From an optimization exercise on the open Yosys and OpenROAD flow, aimed at small area and a short achievable clock period; shortcuts taken in it are not production practice. Where RTL was checked, it was by simulation tests only, not by an equivalence proof against the original. Some runs may be left out. An edit can pass the tests and still lose a function that they never use. Function not checked in runs 2 to 8: the RTL went through the layout flow alone.

**Run 1: I/O pins on the die edge**

Bar = 100 µm. Pins as bars across the die edge, other pins in gray.
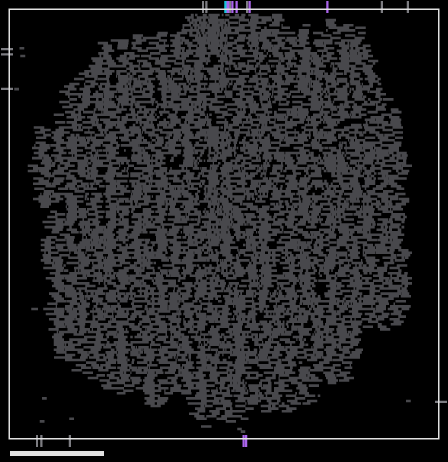
**Run 1: CTS result over the die**

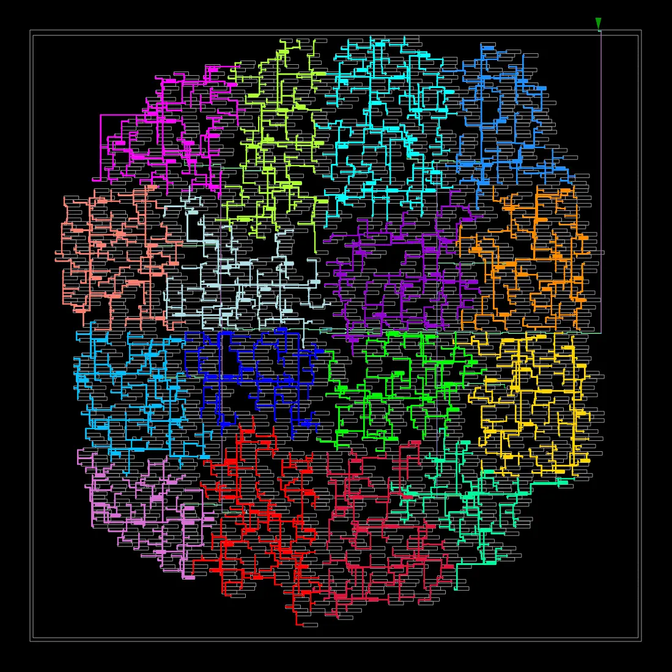
**Run 1: sequential cells colored by netlist name**

Bar = 100 µm. Other sequential cells in the stronger gray, the rest of the logic in the fainter gray.
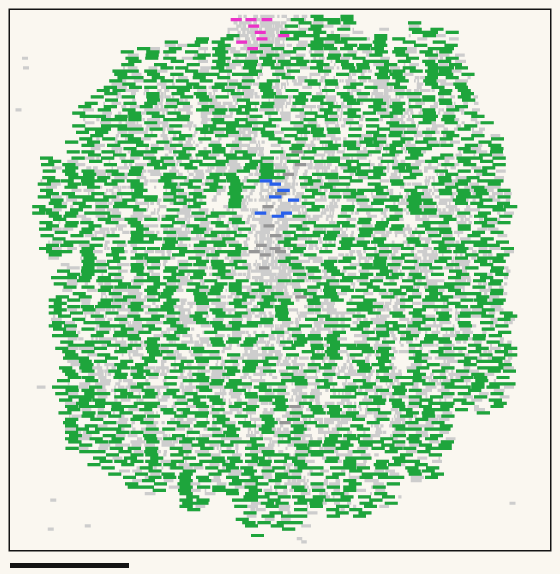
**Run 1: selected gate families**

Bar = 100 µm.
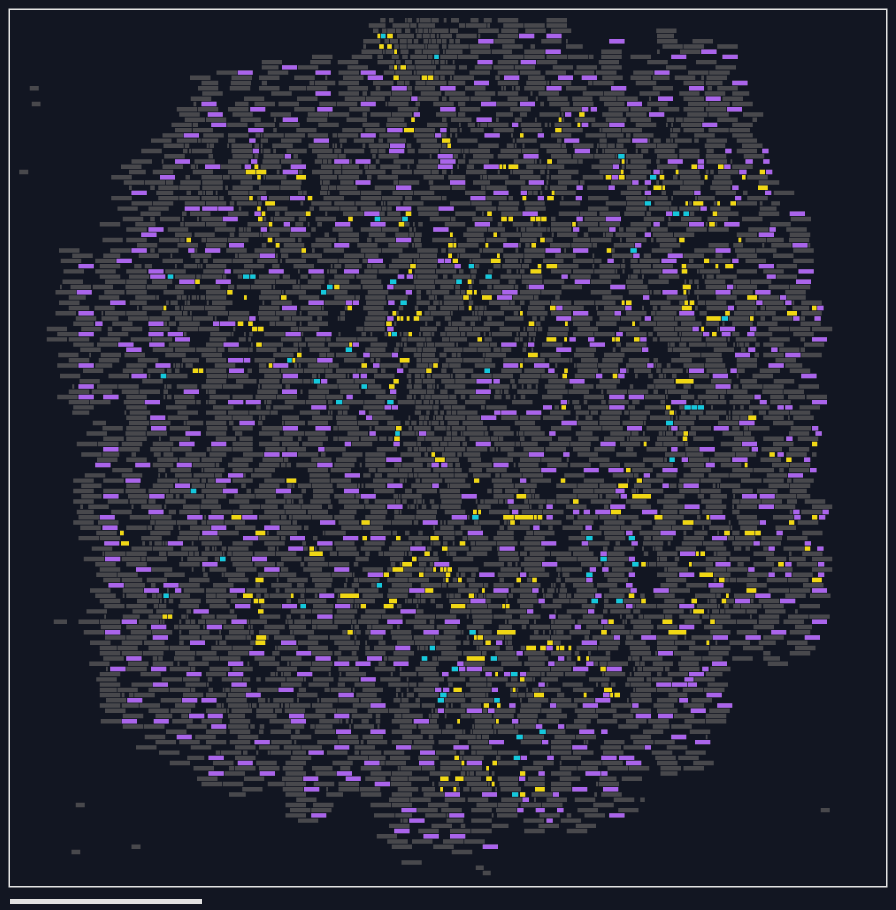
==> design.v <==
`timescale 1 ns / 1 ps
`default_nettype none
module sync_fifo
    #(
    parameter DATA_WIDTH = 8,
    parameter ADDR_WIDTH = 8
    )(
    clk,
    rst_n,
    wr_en,
    wr_full,
    wr_data,
    rd_en,
    rd_empty,
    rd_data
    );    
    input wire clk;
    input wire rst_n;
    input wire wr_en;
    output wire wr_full;
    input wire [DATA_WIDTH-1:0] wr_data;
    input wire rd_en;
    output wire rd_empty;
    output reg [DATA_WIDTH-1:0] rd_data;
    reg [DATA_WIDTH-1:0] dbg_wr_data_illegal;
    reg [DATA_WIDTH-1:0] fifo_mem [(1 << ADDR_WIDTH)-1:0];
    reg [ADDR_WIDTH-1:0] wr_ptr;
    reg [ADDR_WIDTH-1:0] rd_ptr;
    reg [ADDR_WIDTH:0] qCount;
    wire enqueue;
    wire dequeue;
    assign wr_full  = (~rst_n) ? 1'b0 : (qCount == (1 << ADDR_WIDTH));
    assign rd_empty = (~rst_n) ? 1'b1 : (qCount == {ADDR_WIDTH{1'b0}});
    assign enqueue = wr_en && (~wr_full);
    assign dequeue = rd_en && (~rd_empty);
    always @(posedge clk) begin
        if (rst_n) begin
            if (enqueue) begin
                fifo_mem[wr_ptr] <= wr_data;
            end
            if (!enqueue && !dequeue) begin
                dbg_wr_data_illegal <= wr_data;
            end
        end
    end
    always @(posedge clk or negedge rst_n) begin
        if (!rst_n) begin
            wr_ptr <= {ADDR_WIDTH{1'b0}};
            rd_ptr <= {ADDR_WIDTH{1'b0}};
            qCount <= {ADDR_WIDTH{1'b0}};
            rd_data <= {DATA_WIDTH{1'b0}};
        end
        else begin
            case ({enqueue,dequeue})
                2'b11: begin  
                    rd_data <= fifo_mem[rd_ptr];
                end
                2'b10: begin  
                    rd_data <= rd_data;
                end
                2'b01: begin  
                    rd_data <= fifo_mem[rd_ptr];
                end
                default: begin  
                    rd_data <= rd_data;
                end
            endcase
            qCount <= qCount + (enqueue - dequeue);
            wr_ptr <= wr_ptr + enqueue;
            rd_ptr <= rd_ptr + dequeue;
        end
    end
endmodule
`resetall
==> run.sh <==
#!/bin/bash
# synth_recipe.tcl (not shown) runs the flow's synth.tcl, then flattens the netlist and writes it again
# the make line also repeats each setting of config.mk as NAME=value (left out here)
make -C /OpenROAD-flow-scripts/flow DESIGN_CONFIG=/design/flow/config.mk WORK_HOME=/design/flow/orfs CLKGATE_MAP_FILE= SYNTH_SCRIPT=/design/flow/synth_recipe.tcl finish
==> config.mk <==
export PLATFORM = sky130hd
export DESIGN_NAME = sync_fifo
export DESIGN_NICKNAME = sync_fifo
export VERILOG_FILES = /design/flow/design.v
export SDC_FILE = /design/flow/constraint.sdc
export NUM_CORES = 8
export LEC_CHECK = 0
export CAP_MARGIN = 20
export CORE_MARGIN = 2
export CORE_UTILIZATION = 40
export SETUP_SLACK_MARGIN = 1.2
export SLEW_MARGIN = 20
==> constraint.sdc <==
create_clock -name core_clock -period 3.6 [get_ports {clk}]
set_input_delay 0.7200 -clock core_clock [delete_from_list [all_inputs] [get_ports {clk}]]
set_output_delay 0.7200 -clock core_clock [all_outputs]
set_load 0.01 [all_outputs]
==> impl_metrics.csv, run 1 <==
group,metric,value,unit
route,route.met2.wl,112,mm
finish,clk_share,6.66,%
clock_tree,ctsResizeCount,200,
clock_tree,clk_latency,0.88,ns
critical_path,end_kind,"flip-flop",
logic_synthesis,synthTopCellsByCount,"2048 x edfxtp_1, 416 x mux4_2, 307 x nor2_1",
logic_synthesis,avgSynthCellArea,20.4,µm²
grt,antenna_found_initial,5,
critical_path,reg2regPathDepth,12,
sta,layout_setup_ws,0.387,ns
grt,grt_start_max_net_pins,109,
logic_synthesis,yosys.area_share.xor_xnor,0.215,%
logic_synthesis,synth_seq_cells,2081,
sta,fin_crit,3.21,ns
sta,setup_viol,0,
logic_synthesis,synth_warnings,1,
critical_path,crit_path_start_kind,"flip-flop",
finish,top_register,"fifo_mem",
sta,fin_tns_setup,0,ns
floorplanning,fp.coreArea,202000,µm²
route,ant_nets,0,
finish,fillers,16100,
critical_path,crit_fanout,7,
finish,multi_input_area,19000,µm²
logic_synthesis,yosysMostFrequentCell,"edfxtp_1",
finish,area_growth,23.0,%
grt,met2_usage,34.9,%
logic_synthesis,muxShareOfSynthArea,14.6,%
finish,num-multi-input-gates,1653,
logic_synthesis,synth_top_area_share,75.4,%
finish,final_util,49.6,%
finish,nNonClkBuffers,807,
floorplanning,dieArea,207000,µm²
route,first_pass_iters,5,
clock_tree,clockRootBuffer,"clkbuf_16",
job,cap_violations,0,
floorplanning,die_h,456,µm
sta,rsz0062_at_grt,"yes",
sta,finClkSkew,0.0634,ns
sta,final-hold-violation-count,0,
floorplanning,die_w,456,µm
route,drc_errors,0,
hold_path,min_path_type,"input pin to async pin",
logic_synthesis,synthAdderAreaFrac,0.224,%
finish,largest_reg_flops,2048,
sta,maxSlewHeadroom,36.3,%
logic_synthesis,yosysUniqueCellTypes,68,
critical_path,cp.arrival,3.97,ns
critical_path,r2r_start,"rd_ptr[0]",
finish,buf_share,8.78,%
finish,design_area,100000,µm²
finish,finish.net_count,4794,
finish,layout-drive-gt1-share,35.9,%
clock_tree,cts_buffers,207,
clock_tree,cts_buffer_depth,3,
clock_tree,post_cts_buffers,76,
finish,reg.largest.list,"fifo_mem x2048, qCount x9",
placement,gp_congestion,0.852,
placement,port_buffers,21,
grt,grt_pass1_vias,43500,
critical_path,cp_data_required_time,4.36,ns
route,routed-via-count,44400,
route,drt_iter0_markers,6149,
logic_synthesis,synth.top_cells.by_area,"edfxtp_1 75%, mux4_2 11%, mux2i_1 3.0%",
critical_path,r2r_slack,0.39,ns
floorplanning,start_util,40.3,%
logic_synthesis,synth_edf_count,2048,
route,wl_per_cell,30.9,µm
sta,fin_hold_ws,0.175,ns
finish,dominant-cell-class,"sequential cells",
logic_synthesis,synth-compound-area-share,3.51,%
placement,dp_slack,-0.0421,ns
grt,grt_remaining_overflow,0,
critical_path,timing.rr.end,"rd_data[4]",
sta,fmax,0.311,GHz
placement,hpwlAfterDp,144,mm
critical_path,worstSetupPathType,"flip-flop to flip-flop",
route,wl_met1,94.3,mm
placement,placed_cells,7043,
finish,register_area,62400,µm²
sta,slew_viol_final,0,
floorplanning,ios,22,
logic_synthesis,ys_seq_area_share,76.4,%
logic_synthesis,synth_nets,4024,
floorplanning,well_tap_count,2672,
finish,multi_input_area_share,19.0,%
logic_synthesis,netlist_area,81500,µm²
logic_synthesis,synth_ff_type,"edfxtp_1",
sta,worst_pin_slew,0.956,ns
route,detail_route.wirelength,236,mm
grt,met3_usage,3.80,%
grt,grt.busiest_layer,"met2",
finish,diodes,6,
route,topRoutingLayerUsed,"met4",
outcome,outcome,"finished clean",
clock_tree,cts_hold_buf,0,
grt,use_met1,30.8,%
logic_synthesis,synth_top_family_by_area,"multiplexers",
logic_synthesis,async_flop_share,1.59,%
floorplanning,num_rows,165,
About 'I/O pins on the die edge':
Key: purple = `rd_data` [pins 8, direction output, edge 6 north, 2 south]; cyan = `rd_empty` [pins 1, direction output, edge north]

About 'CTS result over the die':
CTS sink count: 2081
FF+latch count: 2081
CTS HTree Levels: 4

About 'sequential cells colored by netlist name':
Key: green = `fifo_mem` [flops 2048, where widely spread]; magenta = `qCount` [flops 9, where north]; blue = `rd_ptr` [flops 8]
Another 16 sequential cells are not colored.

About 'selected gate families':
Key: yellow = aoi and oai cells [cells 318, most used a21oi_1]; purple = mux cells [cells 667, most used mux4_2, where widely spread]; cyan = non-inverting ao/oa cells [cells 62, most used a221o_1]

-- run 1: cells in the final DEF (no fill, tap or decap), drive strengths merged, types with 48 or more instances in the layout --
master	synthesis	layout
edfxtp	2048	2048
buf	140	770
mux2i	241	241
clkbuf	107	283
mux4	416	416
clkinv	1	95
a21oi	48	48
nand2	125	126
nor2	307	307
a221oi	59	59
-- run 1: worst max path at each step --
stage          depth (start not counted)  slack (ns)      start    endpoint
2_1_floorplan                         18        0.30  qCount[4]   qCount[8]
3_5_place_dp                          11       -0.04  rd_ptr[0]  rd_data[4]
6_report                              12        0.39  rd_ptr[0]  rd_data[4]
3_3_place_gp                           7       -0.28  rd_ptr[0]  rd_data[0]
5_1_grt                               17        0.26  qCount[3]   qCount[8]
4_1_cts                               11        0.41  rd_ptr[0]  rd_data[4]
-- run 1: worst max-delay path, cell delays in order, from the launching register on --
cell     delay (ns)
dfrtp_4        0.50
buf_12         0.15
buf_12         0.14
buf_12         0.14
buf_16         0.14
buf_16         0.14
buf_12         0.13
buf_6          0.11
mux4_2         0.45
mux4_2         0.59
o21ai_2        0.20
o21ai_1        0.09
a32o_1         0.29
**Run 1: cell sizes after repair**

Bar = 100 µm.
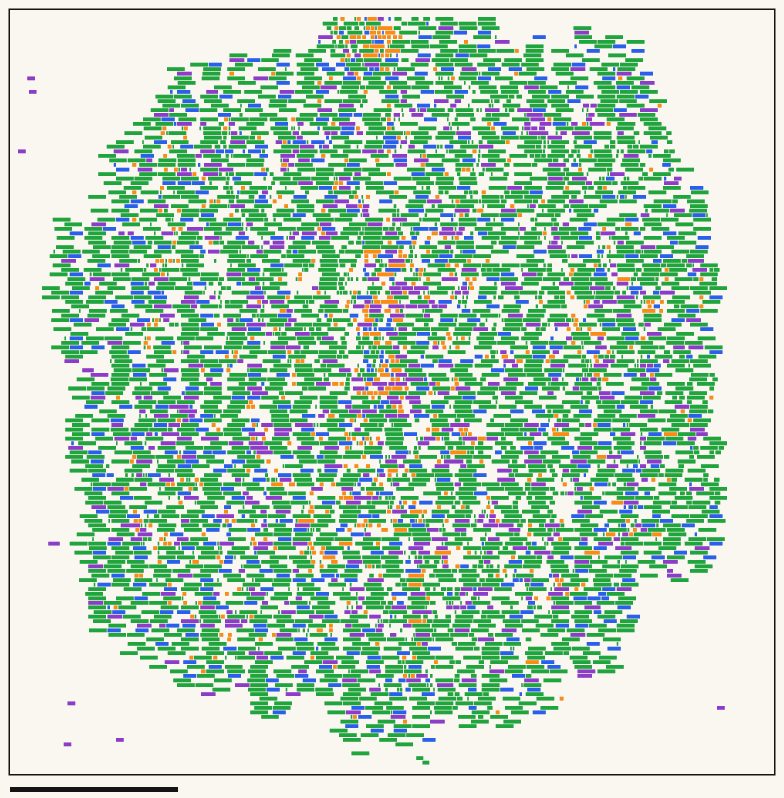

--- run 2 (diff from run 1) ---
==> design.v (replaced) <==
`timescale 1 ns / 1 ps
`default_nettype none
module sync_fifo
    #(
    parameter DATA_WIDTH = 8,
    parameter ADDR_WIDTH = 8
    )(
    clk,
    rst_n,
    wr_en,
    wr_full,
    wr_data,
    rd_en,
    rd_empty,
    rd_data
    );
    input wire clk;
    input wire rst_n;
    input wire wr_en;
    output wire wr_full;
    input wire [DATA_WIDTH-1:0] wr_data;
    input wire rd_en;
    output wire rd_empty;
    output reg [DATA_WIDTH-1:0] rd_data;
    localparam DEPTH = 1 << ADDR_WIDTH;
    reg [DATA_WIDTH-1:0] mem [0:DEPTH-1];
    reg [DATA_WIDTH-1:0] head;       
    reg [ADDR_WIDTH-1:0] wr_ptr;
    reg [ADDR_WIDTH-1:0] nxt;        
    reg [ADDR_WIDTH:0]   cnt;        
    reg full_r;                      
    reg empty_r;                     
    reg one_r;                       
    wire enq = wr_en & ~full_r;
    wire deq = rd_en & ~empty_r;
    assign wr_full  = full_r;
    assign rd_empty = empty_r;
    wire cnt_is2   = (cnt == 2);
    wire cnt_is255 = (cnt == DEPTH - 1);
    always @(posedge clk) begin
        if (enq)
            mem[wr_ptr] <= wr_data;
    end
    always @(posedge clk) begin
        if (empty_r | (deq & one_r))
            head <= wr_data;
        else if (deq)
            head <= mem[nxt];
        rd_data <= head;
    end
    always @(posedge clk or negedge rst_n) begin
        if (!rst_n) begin
            wr_ptr  <= {ADDR_WIDTH{1'b0}};
            nxt     <= {{(ADDR_WIDTH-1){1'b0}}, 1'b1};
            cnt     <= {(ADDR_WIDTH+1){1'b0}};
            full_r  <= 1'b0;
            empty_r <= 1'b1;
            one_r   <= 1'b0;
        end else begin
            wr_ptr <= wr_ptr + enq;
            nxt    <= nxt + deq;
            case ({enq, deq})
                2'b10: begin
                    cnt     <= cnt + 1'b1;
                    full_r  <= cnt_is255;
                    empty_r <= 1'b0;
                    one_r   <= empty_r;
                end
                2'b01: begin
                    cnt     <= cnt - 1'b1;
                    full_r  <= 1'b0;
                    empty_r <= one_r;
                    one_r   <= cnt_is2;
                end
                default: ;
            endcase
        end
    end
endmodule
`resetall
**Run 2: cell sizes after repair**

Bar = 100 µm.
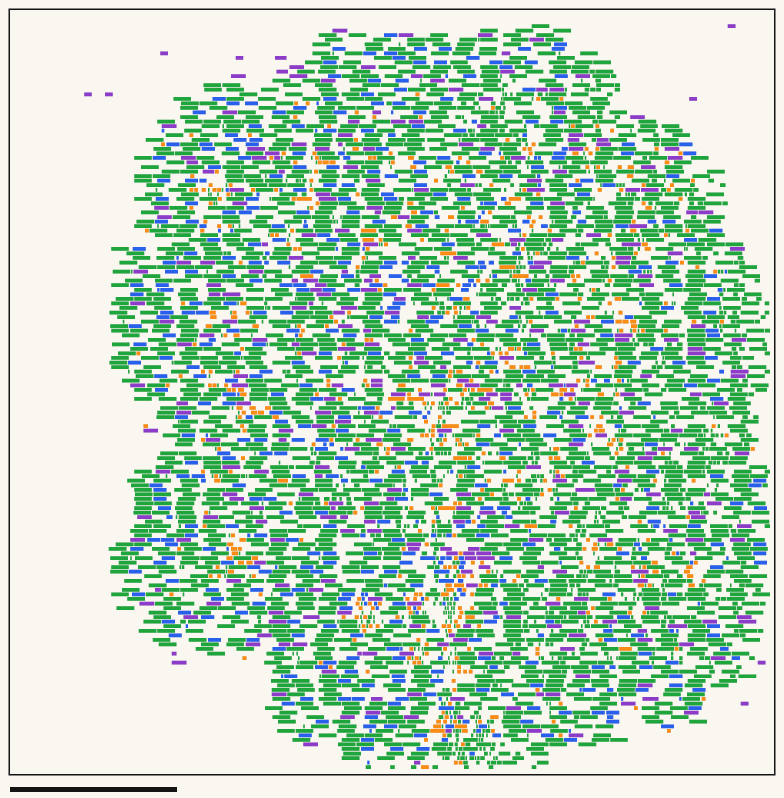
Key: blue = x2 [cells 627, share 13%]; green = x1 and smaller [cells 3184, share 67%]; orange = x3 and x4 [cells 568, share 12%]; purple = x6 and larger [cells 356, share 7.5%]

==> impl_metrics.csv, run 2 <==
group,metric,value,unit
outcome,outcome,"finished clean",
logic_synthesis,yosysUniqueCellTypes,66,
critical_path,crit_path_start_kind,"flip-flop",
clock_tree,clk_latency,0.85,ns
finish,top_register,"mem",
grt,grt_remaining_overflow,0,
logic_synthesis,synth_warnings,1,
clock_tree,clockRootBuffer,"clkbuf_16",
finish,layout-drive-gt1-share,32.8,%
logic_synthesis,ys_seq_area_share,76.2,%
critical_path,cp-startpoint,"nxt[0]",
route,topRoutingLayerUsed,"met5",
finish,design_area,97500,µm²
critical_path,r2r_slack,0.15,ns
sta,worst_pin_slew,1.14,ns
hold_path,min_path_type,"flip-flop to flip-flop",
grt,grt.busiest_layer,"met2",
sta,setup_viol,0,
sta,layout_setup_ws,0.153,ns
placement,port_buffers,21,
placement,hpwlAfterDp,138,mm
sta,rsz0062_at_grt,"yes",
finish,reg.largest.list,"mem x2048, cnt x9",
sta,fin_hold_ws,0.372,ns
sta,slew_viol_final,0,
floorplanning,die_h,457,µm
grt,grt_pass1_vias,42800,
clock_tree,cts_buffer_depth,3,
critical_path,end_kind,"flip-flop",
route,drt_iter0_markers,4913,
critical_path,cp.arrival,4.04,ns
finish,final_util,47.7,%
sta,final-hold-violation-count,0,
finish,largest_reg_flops,2048,
critical_path,r2r_start,"nxt[0]",
critical_path,timing.rr.end,"head[3]",
clock_tree,htreeDepth,4,
sta,maxSlewHeadroom,23.8,%
route,first_pass_iters,5,
route,ant_nets,0,
logic_synthesis,synth_ff_type,"edfxtp_1",
critical_path,crit_top_cell,"buf_12",
logic_synthesis,synthTopCellsByCount,"2056 x edfxtp_1, 418 x mux4_2, 313 x nor2_1",
finish,register_area,62600,µm²
route,detail_route.wirelength,226,mm
floorplanning,fp.coreArea,204000,µm²
finish,fillers,16800,
logic_synthesis,yosysMostFrequentCell,"edfxtp_1",
floorplanning,die_w,457,µm
placement,dp_slack,-0.645,ns
logic_synthesis,synth.top_cells.by_area,"edfxtp_1 75%, mux4_2 11%, mux2i_1 3.0%",
grt,met3_usage,3.75,%
route,route.met2.wl,108,mm
grt,grt_start_max_net_pins,209,
job,cap_violations,0,
route,wl_per_cell,30.4,µm
critical_path,worstSetupPathType,"flip-flop to flip-flop",
logic_synthesis,async_flop_share,1.34,%
floorplanning,ios,22,
grt,met2_usage,34.5,%
sta,finClkSkew,0.0335,ns
critical_path,slowest_stage,"dfstp_4",
critical_path,crit_path_end,"head[3]",
finish,area_growth,18.7,%
route,wl_met1,92.6,mm
clock_tree,clock_sinks,2092,
logic_synthesis,synth_top_area_share,75.2,%
finish,layout_common_cells,"2056 x edfxtp_1, 443 x buf_4, 422 x mux4_2",
logic_synthesis,netlist_area,82100,µm²
floorplanning,start_util,40.2,%
sta,fin_crit,3.45,ns
logic_synthesis,synth_edf_count,2056,
floorplanning,num_rows,166,
finish,multi_input_area,19300,µm²
logic_synthesis,avgSynthCellArea,20.3,µm²
route,drc_errors,0,
critical_path,slowest_delay,0.64,ns
clock_tree,cts_buffers,204,
sta,fin_tns_setup,0,ns
**Run 2: selected gate families**

Bar = 100 µm.
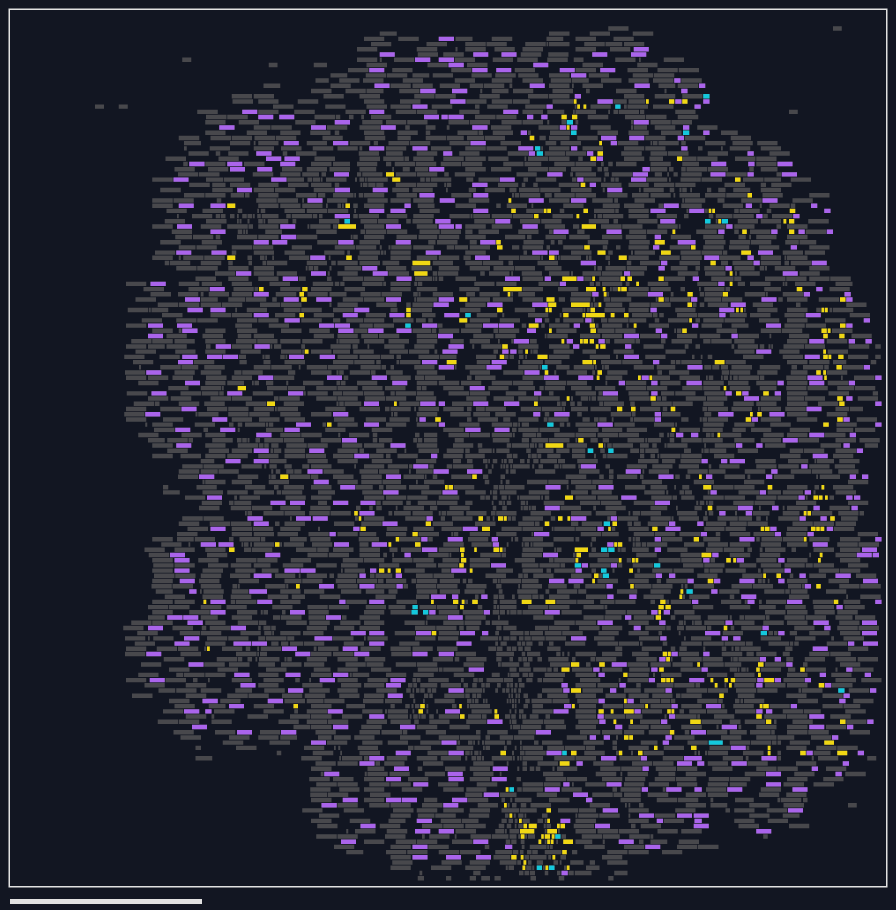
Key: yellow = aoi and oai cells [cells 353, most used a21oi_1]; cyan = non-inverting ao/oa cells [cells 35, most used a221o_1]; purple = mux cells [cells 700, most used mux4_2, where widely spread]
commonest non-fill, non-tap cell in the layout: edfxtp_1
fraction of area in multi-input gates: 19.8%
final non-filler cell total: 7426

==> run 2: logic make-up after synthesis <==
family	after synthesis	share of synthesized area (%)
flip-flops	2092	76.2
multiplexers	700	15.1
AND/OR/NAND/NOR	573	2.98
AO/OA/AOI/OAI	388	3.31
buffers and inverters	265	1.99
XOR/XNOR	25	0.267
adder cells (fa/ha/maj)	5	0.0762
==> run 2: area by class of cell <==
type                       instances  share of cell area [%]
tap                             2688                    3.45
antenna                            3                 0.00770
inverter                           8                  0.0385
clock inverter                   117                    1.13
multi-input combinational       1691                    19.8
clock buffer                     261                    5.60
sequential                      2092                    64.2
timing repair buffer             566                    5.72
==> run 2: critical path: cells and delay by family (launching register included) <==
family / cells / cell delay (ns)
flops: 1 / 0.64
mux: 1 / 0.57
buf+inv: 6 / 0.85
compound gates: 5 / 1.09
==> run 2: repair_timing <==
item	in CTS	in global routing
hold buffers	0	1
pin swaps	21	25
setup endpoints to repair	659	404
buffers inserted	50	28
cloned	8	2
gates resized for setup	154	70
hold endpoints to repair	0	14
**Run 2: sequential cells colored by netlist name**

Bar = 100 µm. Other sequential cells in the stronger gray, the rest of the logic in the fainter gray.
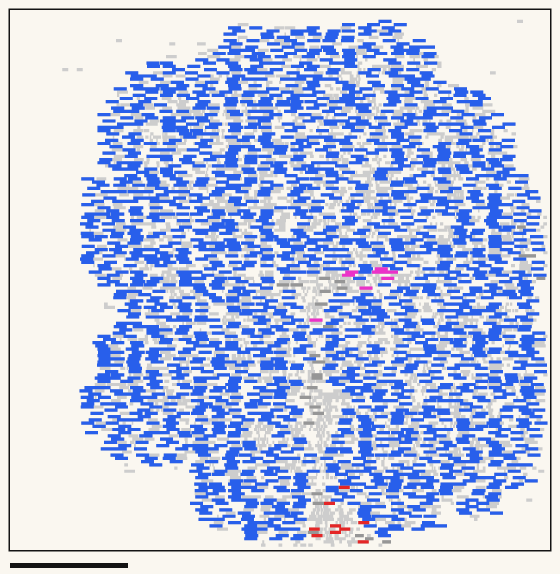

## Run 3: files that changed since run 2, shown whole
==> design.v <==
`timescale 1 ns / 1 ps
`default_nettype none
module sf_aoi222(input wire a0, input wire b0, input wire a1, input wire b1,
                 input wire a2, input wire b2, output wire y);
    assign y = ~((a0 & b0) | (a1 & b1) | (a2 & b2));
endmodule
module sf_nand2(input wire a, input wire b, output wire y);
    assign y = ~(a & b);
endmodule
module sf_nand4(input wire a, input wire b, input wire c, input wire d, output wire y);
    assign y = ~(a & b & c & d);
endmodule
module sf_oai21(input wire a1, input wire a2, input wire b1, output wire y);
    assign y = ~((a1 | a2) & b1);
endmodule
module sf_nor2(input wire a, input wire b, output wire y);
    assign y = ~(a | b);
endmodule
module sf_row16(input wire [15:0] m, input wire [15:0] csel, input wire rsel,
                output wire y);
    wire [5:0] p;
    wire x1, x2;
    sf_aoi222 u0(.a0(m[0]),  .b0(csel[0]),  .a1(m[1]),  .b1(csel[1]),  .a2(m[2]),  .b2(csel[2]),  .y(p[0]));
    sf_aoi222 u1(.a0(m[3]),  .b0(csel[3]),  .a1(m[4]),  .b1(csel[4]),  .a2(m[5]),  .b2(csel[5]),  .y(p[1]));
    sf_aoi222 u2(.a0(m[6]),  .b0(csel[6]),  .a1(m[7]),  .b1(csel[7]),  .a2(m[8]),  .b2(csel[8]),  .y(p[2]));
    sf_aoi222 u3(.a0(m[9]),  .b0(csel[9]),  .a1(m[10]), .b1(csel[10]), .a2(m[11]), .b2(csel[11]), .y(p[3]));
    sf_aoi222 u4(.a0(m[12]), .b0(csel[12]), .a1(m[13]), .b1(csel[13]), .a2(m[14]), .b2(csel[14]), .y(p[4]));
    sf_nand2  u5(.a(m[15]), .b(csel[15]), .y(p[5]));
    sf_nand4  u6(.a(p[0]), .b(p[1]), .c(p[2]), .d(p[3]), .y(x1));
    sf_nand2  u7(.a(p[4]), .b(p[5]), .y(x2));
    sf_oai21  u8(.a1(x1), .a2(x2), .b1(rsel), .y(y));
endmodule
module sync_fifo
    #(
    parameter DATA_WIDTH = 8,
    parameter ADDR_WIDTH = 8
    )(
    clk,
    rst_n,
    wr_en,
    wr_full,
    wr_data,
    rd_en,
    rd_empty,
    rd_data
    );
    input wire clk;
    input wire rst_n;
    input wire wr_en;
    output wire wr_full;
    input wire [DATA_WIDTH-1:0] wr_data;
    input wire rd_en;
    output wire rd_empty;
    output reg [DATA_WIDTH-1:0] rd_data;
    wire [2047:0] memv;     
    reg [7:0] head;         
    reg [7:0] wr_ptr;
    reg [15:0] rc;          
    reg [15:0] rr;          
    reg [8:0] cnt;          
    reg full_r;             
    reg nempty_r;           
    reg one_r;              
    wire empty = ~nempty_r;
    wire enq = wr_en & ~full_r;
    wire deq = rd_en & nempty_r;
    assign wr_full  = full_r;
    assign rd_empty = ~nempty_r;
    wire [15:0] wrow_n, wcol_n;
    genvar i, r, c, b;
    generate
        for (i = 0; i < 16; i = i + 1) begin : g_wdec
            assign wrow_n[i] = ~(enq & (wr_ptr[7:4] == i));
            assign wcol_n[i] = ~(wr_ptr[3:0] == i);
        end
        for (r = 0; r < 16; r = r + 1) begin : g_wr
            for (c = 0; c < 16; c = c + 1) begin : g_wc
                wire we;
                reg [7:0] q;
                sf_nor2 u_we(.a(wrow_n[r]), .b(wcol_n[c]), .y(we));
                always @(posedge clk)
                    if (we) q <= wr_data;
                assign memv[(r*16+c)*8 +: 8] = q;
            end
        end
    endgenerate
    wire [15:0] ry [0:7];
    generate
        for (b = 0; b < 8; b = b + 1) begin : g_bit
            for (r = 0; r < 16; r = r + 1) begin : g_row
                wire [15:0] m;
                for (c = 0; c < 16; c = c + 1) begin : g_m
                    assign m[c] = memv[(r*16+c)*8 + b];
                end
                sf_row16 u_row(.m(m), .csel(rc), .rsel(rr[r]), .y(ry[b][r]));
            end
        end
    endgenerate
    wire [7:0] mem_nxt;
    generate
        for (b = 0; b < 8; b = b + 1) begin : g_or
            assign mem_nxt[b] = ~&ry[b];
        end
    endgenerate
    always @(posedge clk) begin
        if (empty | (deq & one_r))
            head <= wr_data;
        else if (deq)
            head <= mem_nxt;
        rd_data <= head;
    end
    wire [3:0] wc1 = wr_ptr[3:0] + 1'b1;
    wire [3:0] wr1 = wr_ptr[7:4] + (&wr_ptr[3:0]);
    always @(posedge clk) begin
        wr_ptr <= wr_ptr + enq;
        if (empty) begin
            rc <= 16'b1 << wc1;
            rr <= 16'b1 << wr1;
        end else if (deq) begin
            rc <= {rc[14:0], rc[15]};
            if (rc[15])
                rr <= {rr[14:0], rr[15]};
        end
    end
    wire cnt_is2   = (cnt == 9'd2);
    wire cnt_is255 = (cnt == 9'd255);
    always @(posedge clk or negedge rst_n) begin
        if (!rst_n) begin
            cnt      <= 9'd0;
            full_r   <= 1'b0;
            nempty_r <= 1'b0;
            one_r    <= 1'b0;
        end else begin
            case ({enq, deq})
                2'b10: begin
                    cnt      <= cnt + 1'b1;
                    full_r   <= cnt_is255;
                    nempty_r <= 1'b1;
                    one_r    <= empty;
                end
                2'b01: begin
                    cnt      <= cnt - 1'b1;
                    full_r   <= 1'b0;
                    nempty_r <= ~one_r;
                    one_r    <= cnt_is2;
                end
                default: ;
            endcase
        end
    end
endmodule
`resetall
==> config.mk <==
export PLATFORM = sky130hd
export DESIGN_NAME = sync_fifo
export DESIGN_NICKNAME = sync_fifo
export VERILOG_FILES = /design/flow/design.v
export SDC_FILE = /design/flow/constraint.sdc
export NUM_CORES = 8
export LEC_CHECK = 0
export CAP_MARGIN = 20
export CORE_MARGIN = 2
export CORE_UTILIZATION = 40
export CTS_CLUSTER_DIAMETER = 100
export CTS_CLUSTER_SIZE = 30
export SETUP_SLACK_MARGIN = 1.2
export SLEW_MARGIN = 20
export SYNTH_HIERARCHICAL = 1
**Run 3: sequential cells colored by netlist name**

Bar = 100 µm. Other sequential cells in the stronger gray, the rest of the logic in the fainter gray.
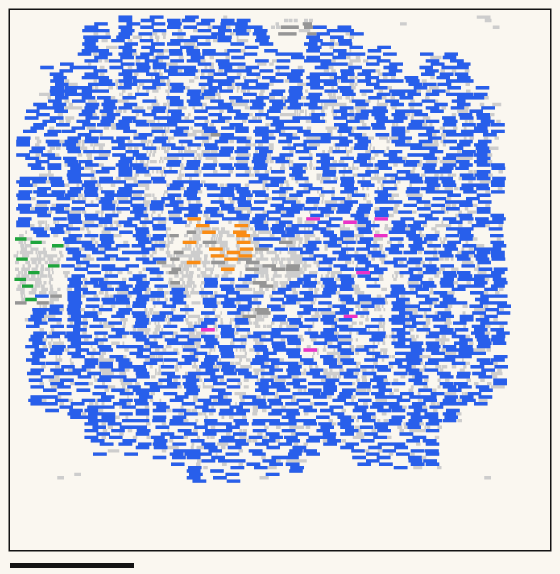
Key: orange = `rr` [flops 16, where center]; magenta = `head` [flops 8]; green = `cnt` [flops 9, where west]; blue = `g_wr.g_wc.q` [flops 2048, where widely spread]
Another 35 sequential cells are not colored.
fraction of area in registers: 74.6%

**Run 3: CTS result over the die**

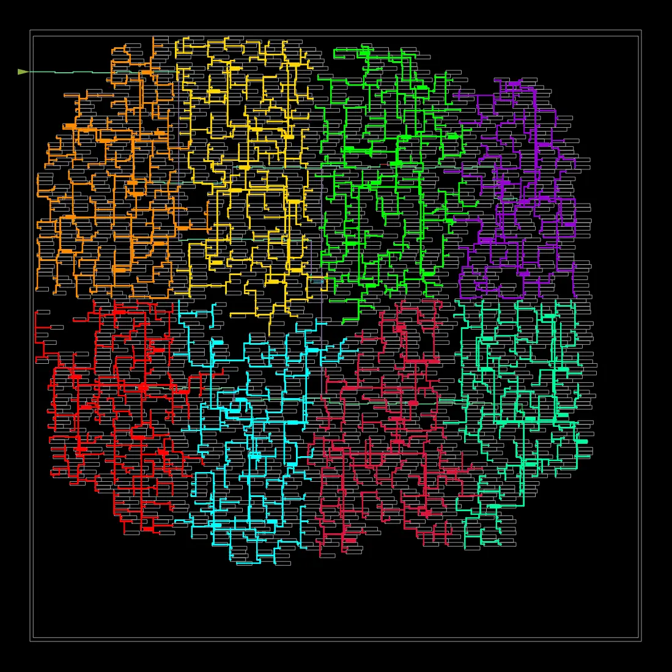
CTS HTree Levels: 3
FF+latch count: 2116
CTS sink count: 2116
Root Driver: clkbuf_16
CTS Buf Count: 81

==> impl_metrics.csv, run 3 <==
group,metric,value,unit
grt,grt_start_max_net_pins,99,
sta,fin_crit,3.20,ns
finish,layout-drive-gt1-share,14.7,%
floorplanning,ios,22,
finish,multi_input_area_share,14.9,%
logic_synthesis,netlist_area,75000,µm²
sta,final-hold-violation-count,0,
grt,grt_remaining_overflow,0,
logic_synthesis,synth_top_area_share,83.7,%
logic_synthesis,synth_ff_type,"edfxtp_1",
logic_synthesis,avgSynthCellArea,19.5,µm²
sta,worst_pin_slew,1.11,ns
critical_path,crit_family,"simple AND/OR/NAND/NOR gates",
critical_path,worstSetupPathType,"flip-flop to flip-flop",
route,wl_met1,84.8,mm
critical_path,timing.rr.end,"head[2]",
floorplanning,fp.coreArea,186000,µm²
critical_path,crit_path_start_kind,"flip-flop",
logic_synthesis,async_flop_share,0.567,%
grt,met3_usage,3.29,%
finish,diodes,3,
critical_path,r2r_slack,0.40,ns
finish,buf_share,4.04,%
finish,clk_share,2.75,%
floorplanning,die_h,437,µm
finish,layout_common_cells,"2088 x edfxtp_1, 640 x a222oi_1, 301 x nand2_1",
finish,num-multi-input-gates,1699,
clock_tree,ctsResizeCount,89,
sta,rsz0062_at_grt,"yes",
route,route.met2.wl,101,mm
grt,met2_usage,34.0,%
critical_path,end_kind,"flip-flop",
route,drc_errors,0,
route,topRoutingLayerUsed,"met5",
critical_path,slowest_delay,0.60,ns
finish,largest_reg_flops,2048,
placement,port_buffers,21,
finish,design_area,84800,µm²
critical_path,cp.arrival,3.70,ns
job,cap_violations,0,
floorplanning,well_tap_count,2480,
outcome,outcome,"finished clean",
critical_path,cp-startpoint,"rc[0]",
finish,top_register,"g_wr.g_wc.q",
grt,grt.busiest_layer,"met2",
logic_synthesis,synth.top_cells.by_area,"edfxtp_1 84%, a222oi_1 8.5%, nand2_1 1.6%",
run 3: changes by cell type after synthesis, moves of 32 or more:
cell / previous run / this run
o21ai_1: 1 / 128
nand2_1: 108 / 320
mux4_2: 418 / 0
a21oi_1: 82 / 14
nor2_1: 313 / 281
buf_2: 57 / 5
buf_6: 39 / 1
clkbuf_1: 101 / 12
nand4_1: 13 / 163
mux2i_1: 250 / 1
a22oi_1: 59 / 0
edfxtp_1: 2056 / 2088
a221oi_1: 61 / 1
a222oi_1: 0 / 640
run 3: through the flow:
stage	worst slack, ns	cells	utilization, %	hold WS, ns
after global routing	0.332	6757	45.7	0.366
after global placement	0.237	6587	43.7	0.459
after CTS	0.520	6738	45.3	0.338
after detailed placement	0.327	6587	43.7	0.479
final	0.396	6760	45.7	0.362
after floorplan	0.471	3846	-	0.323
run 3: cell families after synthesis:
| kind of cell | after synthesis | synth area share, % |
|---|---|---|
| flip-flops | 2116 | 84.5 |
| adder cells (fa/ha/maj) | 5 | 0.0835 |
| AND/OR/NAND/NOR | 828 | 4.91 |
| multiplexers | 4 | 0.0634 |
| XOR/XNOR | 20 | 0.234 |
| buffers and inverters | 31 | 0.180 |
| AO/OA/AOI/OAI | 842 | 10.1 |
**Run 3: cell sizes after repair**

Bar = 100 µm.
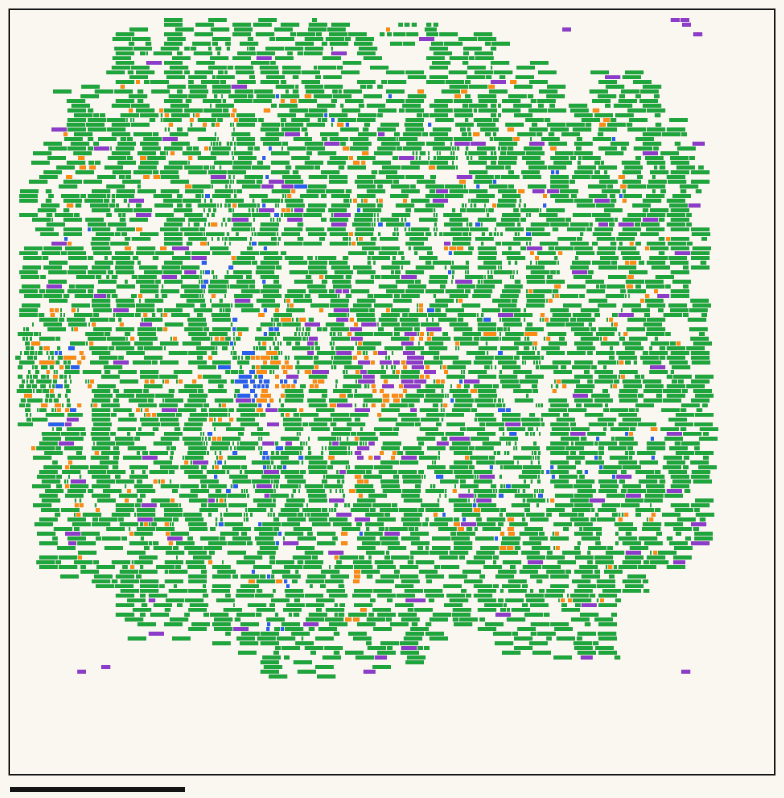

--- run 4 (diff from run 3) ---
--- a/config.mk
+++ b/config.mk
@@ -7,9 +7,9 @@
 export LEC_CHECK = 0
 export CAP_MARGIN = 20
 export CORE_MARGIN = 2
-export CORE_UTILIZATION = 40
+export CORE_UTILIZATION = 60
 export CTS_CLUSTER_DIAMETER = 100
 export CTS_CLUSTER_SIZE = 30
-export SETUP_SLACK_MARGIN = 1.2
+export SETUP_SLACK_MARGIN = 1.6
 export SLEW_MARGIN = 20
 export SYNTH_HIERARCHICAL = 1
**Run 4: cell sizes after repair**

Bar = 100 µm.
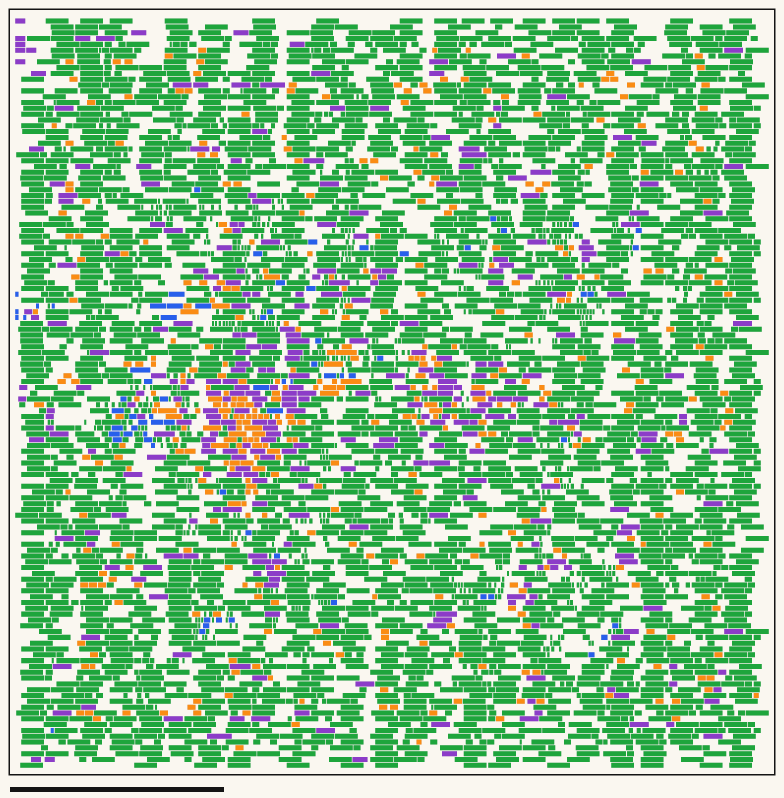
Key: orange = x3 and x4 [cells 425, share 9.9%]; purple = x6 and larger [cells 343, share 8.0%]; green = x1 and smaller [cells 3463, share 80%]; blue = x2 [cells 72, share 1.7%]

==> impl_metrics.csv, run 4 <==
group,metric,value,unit
route,detail_route.wirelength,220,mm
placement,gp_congestion,0.883,
clock_tree,cts_hold_buf,0,
clock_tree,cts_buffers,80,
route,ant_nets,0,
placement,dp_slack,0.369,ns
critical_path,path_buf_inv,2,
route,topRoutingLayerUsed,"met5",
sta,fin_crit,3.15,ns
finish,design_area,87200,µm²
finish,final_common_cell,"edfxtp_1",
sta,worst_pin_slew,0.901,ns
floorplanning,num_rows,129,
floorplanning,die_h,357,µm
hold_path,min_path_type,"input pin to async pin",
sta,fin_hold_ws,0.393,ns
clock_tree,ctsResizeCount,241,
sta,setup_viol,0,
logic_synthesis,netlist_area,75000,µm²
grt,antenna_found_initial,8,
grt,met3_usage,6.73,%
route,wl_met3,27.1,mm
logic_synthesis,synth_nets,3863,
grt,grt_pass1_vias,41600,
finish,largest_reg_flops,2048,
sta,fin_tns_setup,0,ns
clock_tree,clk_latency,0.72,ns
job,cap_violations,0,
route,route.met2.wl,104,mm
grt,grt_first_pass_wirelength,305,mm
sta,fmax,0.317,GHz
clock_tree,post_cts_buffers,145,
logic_synthesis,yosysUniqueCellTypes,55,
placement,port_buffers,21,
logic_synthesis,synth_seq_cells,2116,
sta,fin_crit_sh,87.6,%
finish,top_register,"g_wr.g_wc.q",
logic_synthesis,synth.top_cells.by_area,"edfxtp_1 84%, a222oi_1 8.5%, nand2_1 1.6%",
critical_path,crit_family,"compound AO/OA/AOI/OAI gates",
placement,placed_cells,5603,
critical_path,crit_fanout,73,
floorplanning,ios,22,
critical_path,worstSetupPathType,"flip-flop to flip-flop",
critical_path,cp_data_required_time,4.08,ns
finish,final_util,70.4,%
finish,layout-drive-gt1-share,19.5,%
sta,final-hold-violation-count,0,
critical_path,end_kind,"flip-flop",
route,first_pass_iters,15,
logic_synthesis,avgSynthCellArea,19.5,µm²
clock_tree,clockRootBuffer,"clkbuf_16",
route,wl_met1,81.4,mm
sta,rsz0062_at_grt,"yes",
logic_synthesis,synth_edf_count,2088,
logic_synthesis,async_flop_share,0.567,%
critical_path,slowest_delay,0.58,ns
sta,maxSlewHeadroom,39.9,%
outcome,outcome,"finished clean",
clock_tree,htreeDepth,3,
grt,grt_start_max_net_pins,131,
critical_path,crit_path_start_kind,"flip-flop",
critical_path,cp.arrival,3.63,ns
route,drc_errors,0,
grt,grt.busiest_layer,"met2",
logic_synthesis,synthTopCellsByCount,"2088 x edfxtp_1, 640 x a222oi_1, 320 x nand2_1",
finish,layout_common_cells,"2088 x edfxtp_1, 640 x a222oi_1, 294 x nand2_1",
logic_synthesis,synth_top_area_share,83.7,%
grt,met2_usage,52.6,%
clock_tree,clk_pin_slew_worst_paths,0.11,ns
logic_synthesis,synth_ff_type,"edfxtp_1",
route,drt_iter0_markers,9957,
sta,layout_setup_ws,0.446,ns
grt,grt_remaining_overflow,0,
placement,hpwlAfterDp,122,mm
placement,placed_cell_area,80900,µm²
floorplanning,fp.coreArea,124000,µm²
clock_tree,clock_sinks,2116,
route,routed-via-count,43700,
critical_path,crit_chain,"buf_12 > a222oi_1 > nand4_1 > o21ai_1 > nand4_1 > nor4_1 > buf_4 > a21oi_1",
critical_path,r2r_slack,0.45,ns
**Run 4: selected gate families**

Bar = 100 µm.
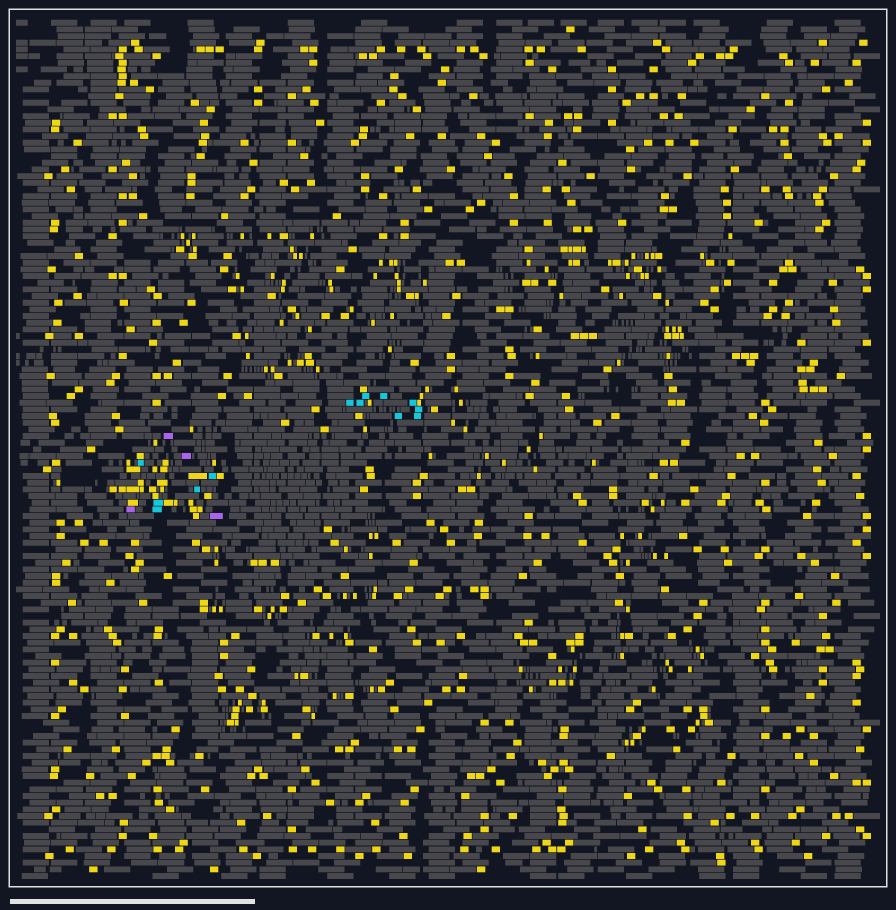
Key: yellow = aoi and oai cells [cells 829, most used a222oi_1, where widely spread]; cyan = non-inverting ao/oa cells [cells 13, most used a22o_1]; purple = mux cells [cells 4, most used mux2_2, where west]
final non-filler cell total: 5944
fraction of area in multi-input gates: 16.6%

-- run 4: cell counts after synthesis --
Identical to the previous run, type by type.
-- run 4: cell type report --
cell class	instances	area, µm²
clock buffer	114	2240
tap	1637	2050
inverter	7	37.5
timing repair buffer	356	4950
clock inverter	5	61.3
fill	7446	36600
sequential	2116	63400
antenna	4	10.0
multi-input combinational	1705	14500
-- run 4: kinds of logic after synthesis --
kind of cell	synth area share (%)
AND/OR/NAND/NOR	4.91
multiplexers	0.0634
AO/OA/AOI/OAI	10.1
adder cells (fa/ha/maj)	0.0835
buffers and inverters	0.180
flip-flops	84.5
XOR/XNOR	0.234
-- run 4: worst paths after layout --
check / from / end / depth (start not counted)
max: rc[6] / head[0] / 8
min: rst_n / cnt[2] / 1
max reg2reg: rc[6] / head[0] / 8
min reg2reg: head[1] / rd_data[1] / 0
max in group asynchronous: rst_n / nempty_r / 1
min in group core_clock: wr_data[5] / g_wr[6].g_wc[4].q[5] / 1
-- run 4: worst register-to-register path: cells and delay by family, from the launching register on --
kind / cells / cell delay [ns]
compound gates: 3 / 1.13
simple gates: 3 / 0.86
flops: 1 / 0.50
buf+inv: 2 / 0.42
**Run 4: CTS result over the die**

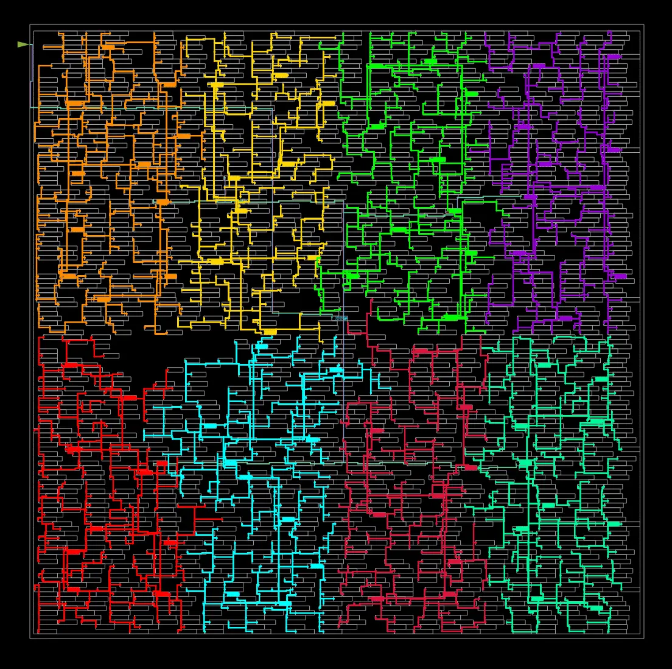

==> run 5: a larger rewrite; changed files in full <==
==> design.v <==
`timescale 1 ns / 1 ps
`default_nettype none
module sf_aoi222(input wire a0, input wire b0, input wire a1, input wire b1,
                 input wire a2, input wire b2, output wire y);
    assign y = ~((a0 & b0) | (a1 & b1) | (a2 & b2));
endmodule
module sf_nand2(input wire a, input wire b, output wire y);
    assign y = ~(a & b);
endmodule
module sf_nand4(input wire a, input wire b, input wire c, input wire d, output wire y);
    assign y = ~(a & b & c & d);
endmodule
module sf_oai21(input wire a1, input wire a2, input wire b1, output wire y);
    assign y = ~((a1 | a2) & b1);
endmodule
module sf_nor2(input wire a, input wire b, output wire y);
    assign y = ~(a | b);
endmodule
module sf_row16(input wire [15:0] m, input wire [15:0] csel, input wire rsel,
                output wire y);
    wire [5:0] p;
    wire x1, x2;
    sf_aoi222 u0(.a0(m[0]),  .b0(csel[0]),  .a1(m[1]),  .b1(csel[1]),  .a2(m[2]),  .b2(csel[2]),  .y(p[0]));
    sf_aoi222 u1(.a0(m[3]),  .b0(csel[3]),  .a1(m[4]),  .b1(csel[4]),  .a2(m[5]),  .b2(csel[5]),  .y(p[1]));
    sf_aoi222 u2(.a0(m[6]),  .b0(csel[6]),  .a1(m[7]),  .b1(csel[7]),  .a2(m[8]),  .b2(csel[8]),  .y(p[2]));
    sf_aoi222 u3(.a0(m[9]),  .b0(csel[9]),  .a1(m[10]), .b1(csel[10]), .a2(m[11]), .b2(csel[11]), .y(p[3]));
    sf_aoi222 u4(.a0(m[12]), .b0(csel[12]), .a1(m[13]), .b1(csel[13]), .a2(m[14]), .b2(csel[14]), .y(p[4]));
    sf_nand2  u5(.a(m[15]), .b(csel[15]), .y(p[5]));
    sf_nand4  u6(.a(p[0]), .b(p[1]), .c(p[2]), .d(p[3]), .y(x1));
    sf_nand2  u7(.a(p[4]), .b(p[5]), .y(x2));
    sf_oai21  u8(.a1(x1), .a2(x2), .b1(rsel), .y(y));
endmodule
module sync_fifo
    #(
    parameter DATA_WIDTH = 8,
    parameter ADDR_WIDTH = 8
    )(
    clk,
    rst_n,
    wr_en,
    wr_full,
    wr_data,
    rd_en,
    rd_empty,
    rd_data
    );
    input wire clk;
    input wire rst_n;
    input wire wr_en;
    output wire wr_full;
    input wire [DATA_WIDTH-1:0] wr_data;
    input wire rd_en;
    output wire rd_empty;
    output reg [DATA_WIDTH-1:0] rd_data;
    wire [2047:0] memv;     
    reg [7:0] head;         
    reg [7:0] wlast;        
    reg lastw;              
    reg [7:0] wr_ptr;
    reg nb;                 
    reg [15:0] cb0, cb1;    
    reg [2:0] rb0, rb1;     
    reg [8:0] cnt;          
    reg full_r, nempty_r, one_r, two_r;
    reg full_o, empty_o;    
    wire empty = ~nempty_r;
    wire enq = wr_en & ~full_r;
    wire deq = rd_en & nempty_r;
    assign wr_full  = full_o;
    assign rd_empty = empty_o;
    genvar i, r, c, b, k;
    wire [15:0] wrow_n, wcol_n;
    generate
        for (i = 0; i < 16; i = i + 1) begin : g_wdec
            assign wrow_n[i] = ~(enq & (wr_ptr[0] == i[3]) & (wr_ptr[7:5] == i[2:0]));
            assign wcol_n[i] = ~(wr_ptr[4:1] == i);
        end
        for (k = 0; k < 2; k = k + 1) begin : g_wb
            for (r = 0; r < 8; r = r + 1) begin : g_wr
                for (c = 0; c < 16; c = c + 1) begin : g_wc
                    wire we;
                    reg [7:0] q;
                    sf_nor2 u_we(.a(wrow_n[k*8+r]), .b(wcol_n[c]), .y(we));
                    always @(posedge clk)
                        if (we) q <= wr_data;
                    assign memv[((r*16+c)*2+k)*8 +: 8] = q;
                end
            end
        end
    endgenerate
    wire [7:0] rs0 = 8'b1 << rb0;
    wire [7:0] rs1 = 8'b1 << rb1;
    wire [1:0] sd0 [0:7];
    wire [1:0] sd1 [0:7];
    reg  [1:0] s0 [0:7];
    reg  [1:0] s1 [0:7];
    generate
        for (k = 0; k < 2; k = k + 1) begin : g_rb
            for (b = 0; b < 8; b = b + 1) begin : g_bit
                wire [7:0] ry;
                for (r = 0; r < 8; r = r + 1) begin : g_row
                    wire [15:0] m;
                    for (c = 0; c < 16; c = c + 1) begin : g_m
                        assign m[c] = memv[((r*16+c)*2+k)*8 + b];
                    end
                    sf_row16 u_row(.m(m), .csel(k ? cb1 : cb0),
                                   .rsel(k ? rs1[r] : rs0[r]), .y(ry[r]));
                end
                wire h0, h1;
                sf_nand4 u_h0(.a(ry[0]), .b(ry[1]), .c(ry[2]), .d(ry[3]), .y(h0));
                sf_nand4 u_h1(.a(ry[4]), .b(ry[5]), .c(ry[6]), .d(ry[7]), .y(h1));
                if (k == 0) begin : g_k0
                    assign sd0[b] = {h1, h0};
                end else begin : g_k1
                    assign sd1[b] = {h1, h0};
                end
            end
        end
        for (b = 0; b < 8; b = b + 1) begin : g_s
            always @(posedge clk) begin
                s0[b] <= sd0[b];
                s1[b] <= sd1[b];
            end
        end
    endgenerate
    wire [7:0] v0, v1;
    generate
        for (b = 0; b < 8; b = b + 1) begin : g_v
            assign v0[b] = |s0[b];
            assign v1[b] = |s1[b];
        end
    endgenerate
    always @(posedge clk) begin
        if (empty | (deq & one_r))
            head <= wr_data;
        else if (deq)
            head <= (two_r & lastw) ? wlast : (nb ? v1 : v0);
        rd_data <= head;
        wlast <= wr_data;
        lastw <= enq;
    end
    wire [6:0] l0 = wr_ptr[7:1] + 1'b1;        
    wire [6:0] l1 = wr_ptr[7:1] + wr_ptr[0];   
    always @(posedge clk) begin
        wr_ptr <= wr_ptr + enq;
        if (empty) begin
            nb  <= ~wr_ptr[0];
            cb0 <= 16'b1 << l0[3:0];
            rb0 <= l0[6:4];
            cb1 <= 16'b1 << l1[3:0];
            rb1 <= l1[6:4];
        end else if (deq) begin
            nb <= ~nb;
            if (nb) begin
                cb1 <= {cb1[14:0], cb1[15]};
                if (cb1[15]) rb1 <= rb1 + 1'b1;
            end else begin
                cb0 <= {cb0[14:0], cb0[15]};
                if (cb0[15]) rb0 <= rb0 + 1'b1;
            end
        end
    end
    wire cnt_is3   = (cnt == 9'd3);
    wire cnt_is255 = (cnt == 9'd255);
    always @(posedge clk or negedge rst_n) begin
        if (!rst_n) begin
            cnt      <= 9'd0;
            full_r   <= 1'b0;
            nempty_r <= 1'b0;
            one_r    <= 1'b0;
            two_r    <= 1'b0;
            full_o   <= 1'b0;
            empty_o  <= 1'b1;
        end else begin
            case ({enq, deq})
                2'b10: begin
                    cnt      <= cnt + 1'b1;
                    full_r   <= cnt_is255;
                    full_o   <= cnt_is255;
                    nempty_r <= 1'b1;
                    empty_o  <= 1'b0;
                    one_r    <= empty;
                    two_r    <= one_r;
                end
                2'b01: begin
                    cnt      <= cnt - 1'b1;
                    full_r   <= 1'b0;
                    full_o   <= 1'b0;
                    nempty_r <= ~one_r;
                    empty_o  <= one_r;
                    one_r    <= two_r;
                    two_r    <= cnt_is3;
                end
                default: ;
            endcase
        end
    end
endmodule
`resetall
==> config.mk <==
export PLATFORM = sky130hd
export DESIGN_NAME = sync_fifo
export DESIGN_NICKNAME = sync_fifo
export VERILOG_FILES = /design/flow/design.v
export SDC_FILE = /design/flow/constraint.sdc
export NUM_CORES = 8
export LEC_CHECK = 0
export CAP_MARGIN = 20
export CORE_MARGIN = 2
export CORE_UTILIZATION = 40
export CTS_CLUSTER_DIAMETER = 100
export CTS_CLUSTER_SIZE = 30
export SETUP_SLACK_MARGIN = 1.6
export SLEW_MARGIN = 20
export SYNTH_HIERARCHICAL = 1
**Run 5: CTS result over the die**

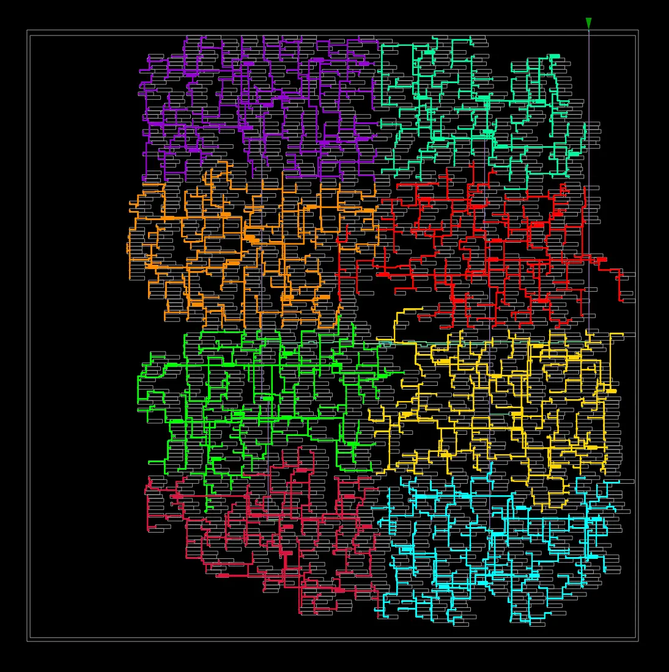
FF+latch count: 2166
CTS Buf Count: 83
CTS sink count: 2166

==> impl_metrics.csv, run 5 <==
group,metric,value,unit
critical_path,cp-startpoint,"cb0[0]",
finish,layout_common_cells,"2095 x edfxtp_1, 640 x a222oi_1, 307 x nand2_1",
route,routed-via-count,44700,
critical_path,cp.arrival,2.93,ns
clock_tree,cts_hold_buf,0,
critical_path,crit_fanout,6,
placement,hpwlAfterDp,128,mm
route,drt_iter0_markers,9410,
sta,final-hold-violation-count,0,
route,wl_met1,89.7,mm
logic_synthesis,synth_top_family_by_area,"compound AO/OA/AOI/OAI gates",
critical_path,r2r_start,"cb0[0]",
critical_path,reg2regPathDepth,7,
finish,largest_reg_flops,2048,
grt,grt_start_max_net_pins,88,
route,wl_met3,27.7,mm
logic_synthesis,muxShareOfSynthArea,0.0571,%
logic_synthesis,synth_nets,4034,
finish,top_register,"g_wb.g_wr.g_wc.q",
placement,dp_slack,0.422,ns
grt,antenna_found_initial,4,
logic_synthesis,synth_seq_cells,2166,
critical_path,cp_data_required_time,4.17,ns
critical_path,slowest_delay,0.48,ns
clock_tree,clockRootBuffer,"clkbuf_16",
route,detail_route.wirelength,231,mm
logic_synthesis,synthTopCellsByCount,"2095 x edfxtp_1, 640 x a222oi_1, 330 x nand2_1",
floorplanning,fp.coreArea,190000,µm²
hold_path,whs_path_depth,1,
sta,worst_pin_slew,1.02,ns
critical_path,r2r_slack,1.24,ns
sta,setup_viol,0,
logic_synthesis,netlist_area,76700,µm²
job,cap_violations,0,
logic_synthesis,synth.top_cells.by_area,"edfxtp_1 82%, a222oi_1 8.4%, nand2_1 1.6%",
clock_tree,clk_pin_slew_worst_paths,0.12,ns
grt,grt_first_pass_wirelength,319,mm
logic_synthesis,yosysUniqueCellTypes,57,
grt,grt.busiest_layer,"met2",
sta,fin_tns_setup,0,ns
logic_synthesis,yosys.area_share.xor_xnor,0.274,%
finish,layoutNonFillerInstCount,6945,
route,first_pass_iters,17,
outcome,outcome,"finished clean",
sta,fin_crit_sh,65.6,%
hold_path,worstHoldEndpoint,"wlast[2]",
sta,rsz0062_at_grt,"yes",
grt,grt_remaining_overflow,0,
critical_path,crit_chain,"buf_12 > buf_6 > buf_12 > a222oi_1 > nand4_1 > o21ai_2 > nand4_1",
finish,final_common_cell,"edfxtp_1",
critical_path,crit_path_end,"s0[2][0]",
**Run 5: I/O pins on the die edge**

Bar = 100 µm. Pins as bars across the die edge, other pins in gray.
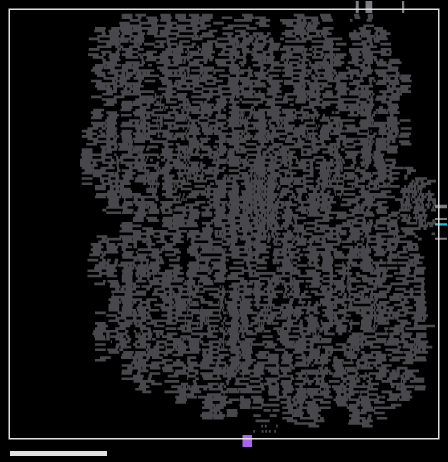
Key: purple = `rd_data` [pins 8, direction output, edge south]; cyan = `rd_empty` [pins 1, direction output, edge east]
All pins by edge: 9 north, 8 south, 5 east.
die width: 442 µm
die height: 442 µm
input/output buffers: 21

run 5: changes by cell type after synthesis, moves of 10 or more:
| cell | previous run | this run |
|---|---|---|
| dfxtp_1 | 16 | 57 |
| ha_1 | 5 | 21 |
| a21oi_1 | 14 | 29 |
| nor2_1 | 281 | 293 |
| inv_1 | 6 | 17 |
| nand2_1 | 320 | 330 |
run 5: kinds of logic (layout without fill, tap and decap cells):
logic type                 Yosys count  count (layout)
other                                0               1
adders and majority gates           21              21
and+or+nand+nor                    864             870
buffers and inverters               53             479
xor gates and xnor gates            24              24
DFF                               2166            2166
AOI/OAI and AO/OA                  869             869
muxes                                4               4
run 5: layout make-up:
type,count,area (µm²),share of cell area (%)
Sequential cell,2166,64400,71.9
Multi-Input combinational cell,1788,15100,16.9
Timing Repair Buffer,322,4390,4.90
Tap cell,2511,3140,3.51
Clock buffer,132,2300,2.57
Clock inverter,7,103,0.115
Inverter,18,81.3,0.0908
Antenna cell,1,2.50,0.00279
run 5: what timing repair did:
item,4_1_cts,5_1_grt
setup buffers,118,22
setup endpoints to repair,2141,1634
pin swaps,203,106
cloned,32,4
gates resized for setup,255,39
**Run 5: cell sizes after repair**

Bar = 100 µm.
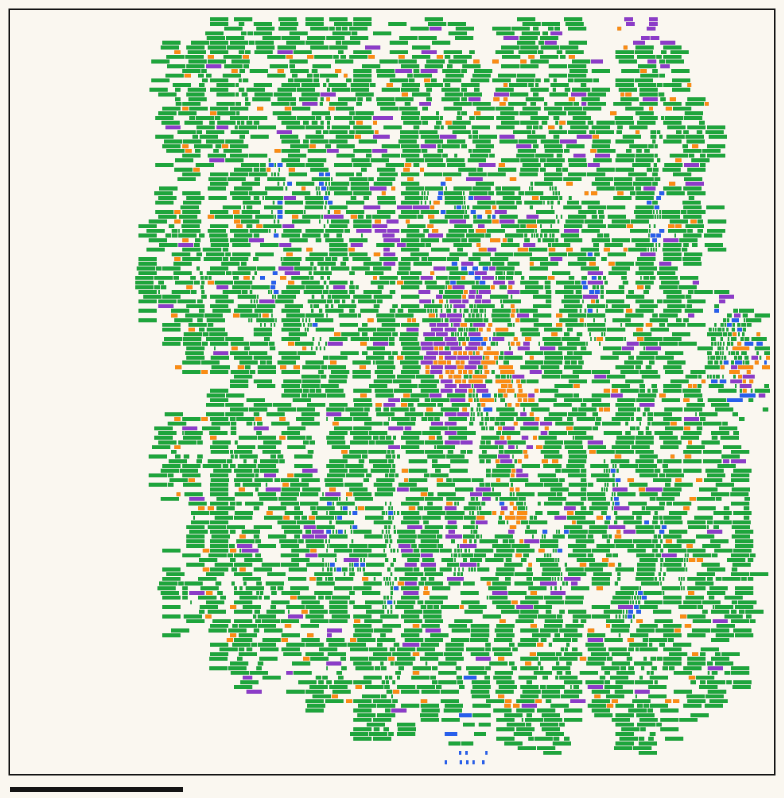

--- run 6 (diff from run 5) ---
--- a/config.mk
+++ b/config.mk
@@ -7,9 +7,9 @@
 export LEC_CHECK = 0
 export CAP_MARGIN = 20
 export CORE_MARGIN = 2
-export CORE_UTILIZATION = 40
+export CORE_UTILIZATION = 55
 export CTS_CLUSTER_DIAMETER = 100
 export CTS_CLUSTER_SIZE = 30
-export SETUP_SLACK_MARGIN = 1.6
+export SETUP_SLACK_MARGIN = 1.3
 export SLEW_MARGIN = 20
 export SYNTH_HIERARCHICAL = 1
**Run 6: cell sizes after repair**

Bar = 100 µm.
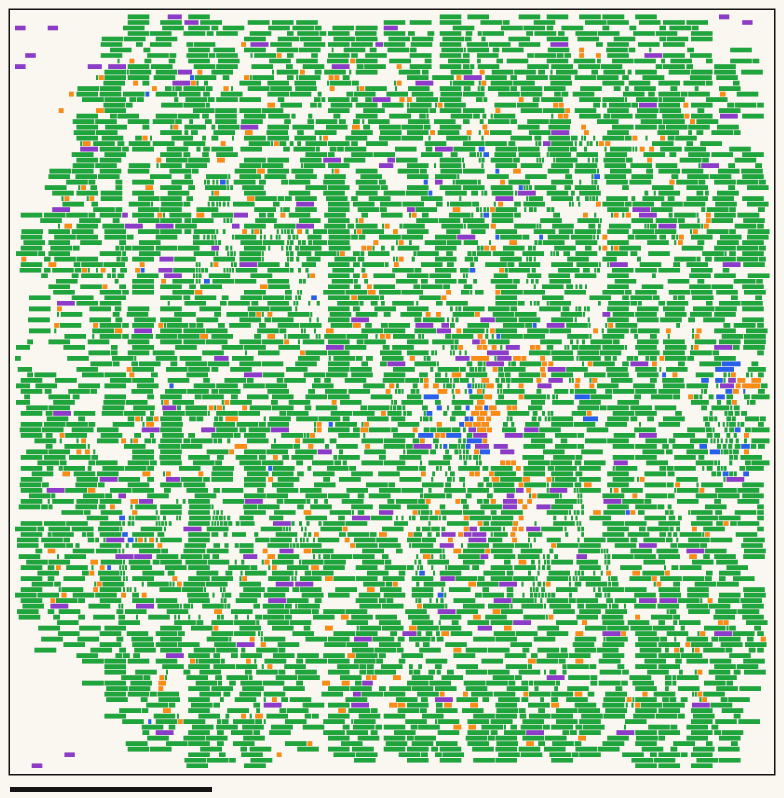
Key: purple = x6 and larger [cells 162, share 3.6%]; orange = x3 and x4 [cells 431, share 9.5%]; blue = x2 [cells 62, share 1.4%]; green = x1 and smaller [cells 3870, share 86%]

==> impl_metrics.csv, run 6 <==
group,metric,value,unit
critical_path,r2r_slack,1.21,ns
hold_path,hp-start,"wr_data[1]",
finish,nNonClkBuffers,405,
placement,dp_slack,0.268,ns
outcome,outcome,"finished clean",
clock_tree,post_cts_buffers,26,
finish,register_area,64400,µm²
critical_path,reg2regPathDepth,6,
logic_synthesis,synth.top_cells.by_area,"edfxtp_1 82%, a222oi_1 8.4%, nand2_1 1.6%",
finish,seq_cells,2166,
finish,dominant-cell-class,"sequential cells",
sta,setup_viol,0,
logic_synthesis,yosysUniqueCellTypes,57,
sta,worst_pin_slew,1.06,ns
logic_synthesis,synth_nets,4034,
critical_path,r2r_start,"wr_ptr[3]",
finish,multi_input_area,13100,µm²
route,routed-via-count,43400,
critical_path,crit_fanout,13,
hold_path,worstHoldEndpoint,"wlast[1]",
clock_tree,ctsResizeCount,87,
finish,diodes,2,
placement,port_buffers,21,
finish,num-multi-input-gates,1784,
sta,fin_crit_sh,66.4,%
grt,grt_first_pass_wirelength,296,mm
sta,fin_tns_setup,0,ns
grt,grt_remaining_overflow,0,
hold_path,whs_path_depth,1,
finish,seq_share,74.8,%
finish,inverters,18,
critical_path,cp-startpoint,"wr_ptr[3]",
floorplanning,fp.coreArea,139000,µm²
finish,clock_buffers,146,
logic_synthesis,synthTopCellsByCount,"2095 x edfxtp_1, 640 x a222oi_1, 330 x nand2_1",
sta,final-hold-violation-count,0,
critical_path,cp_data_required_time,4.05,ns
grt,antenna_found_initial,4,
route,wl_per_cell,32.9,µm
finish,multi_input_area_share,15.2,%
sta,rsz0062_at_grt,"yes",
finish,layout_common_cells,"2095 x edfxtp_1, 640 x a222oi_1, 324 x buf_4",
finish,buf_share,4.31,%
route,first_pass_iters,14,
floorplanning,die_w,377,µm
critical_path,crit_path_end,"g_wb[0].g_wr[6].g_wc[4].q[5]",
floorplanning,well_tap_count,1876,
finish,layoutNonFillerInstCount,6403,
route,detail_route.wirelength,211,mm
logic_synthesis,netlist_area,76700,µm²
floorplanning,ios,22,
placement,gp_congestion,0.857,
grt,grt_start_max_net_pins,101,
critical_path,cp.arrival,2.84,ns
job,cap_violations,0,
clock_tree,clockRootBuffer,"clkbuf_16",
logic_synthesis,synth_seq_cells,2166,
finish,final_common_cell,"edfxtp_1",
floorplanning,die_h,377,µm
finish,top_register,"g_wb.g_wr.g_wc.q",
placement,hpwlAfterDp,128,mm
clock_tree,clock_sinks,2166,
route,drt_iter0_markers,8054,
clock_tree,clk_pin_slew_worst_paths,0.12,ns
route,drc_errors,0,
**Run 6: CTS result over the die**

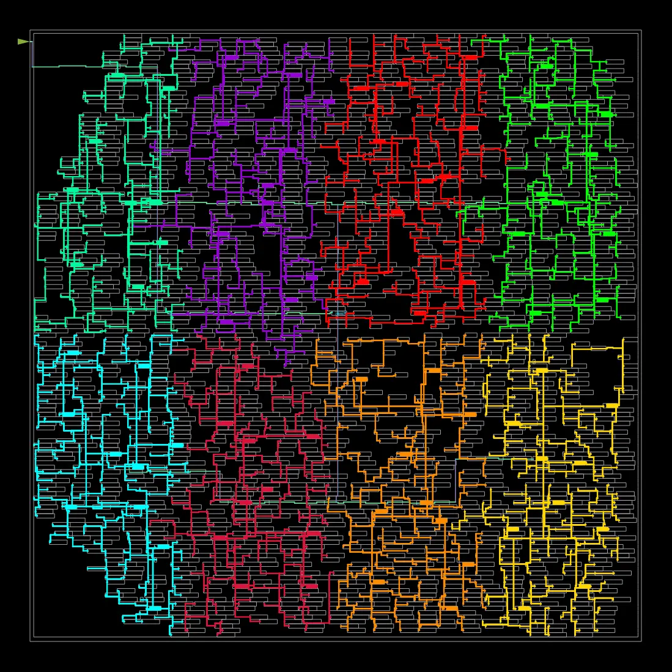
CTS Buf Count: 82

## run 6: critical path, cell delays in order, from the launching register on
cell     delay, ns
dfxtp_2       0.52
inv_1         0.13
nor2_2        0.35
nand2_4       0.34
buf_4         0.32
nor2_1        0.20
buf_4         0.22
## run 6: metal layers
metal | up-vias | routed length, µm | GRT usage [%]
met4 | 0 | 4630 | 6.38
met3 | 223 | 21800 | 4.42
met1 | 22200 | 86900 | 44.9
met5 | - | 0 | 0
li1 | 18400 | - | -
met2 | 2532 | 97200 | 44.4
## run 6: kinds of logic (layout without fill, tap and decap cells)
group                    count (synthesis)  in the layout  share of synthesized area, %
AO/OA/AOI/OAI                          869            869                          10.1
XOR/XNOR                                24             24                         0.274
adder cells (fa/ha/maj)                 21             21                         0.343
buffers and inverters                   53            575                         0.276
flip-flops                            2166           2166                          84.0
multiplexers                             4              4                        0.0571
other                                    0              2                             0
AND/OR/NAND/NOR                        864            866                          5.02
**Run 6: I/O pins on the die edge**

Bar = 100 µm. Pins as bars across the die edge, other pins in gray.
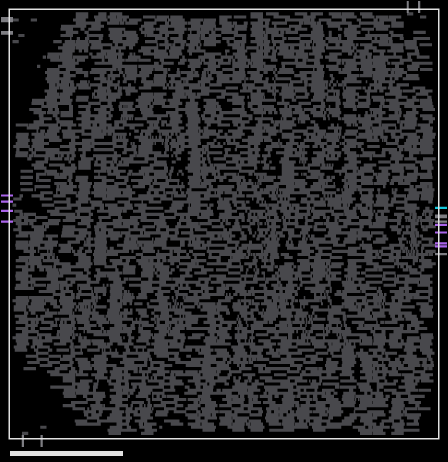

--- run 7 (diff from run 6) ---
--- a/design.v
+++ b/design.v
@@ -15,6 +15,10 @@
 endmodule
 module sf_nor2(input wire a, input wire b, output wire y);
     assign y = ~(a | b);
+endmodule
+module sf_cbnext(input wire [15:0] cur, input wire [15:0] init, input wire ld,
+                 input wire adv, output wire [15:0] nxt);
+    assign nxt = ld ? init : adv ? {cur[14:0], cur[15]} : cur;
 endmodule
 module sf_row16(input wire [15:0] m, input wire [15:0] csel, input wire rsel,
                 output wire y);
@@ -55,25 +59,26 @@
     wire [2047:0] memv;     
     reg [7:0] head;         
     reg [7:0] wlast;        
-    reg lastw;              
-    reg [7:0] wr_ptr;
+    reg [7:0] wlast2;       
+    reg lastw, lastw2;      
+    reg [7:0] wp;           
     reg nb;                 
-    reg [15:0] cb0, cb1;    
+    reg [15:0] cb0a, cb0b, cb1a, cb1b;  
     reg [2:0] rb0, rb1;     
     reg [8:0] cnt;          
-    reg full_r, nempty_r, one_r, two_r;
-    reg full_o, empty_o;    
+    reg full_r, nempty_r, one_r, two_r, three_r;
+    reg full_o, nempty_o;   
     wire empty = ~nempty_r;
     wire enq = wr_en & ~full_r;
     wire deq = rd_en & nempty_r;
     assign wr_full  = full_o;
-    assign rd_empty = empty_o;
+    assign rd_empty = ~nempty_o;
     genvar i, r, c, b, k;
     wire [15:0] wrow_n, wcol_n;
     generate
         for (i = 0; i < 16; i = i + 1) begin : g_wdec
-            assign wrow_n[i] = ~(enq & (wr_ptr[0] == i[3]) & (wr_ptr[7:5] == i[2:0]));
-            assign wcol_n[i] = ~(wr_ptr[4:1] == i);
+            assign wrow_n[i] = ~(lastw & (wp[0] == i[3]) & (wp[7:5] == i[2:0]));
+            assign wcol_n[i] = ~(wp[4:1] == i);
         end
         for (k = 0; k < 2; k = k + 1) begin : g_wb
             for (r = 0; r < 8; r = r + 1) begin : g_wr
@@ -82,7 +87,7 @@
                     reg [7:0] q;
                     sf_nor2 u_we(.a(wrow_n[k*8+r]), .b(wcol_n[c]), .y(we));
                     always @(posedge clk)
-                        if (we) q <= wr_data;
+                        if (we) q <= wlast;
                     assign memv[((r*16+c)*2+k)*8 +: 8] = q;
                 end
             end
@@ -97,14 +102,15 @@
     generate
         for (k = 0; k < 2; k = k + 1) begin : g_rb
             for (b = 0; b < 8; b = b + 1) begin : g_bit
+                wire [15:0] cs = k ? (b < 4 ? cb1a : cb1b) : (b < 4 ? cb0a : cb0b);
+                wire [7:0] rs = k ? rs1 : rs0;
                 wire [7:0] ry;
                 for (r = 0; r < 8; r = r + 1) begin : g_row
                     wire [15:0] m;
                     for (c = 0; c < 16; c = c + 1) begin : g_m
                         assign m[c] = memv[((r*16+c)*2+k)*8 + b];
                     end
-                    sf_row16 u_row(.m(m), .csel(k ? cb1 : cb0),
-                                   .rsel(k ? rs1[r] : rs0[r]), .y(ry[r]));
+                    sf_row16 u_row(.m(m), .csel(cs), .rsel(rs[r]), .y(ry[r]));
                 end
                 wire h0, h1;
                 sf_nand4 u_h0(.a(ry[0]), .b(ry[1]), .c(ry[2]), .d(ry[3]), .y(h0));
@@ -130,37 +136,51 @@
             assign v1[b] = |s1[b];
         end
     endgenerate
+    wire by1 = two_r & lastw;
+    wire by2 = lastw2 & ((two_r & ~lastw) | (three_r & lastw));
     always @(posedge clk) begin
         if (empty | (deq & one_r))
             head <= wr_data;
         else if (deq)
-            head <= (two_r & lastw) ? wlast : (nb ? v1 : v0);
+            head <= by1 ? wlast : by2 ? wlast2 : (nb ? v1 : v0);
         rd_data <= head;
-        wlast <= wr_data;
-        lastw <= enq;
+        wlast  <= wr_data;
+        wlast2 <= wlast;
+        lastw  <= enq;
+        lastw2 <= lastw;
     end
-    wire [6:0] l0 = wr_ptr[7:1] + 1'b1;        
-    wire [6:0] l1 = wr_ptr[7:1] + wr_ptr[0];   
+    wire [7:0] w  = wp + 1'b1;
+    wire [6:0] l0 = w[7:1] + 1'b1;
+    wire [6:0] l1 = w[7:1] + w[0];
+    wire [15:0] i0 = 16'b1 << l0[3:0];
+    wire [15:0] i1 = 16'b1 << l1[3:0];
+    wire adv0 = deq & ~nb;
+    wire adv1 = deq & nb;
+    wire [15:0] n0a, n0b, n1a, n1b;
+    sf_cbnext u_n0a(.cur(cb0a), .init(i0), .ld(empty), .adv(adv0), .nxt(n0a));
+    sf_cbnext u_n0b(.cur(cb0b), .init(i0), .ld(empty), .adv(adv0), .nxt(n0b));
+    sf_cbnext u_n1a(.cur(cb1a), .init(i1), .ld(empty), .adv(adv1), .nxt(n1a));
+    sf_cbnext u_n1b(.cur(cb1b), .init(i1), .ld(empty), .adv(adv1), .nxt(n1b));
     always @(posedge clk) begin
-        wr_ptr <= wr_ptr + enq;
+        wp <= wp + enq;
+        cb0a <= n0a;
+        cb0b <= n0b;
+        cb1a <= n1a;
+        cb1b <= n1b;
         if (empty) begin
-            nb  <= ~wr_ptr[0];
-            cb0 <= 16'b1 << l0[3:0];
+            nb  <= wp[0];
             rb0 <= l0[6:4];
-            cb1 <= 16'b1 << l1[3:0];
             rb1 <= l1[6:4];
         end else if (deq) begin
             nb <= ~nb;
             if (nb) begin
-                cb1 <= {cb1[14:0], cb1[15]};
-                if (cb1[15]) rb1 <= rb1 + 1'b1;
+                if (cb1a[15]) rb1 <= rb1 + 1'b1;
             end else begin
-                cb0 <= {cb0[14:0], cb0[15]};
-                if (cb0[15]) rb0 <= rb0 + 1'b1;
+                if (cb0a[15]) rb0 <= rb0 + 1'b1;
             end
         end
     end
-    wire cnt_is3   = (cnt == 9'd3);
+    wire cnt_is4   = (cnt == 9'd4);
     wire cnt_is255 = (cnt == 9'd255);
     always @(posedge clk or negedge rst_n) begin
         if (!rst_n) begin
@@ -169,8 +189,9 @@
             nempty_r <= 1'b0;
             one_r    <= 1'b0;
             two_r    <= 1'b0;
+            three_r  <= 1'b0;
             full_o   <= 1'b0;
-            empty_o  <= 1'b1;
+            nempty_o <= 1'b0;
         end else begin
             case ({enq, deq})
                 2'b10: begin
@@ -178,18 +199,20 @@
                     full_r   <= cnt_is255;
                     full_o   <= cnt_is255;
                     nempty_r <= 1'b1;
-                    empty_o  <= 1'b0;
+                    nempty_o <= 1'b1;
                     one_r    <= empty;
                     two_r    <= one_r;
+                    three_r  <= two_r;
                 end
                 2'b01: begin
                     cnt      <= cnt - 1'b1;
                     full_r   <= 1'b0;
                     full_o   <= 1'b0;
                     nempty_r <= ~one_r;
-                    empty_o  <= one_r;
+                    nempty_o <= ~one_r;
                     one_r    <= two_r;
-                    two_r    <= cnt_is3;
+                    two_r    <= three_r;
+                    three_r  <= cnt_is4;
                 end
                 default: ;
             endcase
--- a/config.mk
+++ b/config.mk
@@ -7,9 +7,9 @@
 export LEC_CHECK = 0
 export CAP_MARGIN = 20
 export CORE_MARGIN = 2
-export CORE_UTILIZATION = 55
+export CORE_UTILIZATION = 40
 export CTS_CLUSTER_DIAMETER = 100
 export CTS_CLUSTER_SIZE = 30
-export SETUP_SLACK_MARGIN = 1.3
+export SETUP_SLACK_MARGIN = 2.0
 export SLEW_MARGIN = 20
 export SYNTH_HIERARCHICAL = 1
**Run 7: I/O pins on the die edge**

Bar = 100 µm. Pins as bars across the die edge, other pins in gray.
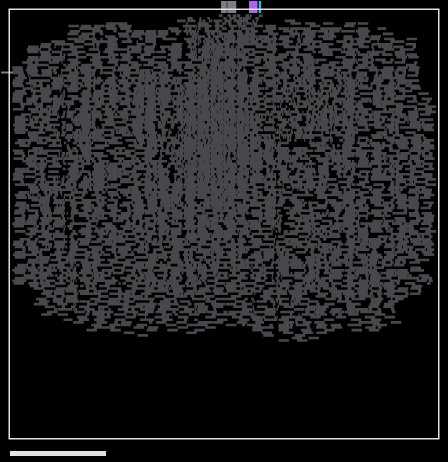
Key: cyan = `rd_empty` [pins 1, direction output, edge north]; purple = `rd_data` [pins 8, direction output, edge north]
die width: 448 µm
die height: 448 µm

==> impl_metrics.csv, run 7 <==
group,metric,value,unit
critical_path,crit_path_end,"rb1[1]",
finish,multi_input_area,17200,µm²
critical_path,crit_chain,"buf_12 > ha_4 > buf_6 > xor2_4 > nand4_1 > buf_4 > o21a_1 > o31ai_2",
logic_synthesis,yosys.area_share.simple,5.54,%
logic_synthesis,synthAdderAreaFrac,0.286,%
finish,top_register,"g_wb.g_wr.g_wc.q",
logic_synthesis,yosys.area_share.xor_xnor,0.298,%
clock_tree,clk_latency,0.77,ns
finish,register_area,65100,µm²
sta,fin_crit_sh,63.0,%
sta,setup_viol,0,
critical_path,r2r_start,"wp[0]",
logic_synthesis,netlist_area,78800,µm²
placement,port_buffers,21,
sta,fin_crit,2.27,ns
clock_tree,cts_buffers,83,
critical_path,reg2regPathDepth,8,
logic_synthesis,ys_seq_area_share,82.3,%
finish,layout_common_cells,"2063 x edfxtp_1, 640 x a222oi_1, 348 x nand2_1",
route,topRoutingLayerUsed,"met5",
clock_tree,ctsResizeCount,1301,
placement,gp_congestion,0.910,
route,drt_iter0_markers,9199,
grt,grt_first_pass_wirelength,336,mm
critical_path,path_buf_inv,3,
critical_path,crit_family,"buffers and inverters",
floorplanning,ios,22,
logic_synthesis,muxShareOfSynthArea,0.968,%
critical_path,cp.arrival,2.85,ns
hold_path,whs_path_depth,0,
clock_tree,post_cts_buffers,375,
critical_path,path_depth,8,
route,route.met2.wl,116,mm
outcome,outcome,"finished clean",
finish,diodes,0,
clock_tree,cts_tree,"built",
sta,worst_pin_slew,1.06,ns
clock_tree,clockRootBuffer,"clkbuf_16",
hold_path,hp-start,"head[3]",
grt,grt_remaining_overflow,0,
finish,fillers,15500,
grt,use_met1,32.1,%
logic_synthesis,synth_top_family_by_area,"compound AO/OA/AOI/OAI gates",
placement,hpwlAfterDp,138,mm
critical_path,cp_data_required_time,4.18,ns
logic_synthesis,synth-compound-area-share,10.1,%
critical_path,r2r_slack,1.33,ns
hold_path,worstHoldEndpoint,"rd_data[3]",
sta,slew_viol_final,0,
route,detail_route.wirelength,248,mm
sta,final-hold-violation-count,0,
route,drc_errors,0,
route,routed-via-count,48700,
grt,antenna_found_initial,5,
route,first_pass_iters,12,
logic_synthesis,synth_nets,4325,
route,viasPerCell,6.24,
grt,met3_usage,4.84,%
critical_path,slowest_delay,0.44,ns
logic_synthesis,synth.top_cells.by_area,"edfxtp_1 79%, a222oi_1 8.1%, dfxtp_1 3.3%",
sta,finClkSkew,0.0252,ns
floorplanning,dieArea,201000,µm²
logic_synthesis,synthTopCellsByCount,"2063 x edfxtp_1, 640 x a222oi_1, 384 x nand2_1",
clock_tree,clock_sinks,2207,
logic_synthesis,yosysUniqueCellTypes,74,
floorplanning,fp.coreArea,195000,µm²
logic_synthesis,synth_seq_cells,2207,
job,cap_violations,0,
finish,final_common_cell,"edfxtp_1",
grt,grt.busiest_layer,"met2",
route,wl_met1,93.1,mm
critical_path,crit_fanout,5,
critical_path,slowest_stage,"dfxtp_4",
sta,rsz0062_at_grt,"yes",
grt,grt_pass1_vias,45800,
route,wl_met3,28.3,mm
route,wl_per_cell,31.8,µm
grt,grt_start_max_net_pins,150,
clock_tree,clk_pin_slew_worst_paths,0.12,ns
grt,met2_usage,36.9,%
critical_path,cp-startpoint,"wp[0]",
sta,fin_tns_setup,0,ns
**Run 7: selected gate families**

Bar = 100 µm.
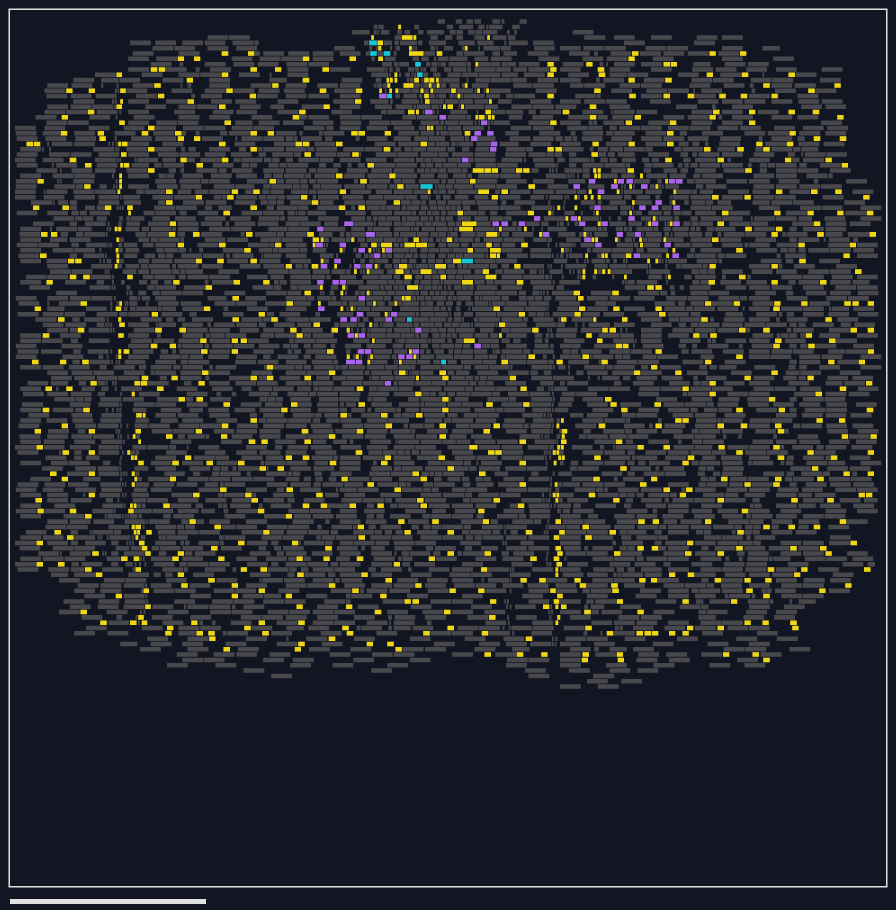
Key: purple = mux cells [cells 76, most used mux2i_1, where north]; yellow = aoi and oai cells [cells 915, most used a222oi_1]; cyan = non-inverting ao/oa cells [cells 10, most used o21a_1, where north]
fraction of area in multi-input gates: 17.5%
final non-filler cell total: 7794

[run 7: cell types whose count changed in the layout (fill, tap and decap cells not counted), sizes merged, moves of 12 or more]
| cell | delta |
|---|---|
| nor2 | +23 |
| a22o | -16 |
| o21ai | +65 |
| a21oi | +13 |
| buf | +369 |
| nor3 | +12 |
| mux2i | +73 |
| edfxtp | -32 |
| nand2 | +55 |
| dfxtp | +73 |
[run 7: through the flow]
stage                     cell area (µm²)  worst slack, ns  instances  hold WS, ns
after CTS                           96000             1.34       7667        0.355
final                               98500             1.33       7794        0.354
after floorplan                     78900             1.15       4295        0.323
after global routing                98500             1.26       7794        0.360
after detailed placement            84200            0.503       7128        0.327
after global placement              84100            0.500       7127        0.327
[run 7: cell type report]
| cell class | instances | share of cell area [%] |
|---|---|---|
| Tap cell | 2624 | 3.33 |
| Clock buffer | 140 | 2.41 |
| Timing Repair Buffer | 777 | 10.5 |
| Inverter | 17 | 0.114 |
| Clock inverter | 4 | 0.0280 |
| Sequential cell | 2207 | 66.1 |
| Multi-Input combinational cell | 2025 | 17.5 |
**Run 7: sequential cells colored by netlist name**

Bar = 100 µm. Other sequential cells in the stronger gray, the rest of the logic in the fainter gray.
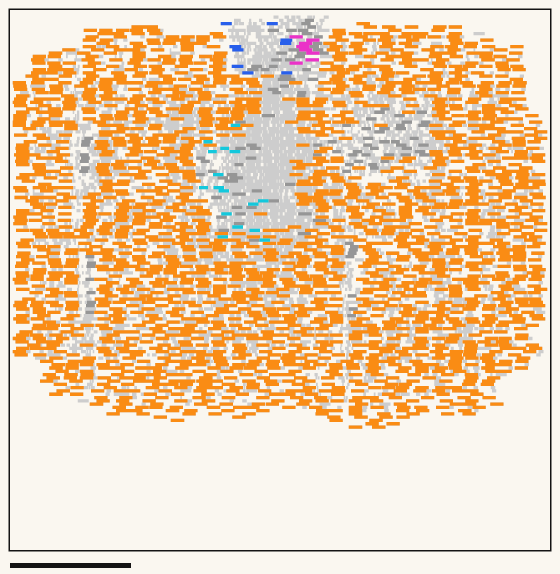

--- run 8 (diff from run 7) ---
--- a/config.mk
+++ b/config.mk
@@ -10,6 +10,6 @@
 export CORE_UTILIZATION = 40
 export CTS_CLUSTER_DIAMETER = 100
 export CTS_CLUSTER_SIZE = 30
-export SETUP_SLACK_MARGIN = 2.0
+export SETUP_SLACK_MARGIN = 1.6
 export SLEW_MARGIN = 20
 export SYNTH_HIERARCHICAL = 1
**Run 8: sequential cells colored by netlist name**

Bar = 100 µm. Other sequential cells in the stronger gray, the rest of the logic in the fainter gray.
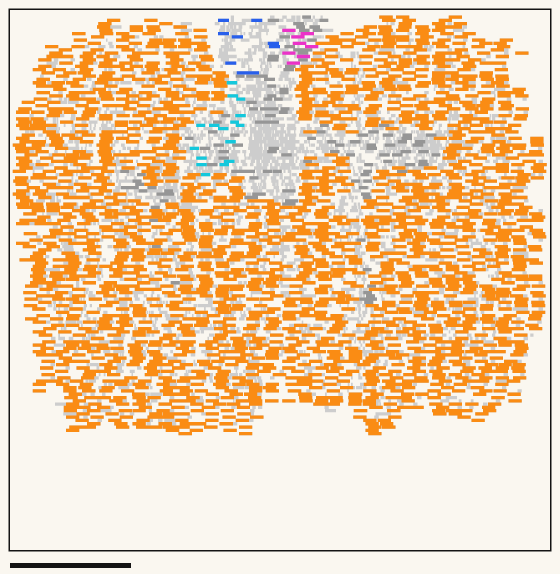
Key: cyan = `cb0a` [flops 16, where north]; blue = `cnt` [flops 9, where north]; orange = `g_wb.g_wr.g_wc.q` [flops 2048]; magenta = `head` [flops 8, where north]
Another 126 sequential cells are not colored.

==> impl_metrics.csv, run 8 <==
group,metric,value,unit
route,detail_route.wirelength,227,mm
logic_synthesis,muxShareOfSynthArea,0.968,%
finish,multi_input_area,15200,µm²
critical_path,r2r_slack,1.46,ns
floorplanning,fp.coreArea,195000,µm²
sta,fin_crit,2.18,ns
logic_synthesis,synthAdderAreaFrac,0.286,%
finish,register_area,65100,µm²
finish,dominant-cell-class,"sequential cells",
finish,top_register,"g_wb.g_wr.g_wc.q",
grt,grt_start_max_net_pins,140,
finish,final_common_cell,"edfxtp_1",
placement,placed_cells,7228,
sta,slew_viol_final,0,
hold_path,hp-start,"head[7]",
critical_path,path_buf_inv,3,
floorplanning,die_w,448,µm
floorplanning,well_tap_count,2624,
finish,fillers,16500,
finish,multi_input_area_share,16.8,%
logic_synthesis,synthTopCellsByCount,"2063 x edfxtp_1, 640 x a222oi_1, 384 x nand2_1",
critical_path,cp.arrival,1.46,ns
route,drt_iter0_markers,8919,
logic_synthesis,synth.top_cells.by_area,"edfxtp_1 79%, a222oi_1 8.1%, dfxtp_1 3.3%",
route,viasPerCell,6.13,
floorplanning,ios,22,
placement,port_buffers,21,
finish,buf_share,5.19,%
placement,gp_congestion,0.899,
critical_path,slowest_stage,"dfrtp_1",
critical_path,slowest_delay,0.42,ns
logic_synthesis,yosysUniqueCellTypes,74,
clock_tree,clockRootBuffer,"clkbuf_16",
finish,num-multi-input-gates,2021,
logic_synthesis,ys_seq_area_share,82.3,%
finish,seq_cells,2207,
route,wl_per_cell,30.4,µm
route,routed-via-count,45900,
finish,diodes,1,
sta,finClkSkew,0.0349,ns
floorplanning,dieArea,201000,µm²
outcome,outcome,"finished clean",
clock_tree,clk_pin_slew_worst_paths,0.11,ns
job,cap_violations,0,
critical_path,reg2regPathDepth,10,
grt,use_met1,31.8,%
route,topRoutingLayerUsed,"met5",
route,drc_errors,0,
logic_synthesis,synth_top_family_by_area,"compound AO/OA/AOI/OAI gates",
critical_path,crit_chain,"buf_12 > clkinv_8 > buf_6",
grt,grt.busiest_layer,"met2",
grt,grt_first_pass_wirelength,317,mm
finish,seq_share,71.7,%
logic_synthesis,yosys.area_share.simple,5.54,%
finish,clk_share,2.70,%
grt,met2_usage,34.6,%
clock_tree,clk_latency,0.78,ns
grt,grt_pass1_vias,43100,
route,first_pass_iters,13,
**Run 8: cell sizes after repair**

Bar = 100 µm.
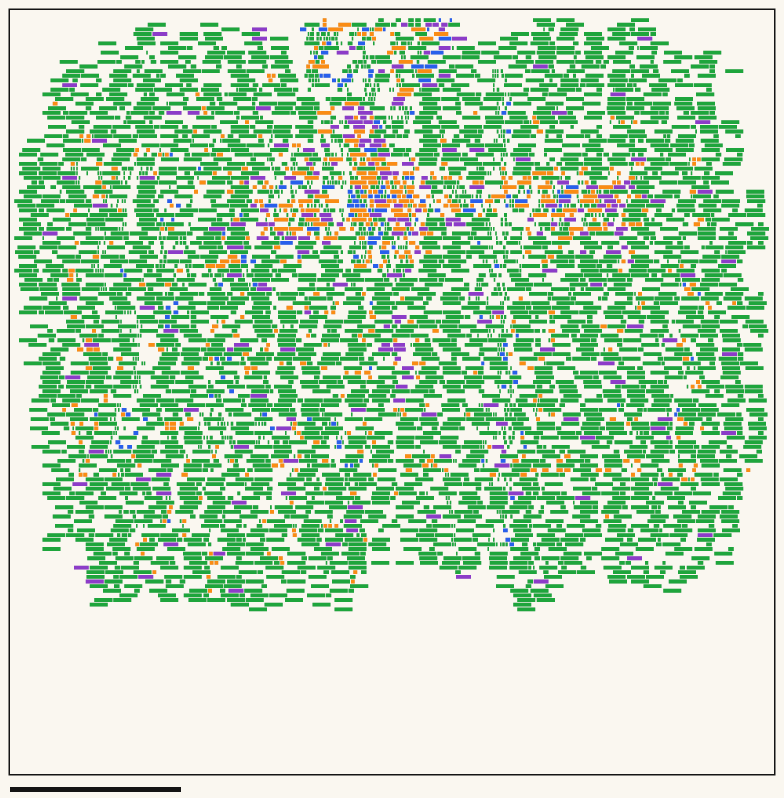
Key: orange = x3 and x4 [cells 549, share 11%]; green = x1 and smaller [cells 3944, share 81%]; blue = x2 [cells 151, share 3.1%]; purple = x6 and larger [cells 218, share 4.5%]
Non-clock buffers: 475
final setup margin: 1.42 ns
Layout Area Growth over Synthesis: 15.3%
cell area after layout: 90900 µm²

==> run 8: cell counts after synthesis <==
Identical to the previous run, type by type.
==> run 8: how the worst max path moves through the flow <==
stage,end,slack [ns],depth (start not counted)
2_1_floorplan,cnt[8],1.11,12
3_3_place_gp,cnt[8],0.61,10
3_5_place_dp,cnt[8],0.62,10
4_1_cts,rd_empty,1.35,3
5_1_grt,rd_empty,1.36,3
6_report,rd_empty,1.42,3
==> run 8: what timing repair did <==
action                                  in CTS  in global routing
endpoints found under the setup margin    2001                862
pin swaps                                   94                115
gates resized for setup                    514                198
buffers inserted                            73                 33
gates cloned                                 5                  5
==> run 8: per-stage QoR <==
step	setup WS, ns	cell area (µm²)	hold WS (ns)	util, %
2_1_floorplan	1.11	78900	0.323	-
3_3_place_gp	0.610	84900	0.326	43.5
3_5_place_dp	0.621	84900	0.329	43.5
4_1_cts	1.35	89700	0.340	45.9
5_1_grt	1.36	90900	0.364	46.5
6_report	1.42	90900	0.352	46.5

==> notes/layouts.md <==
Pictures saved along the way, in no particular order.

I/O pins on the die edge.
Bar = 100 µm. Pins as bars across the die edge, other pins in gray.
shot_01.png
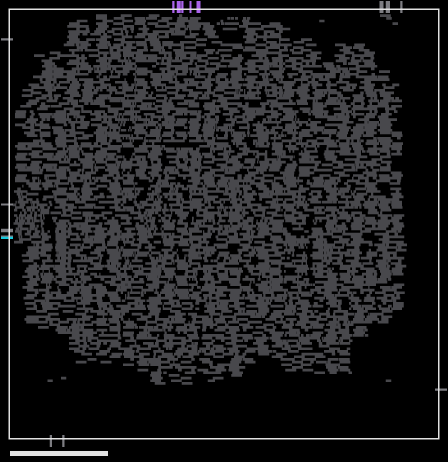
shot_02.png
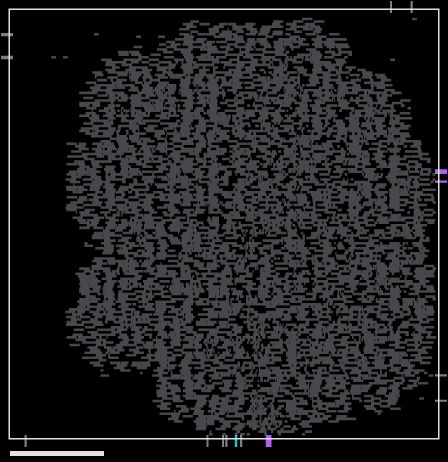
shot_03.png
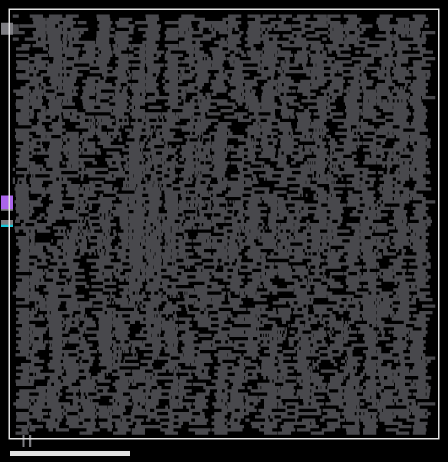
| picture | from |
|---|---|
| shot_02.png | run 2 |
| shot_01.png | run 3 |
| shot_03.png | run 4 |


==> screenshots <==
Selected gate families.
Bar = 100 µm.
panel A
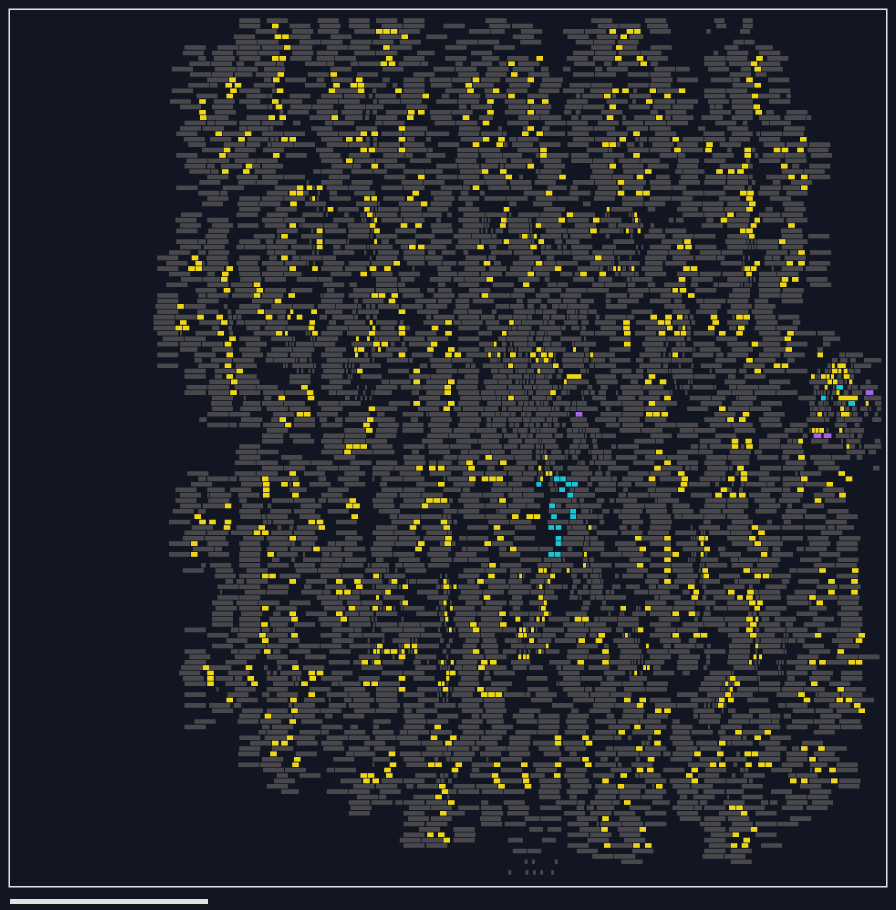
panel B
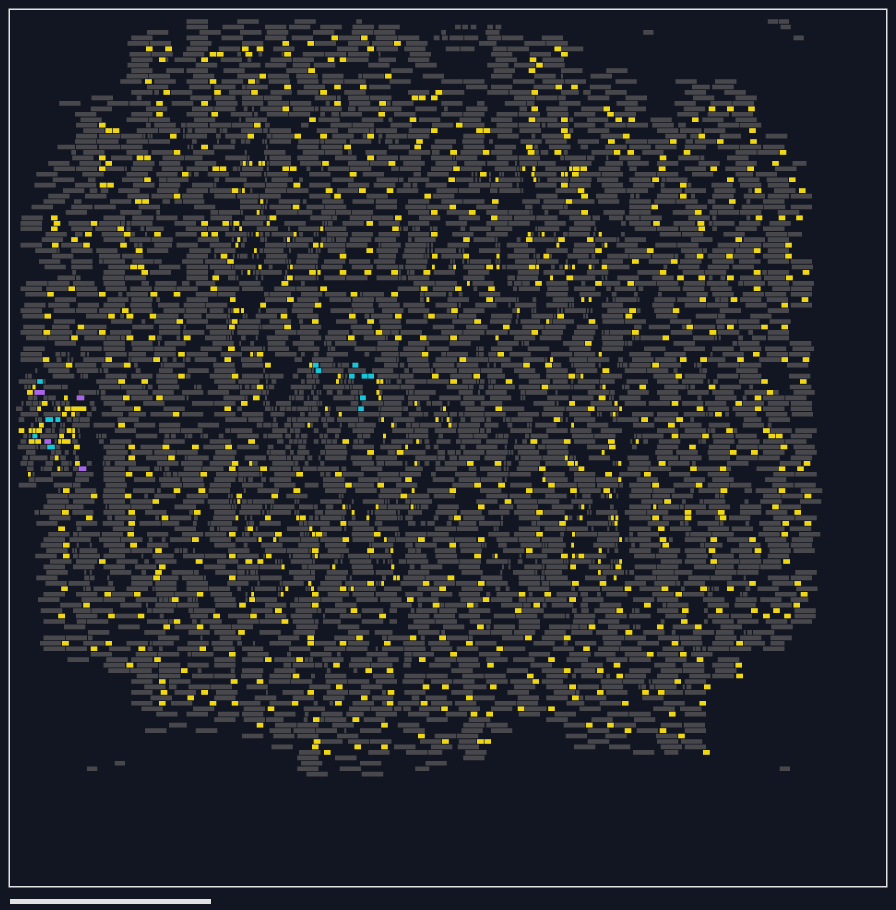
panel C
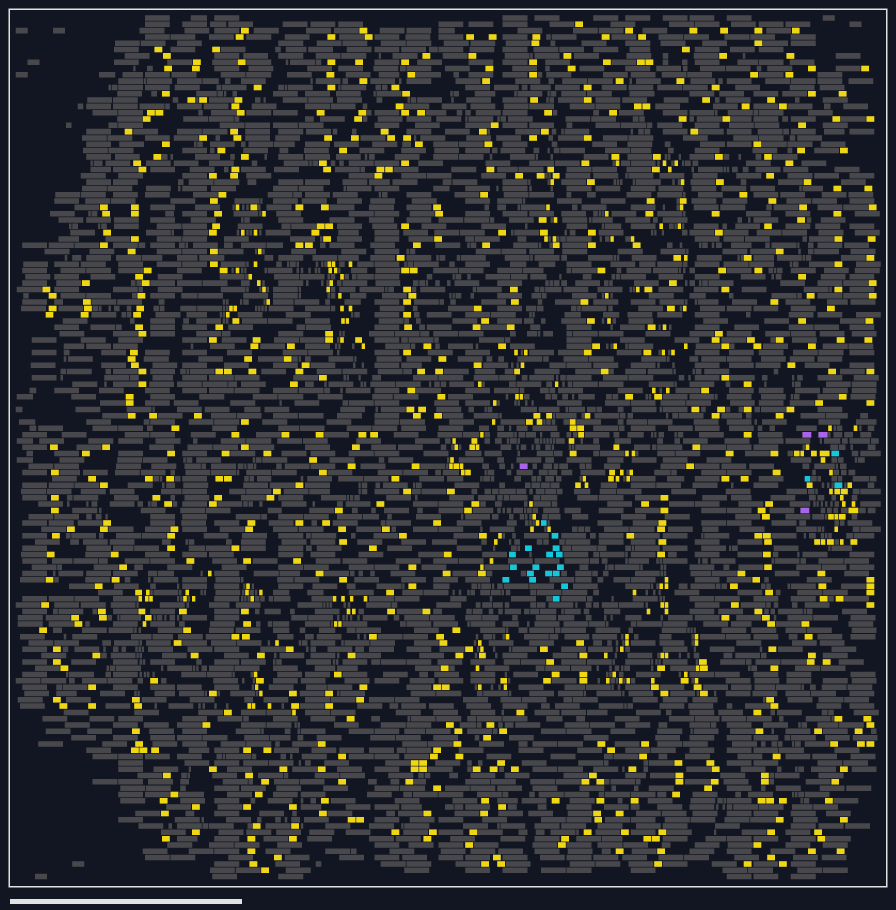
panel D
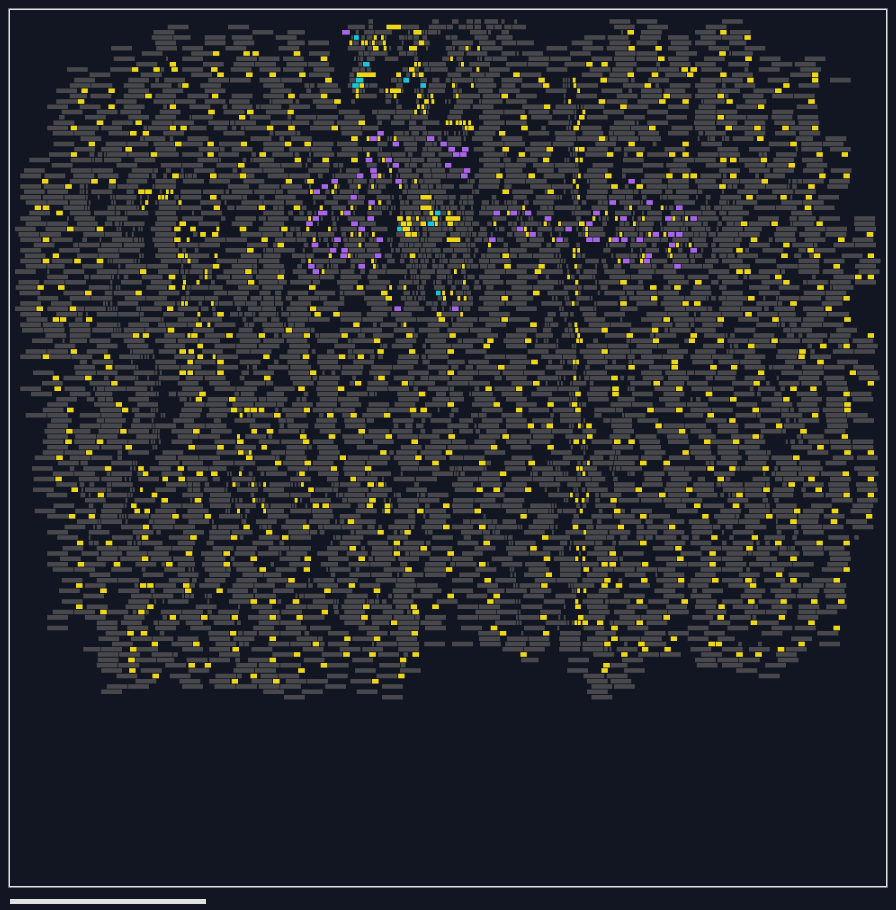
Panel C is run 6.
Panel B is run 3.
Panel D is run 8.
Panel A is run 5.
Of these, smallest die: panel C

afterwards: timing with drivers on the ports:
No port has a modelled driver above. Below, the same layouts with a new extraction and two added sets of constraints. Step 1, drivers: a clkbuf_16 drives clk and a buf_2 each remaining input, both assumed. Step 2 also shifts input and output timing later by t, the mid clock arrival at the registers, as if the neighbouring blocks saw the same clock. Slacks: ideal / step 1 / step 2; pairs: ideal / step 1.
run	t (ns)	setup WS [ns]	latest minus earliest clock arrival (ns)
run 1	0.942	0.387 / 0.387 / 0.302	0.071 / 0.071
run 2	0.921	0.153 / 0.153 / -0.030	0.043 / 0.042
run 3	0.810	0.396 / 0.396 / 0.396	0.060 / 0.060
run 4	0.786	0.446 / 0.446 / 0.446	0.031 / 0.031
run 5	0.822	1.238 / 1.238 / 0.727	0.050 / 0.050
run 6	0.816	1.210 / 1.210 / 0.610	0.041 / 0.041
run 7	0.834	1.333 / 1.298 / 0.579	0.028 / 0.028
run 8	0.851	1.415 / 1.331 / 0.668	0.043 / 0.043
Met with ideal ports but missed after step 2: setup timing in run 2. The setup slack of run 7, which loses most, moves by -0.035 ns with the drivers and by -0.754 ns with both steps.
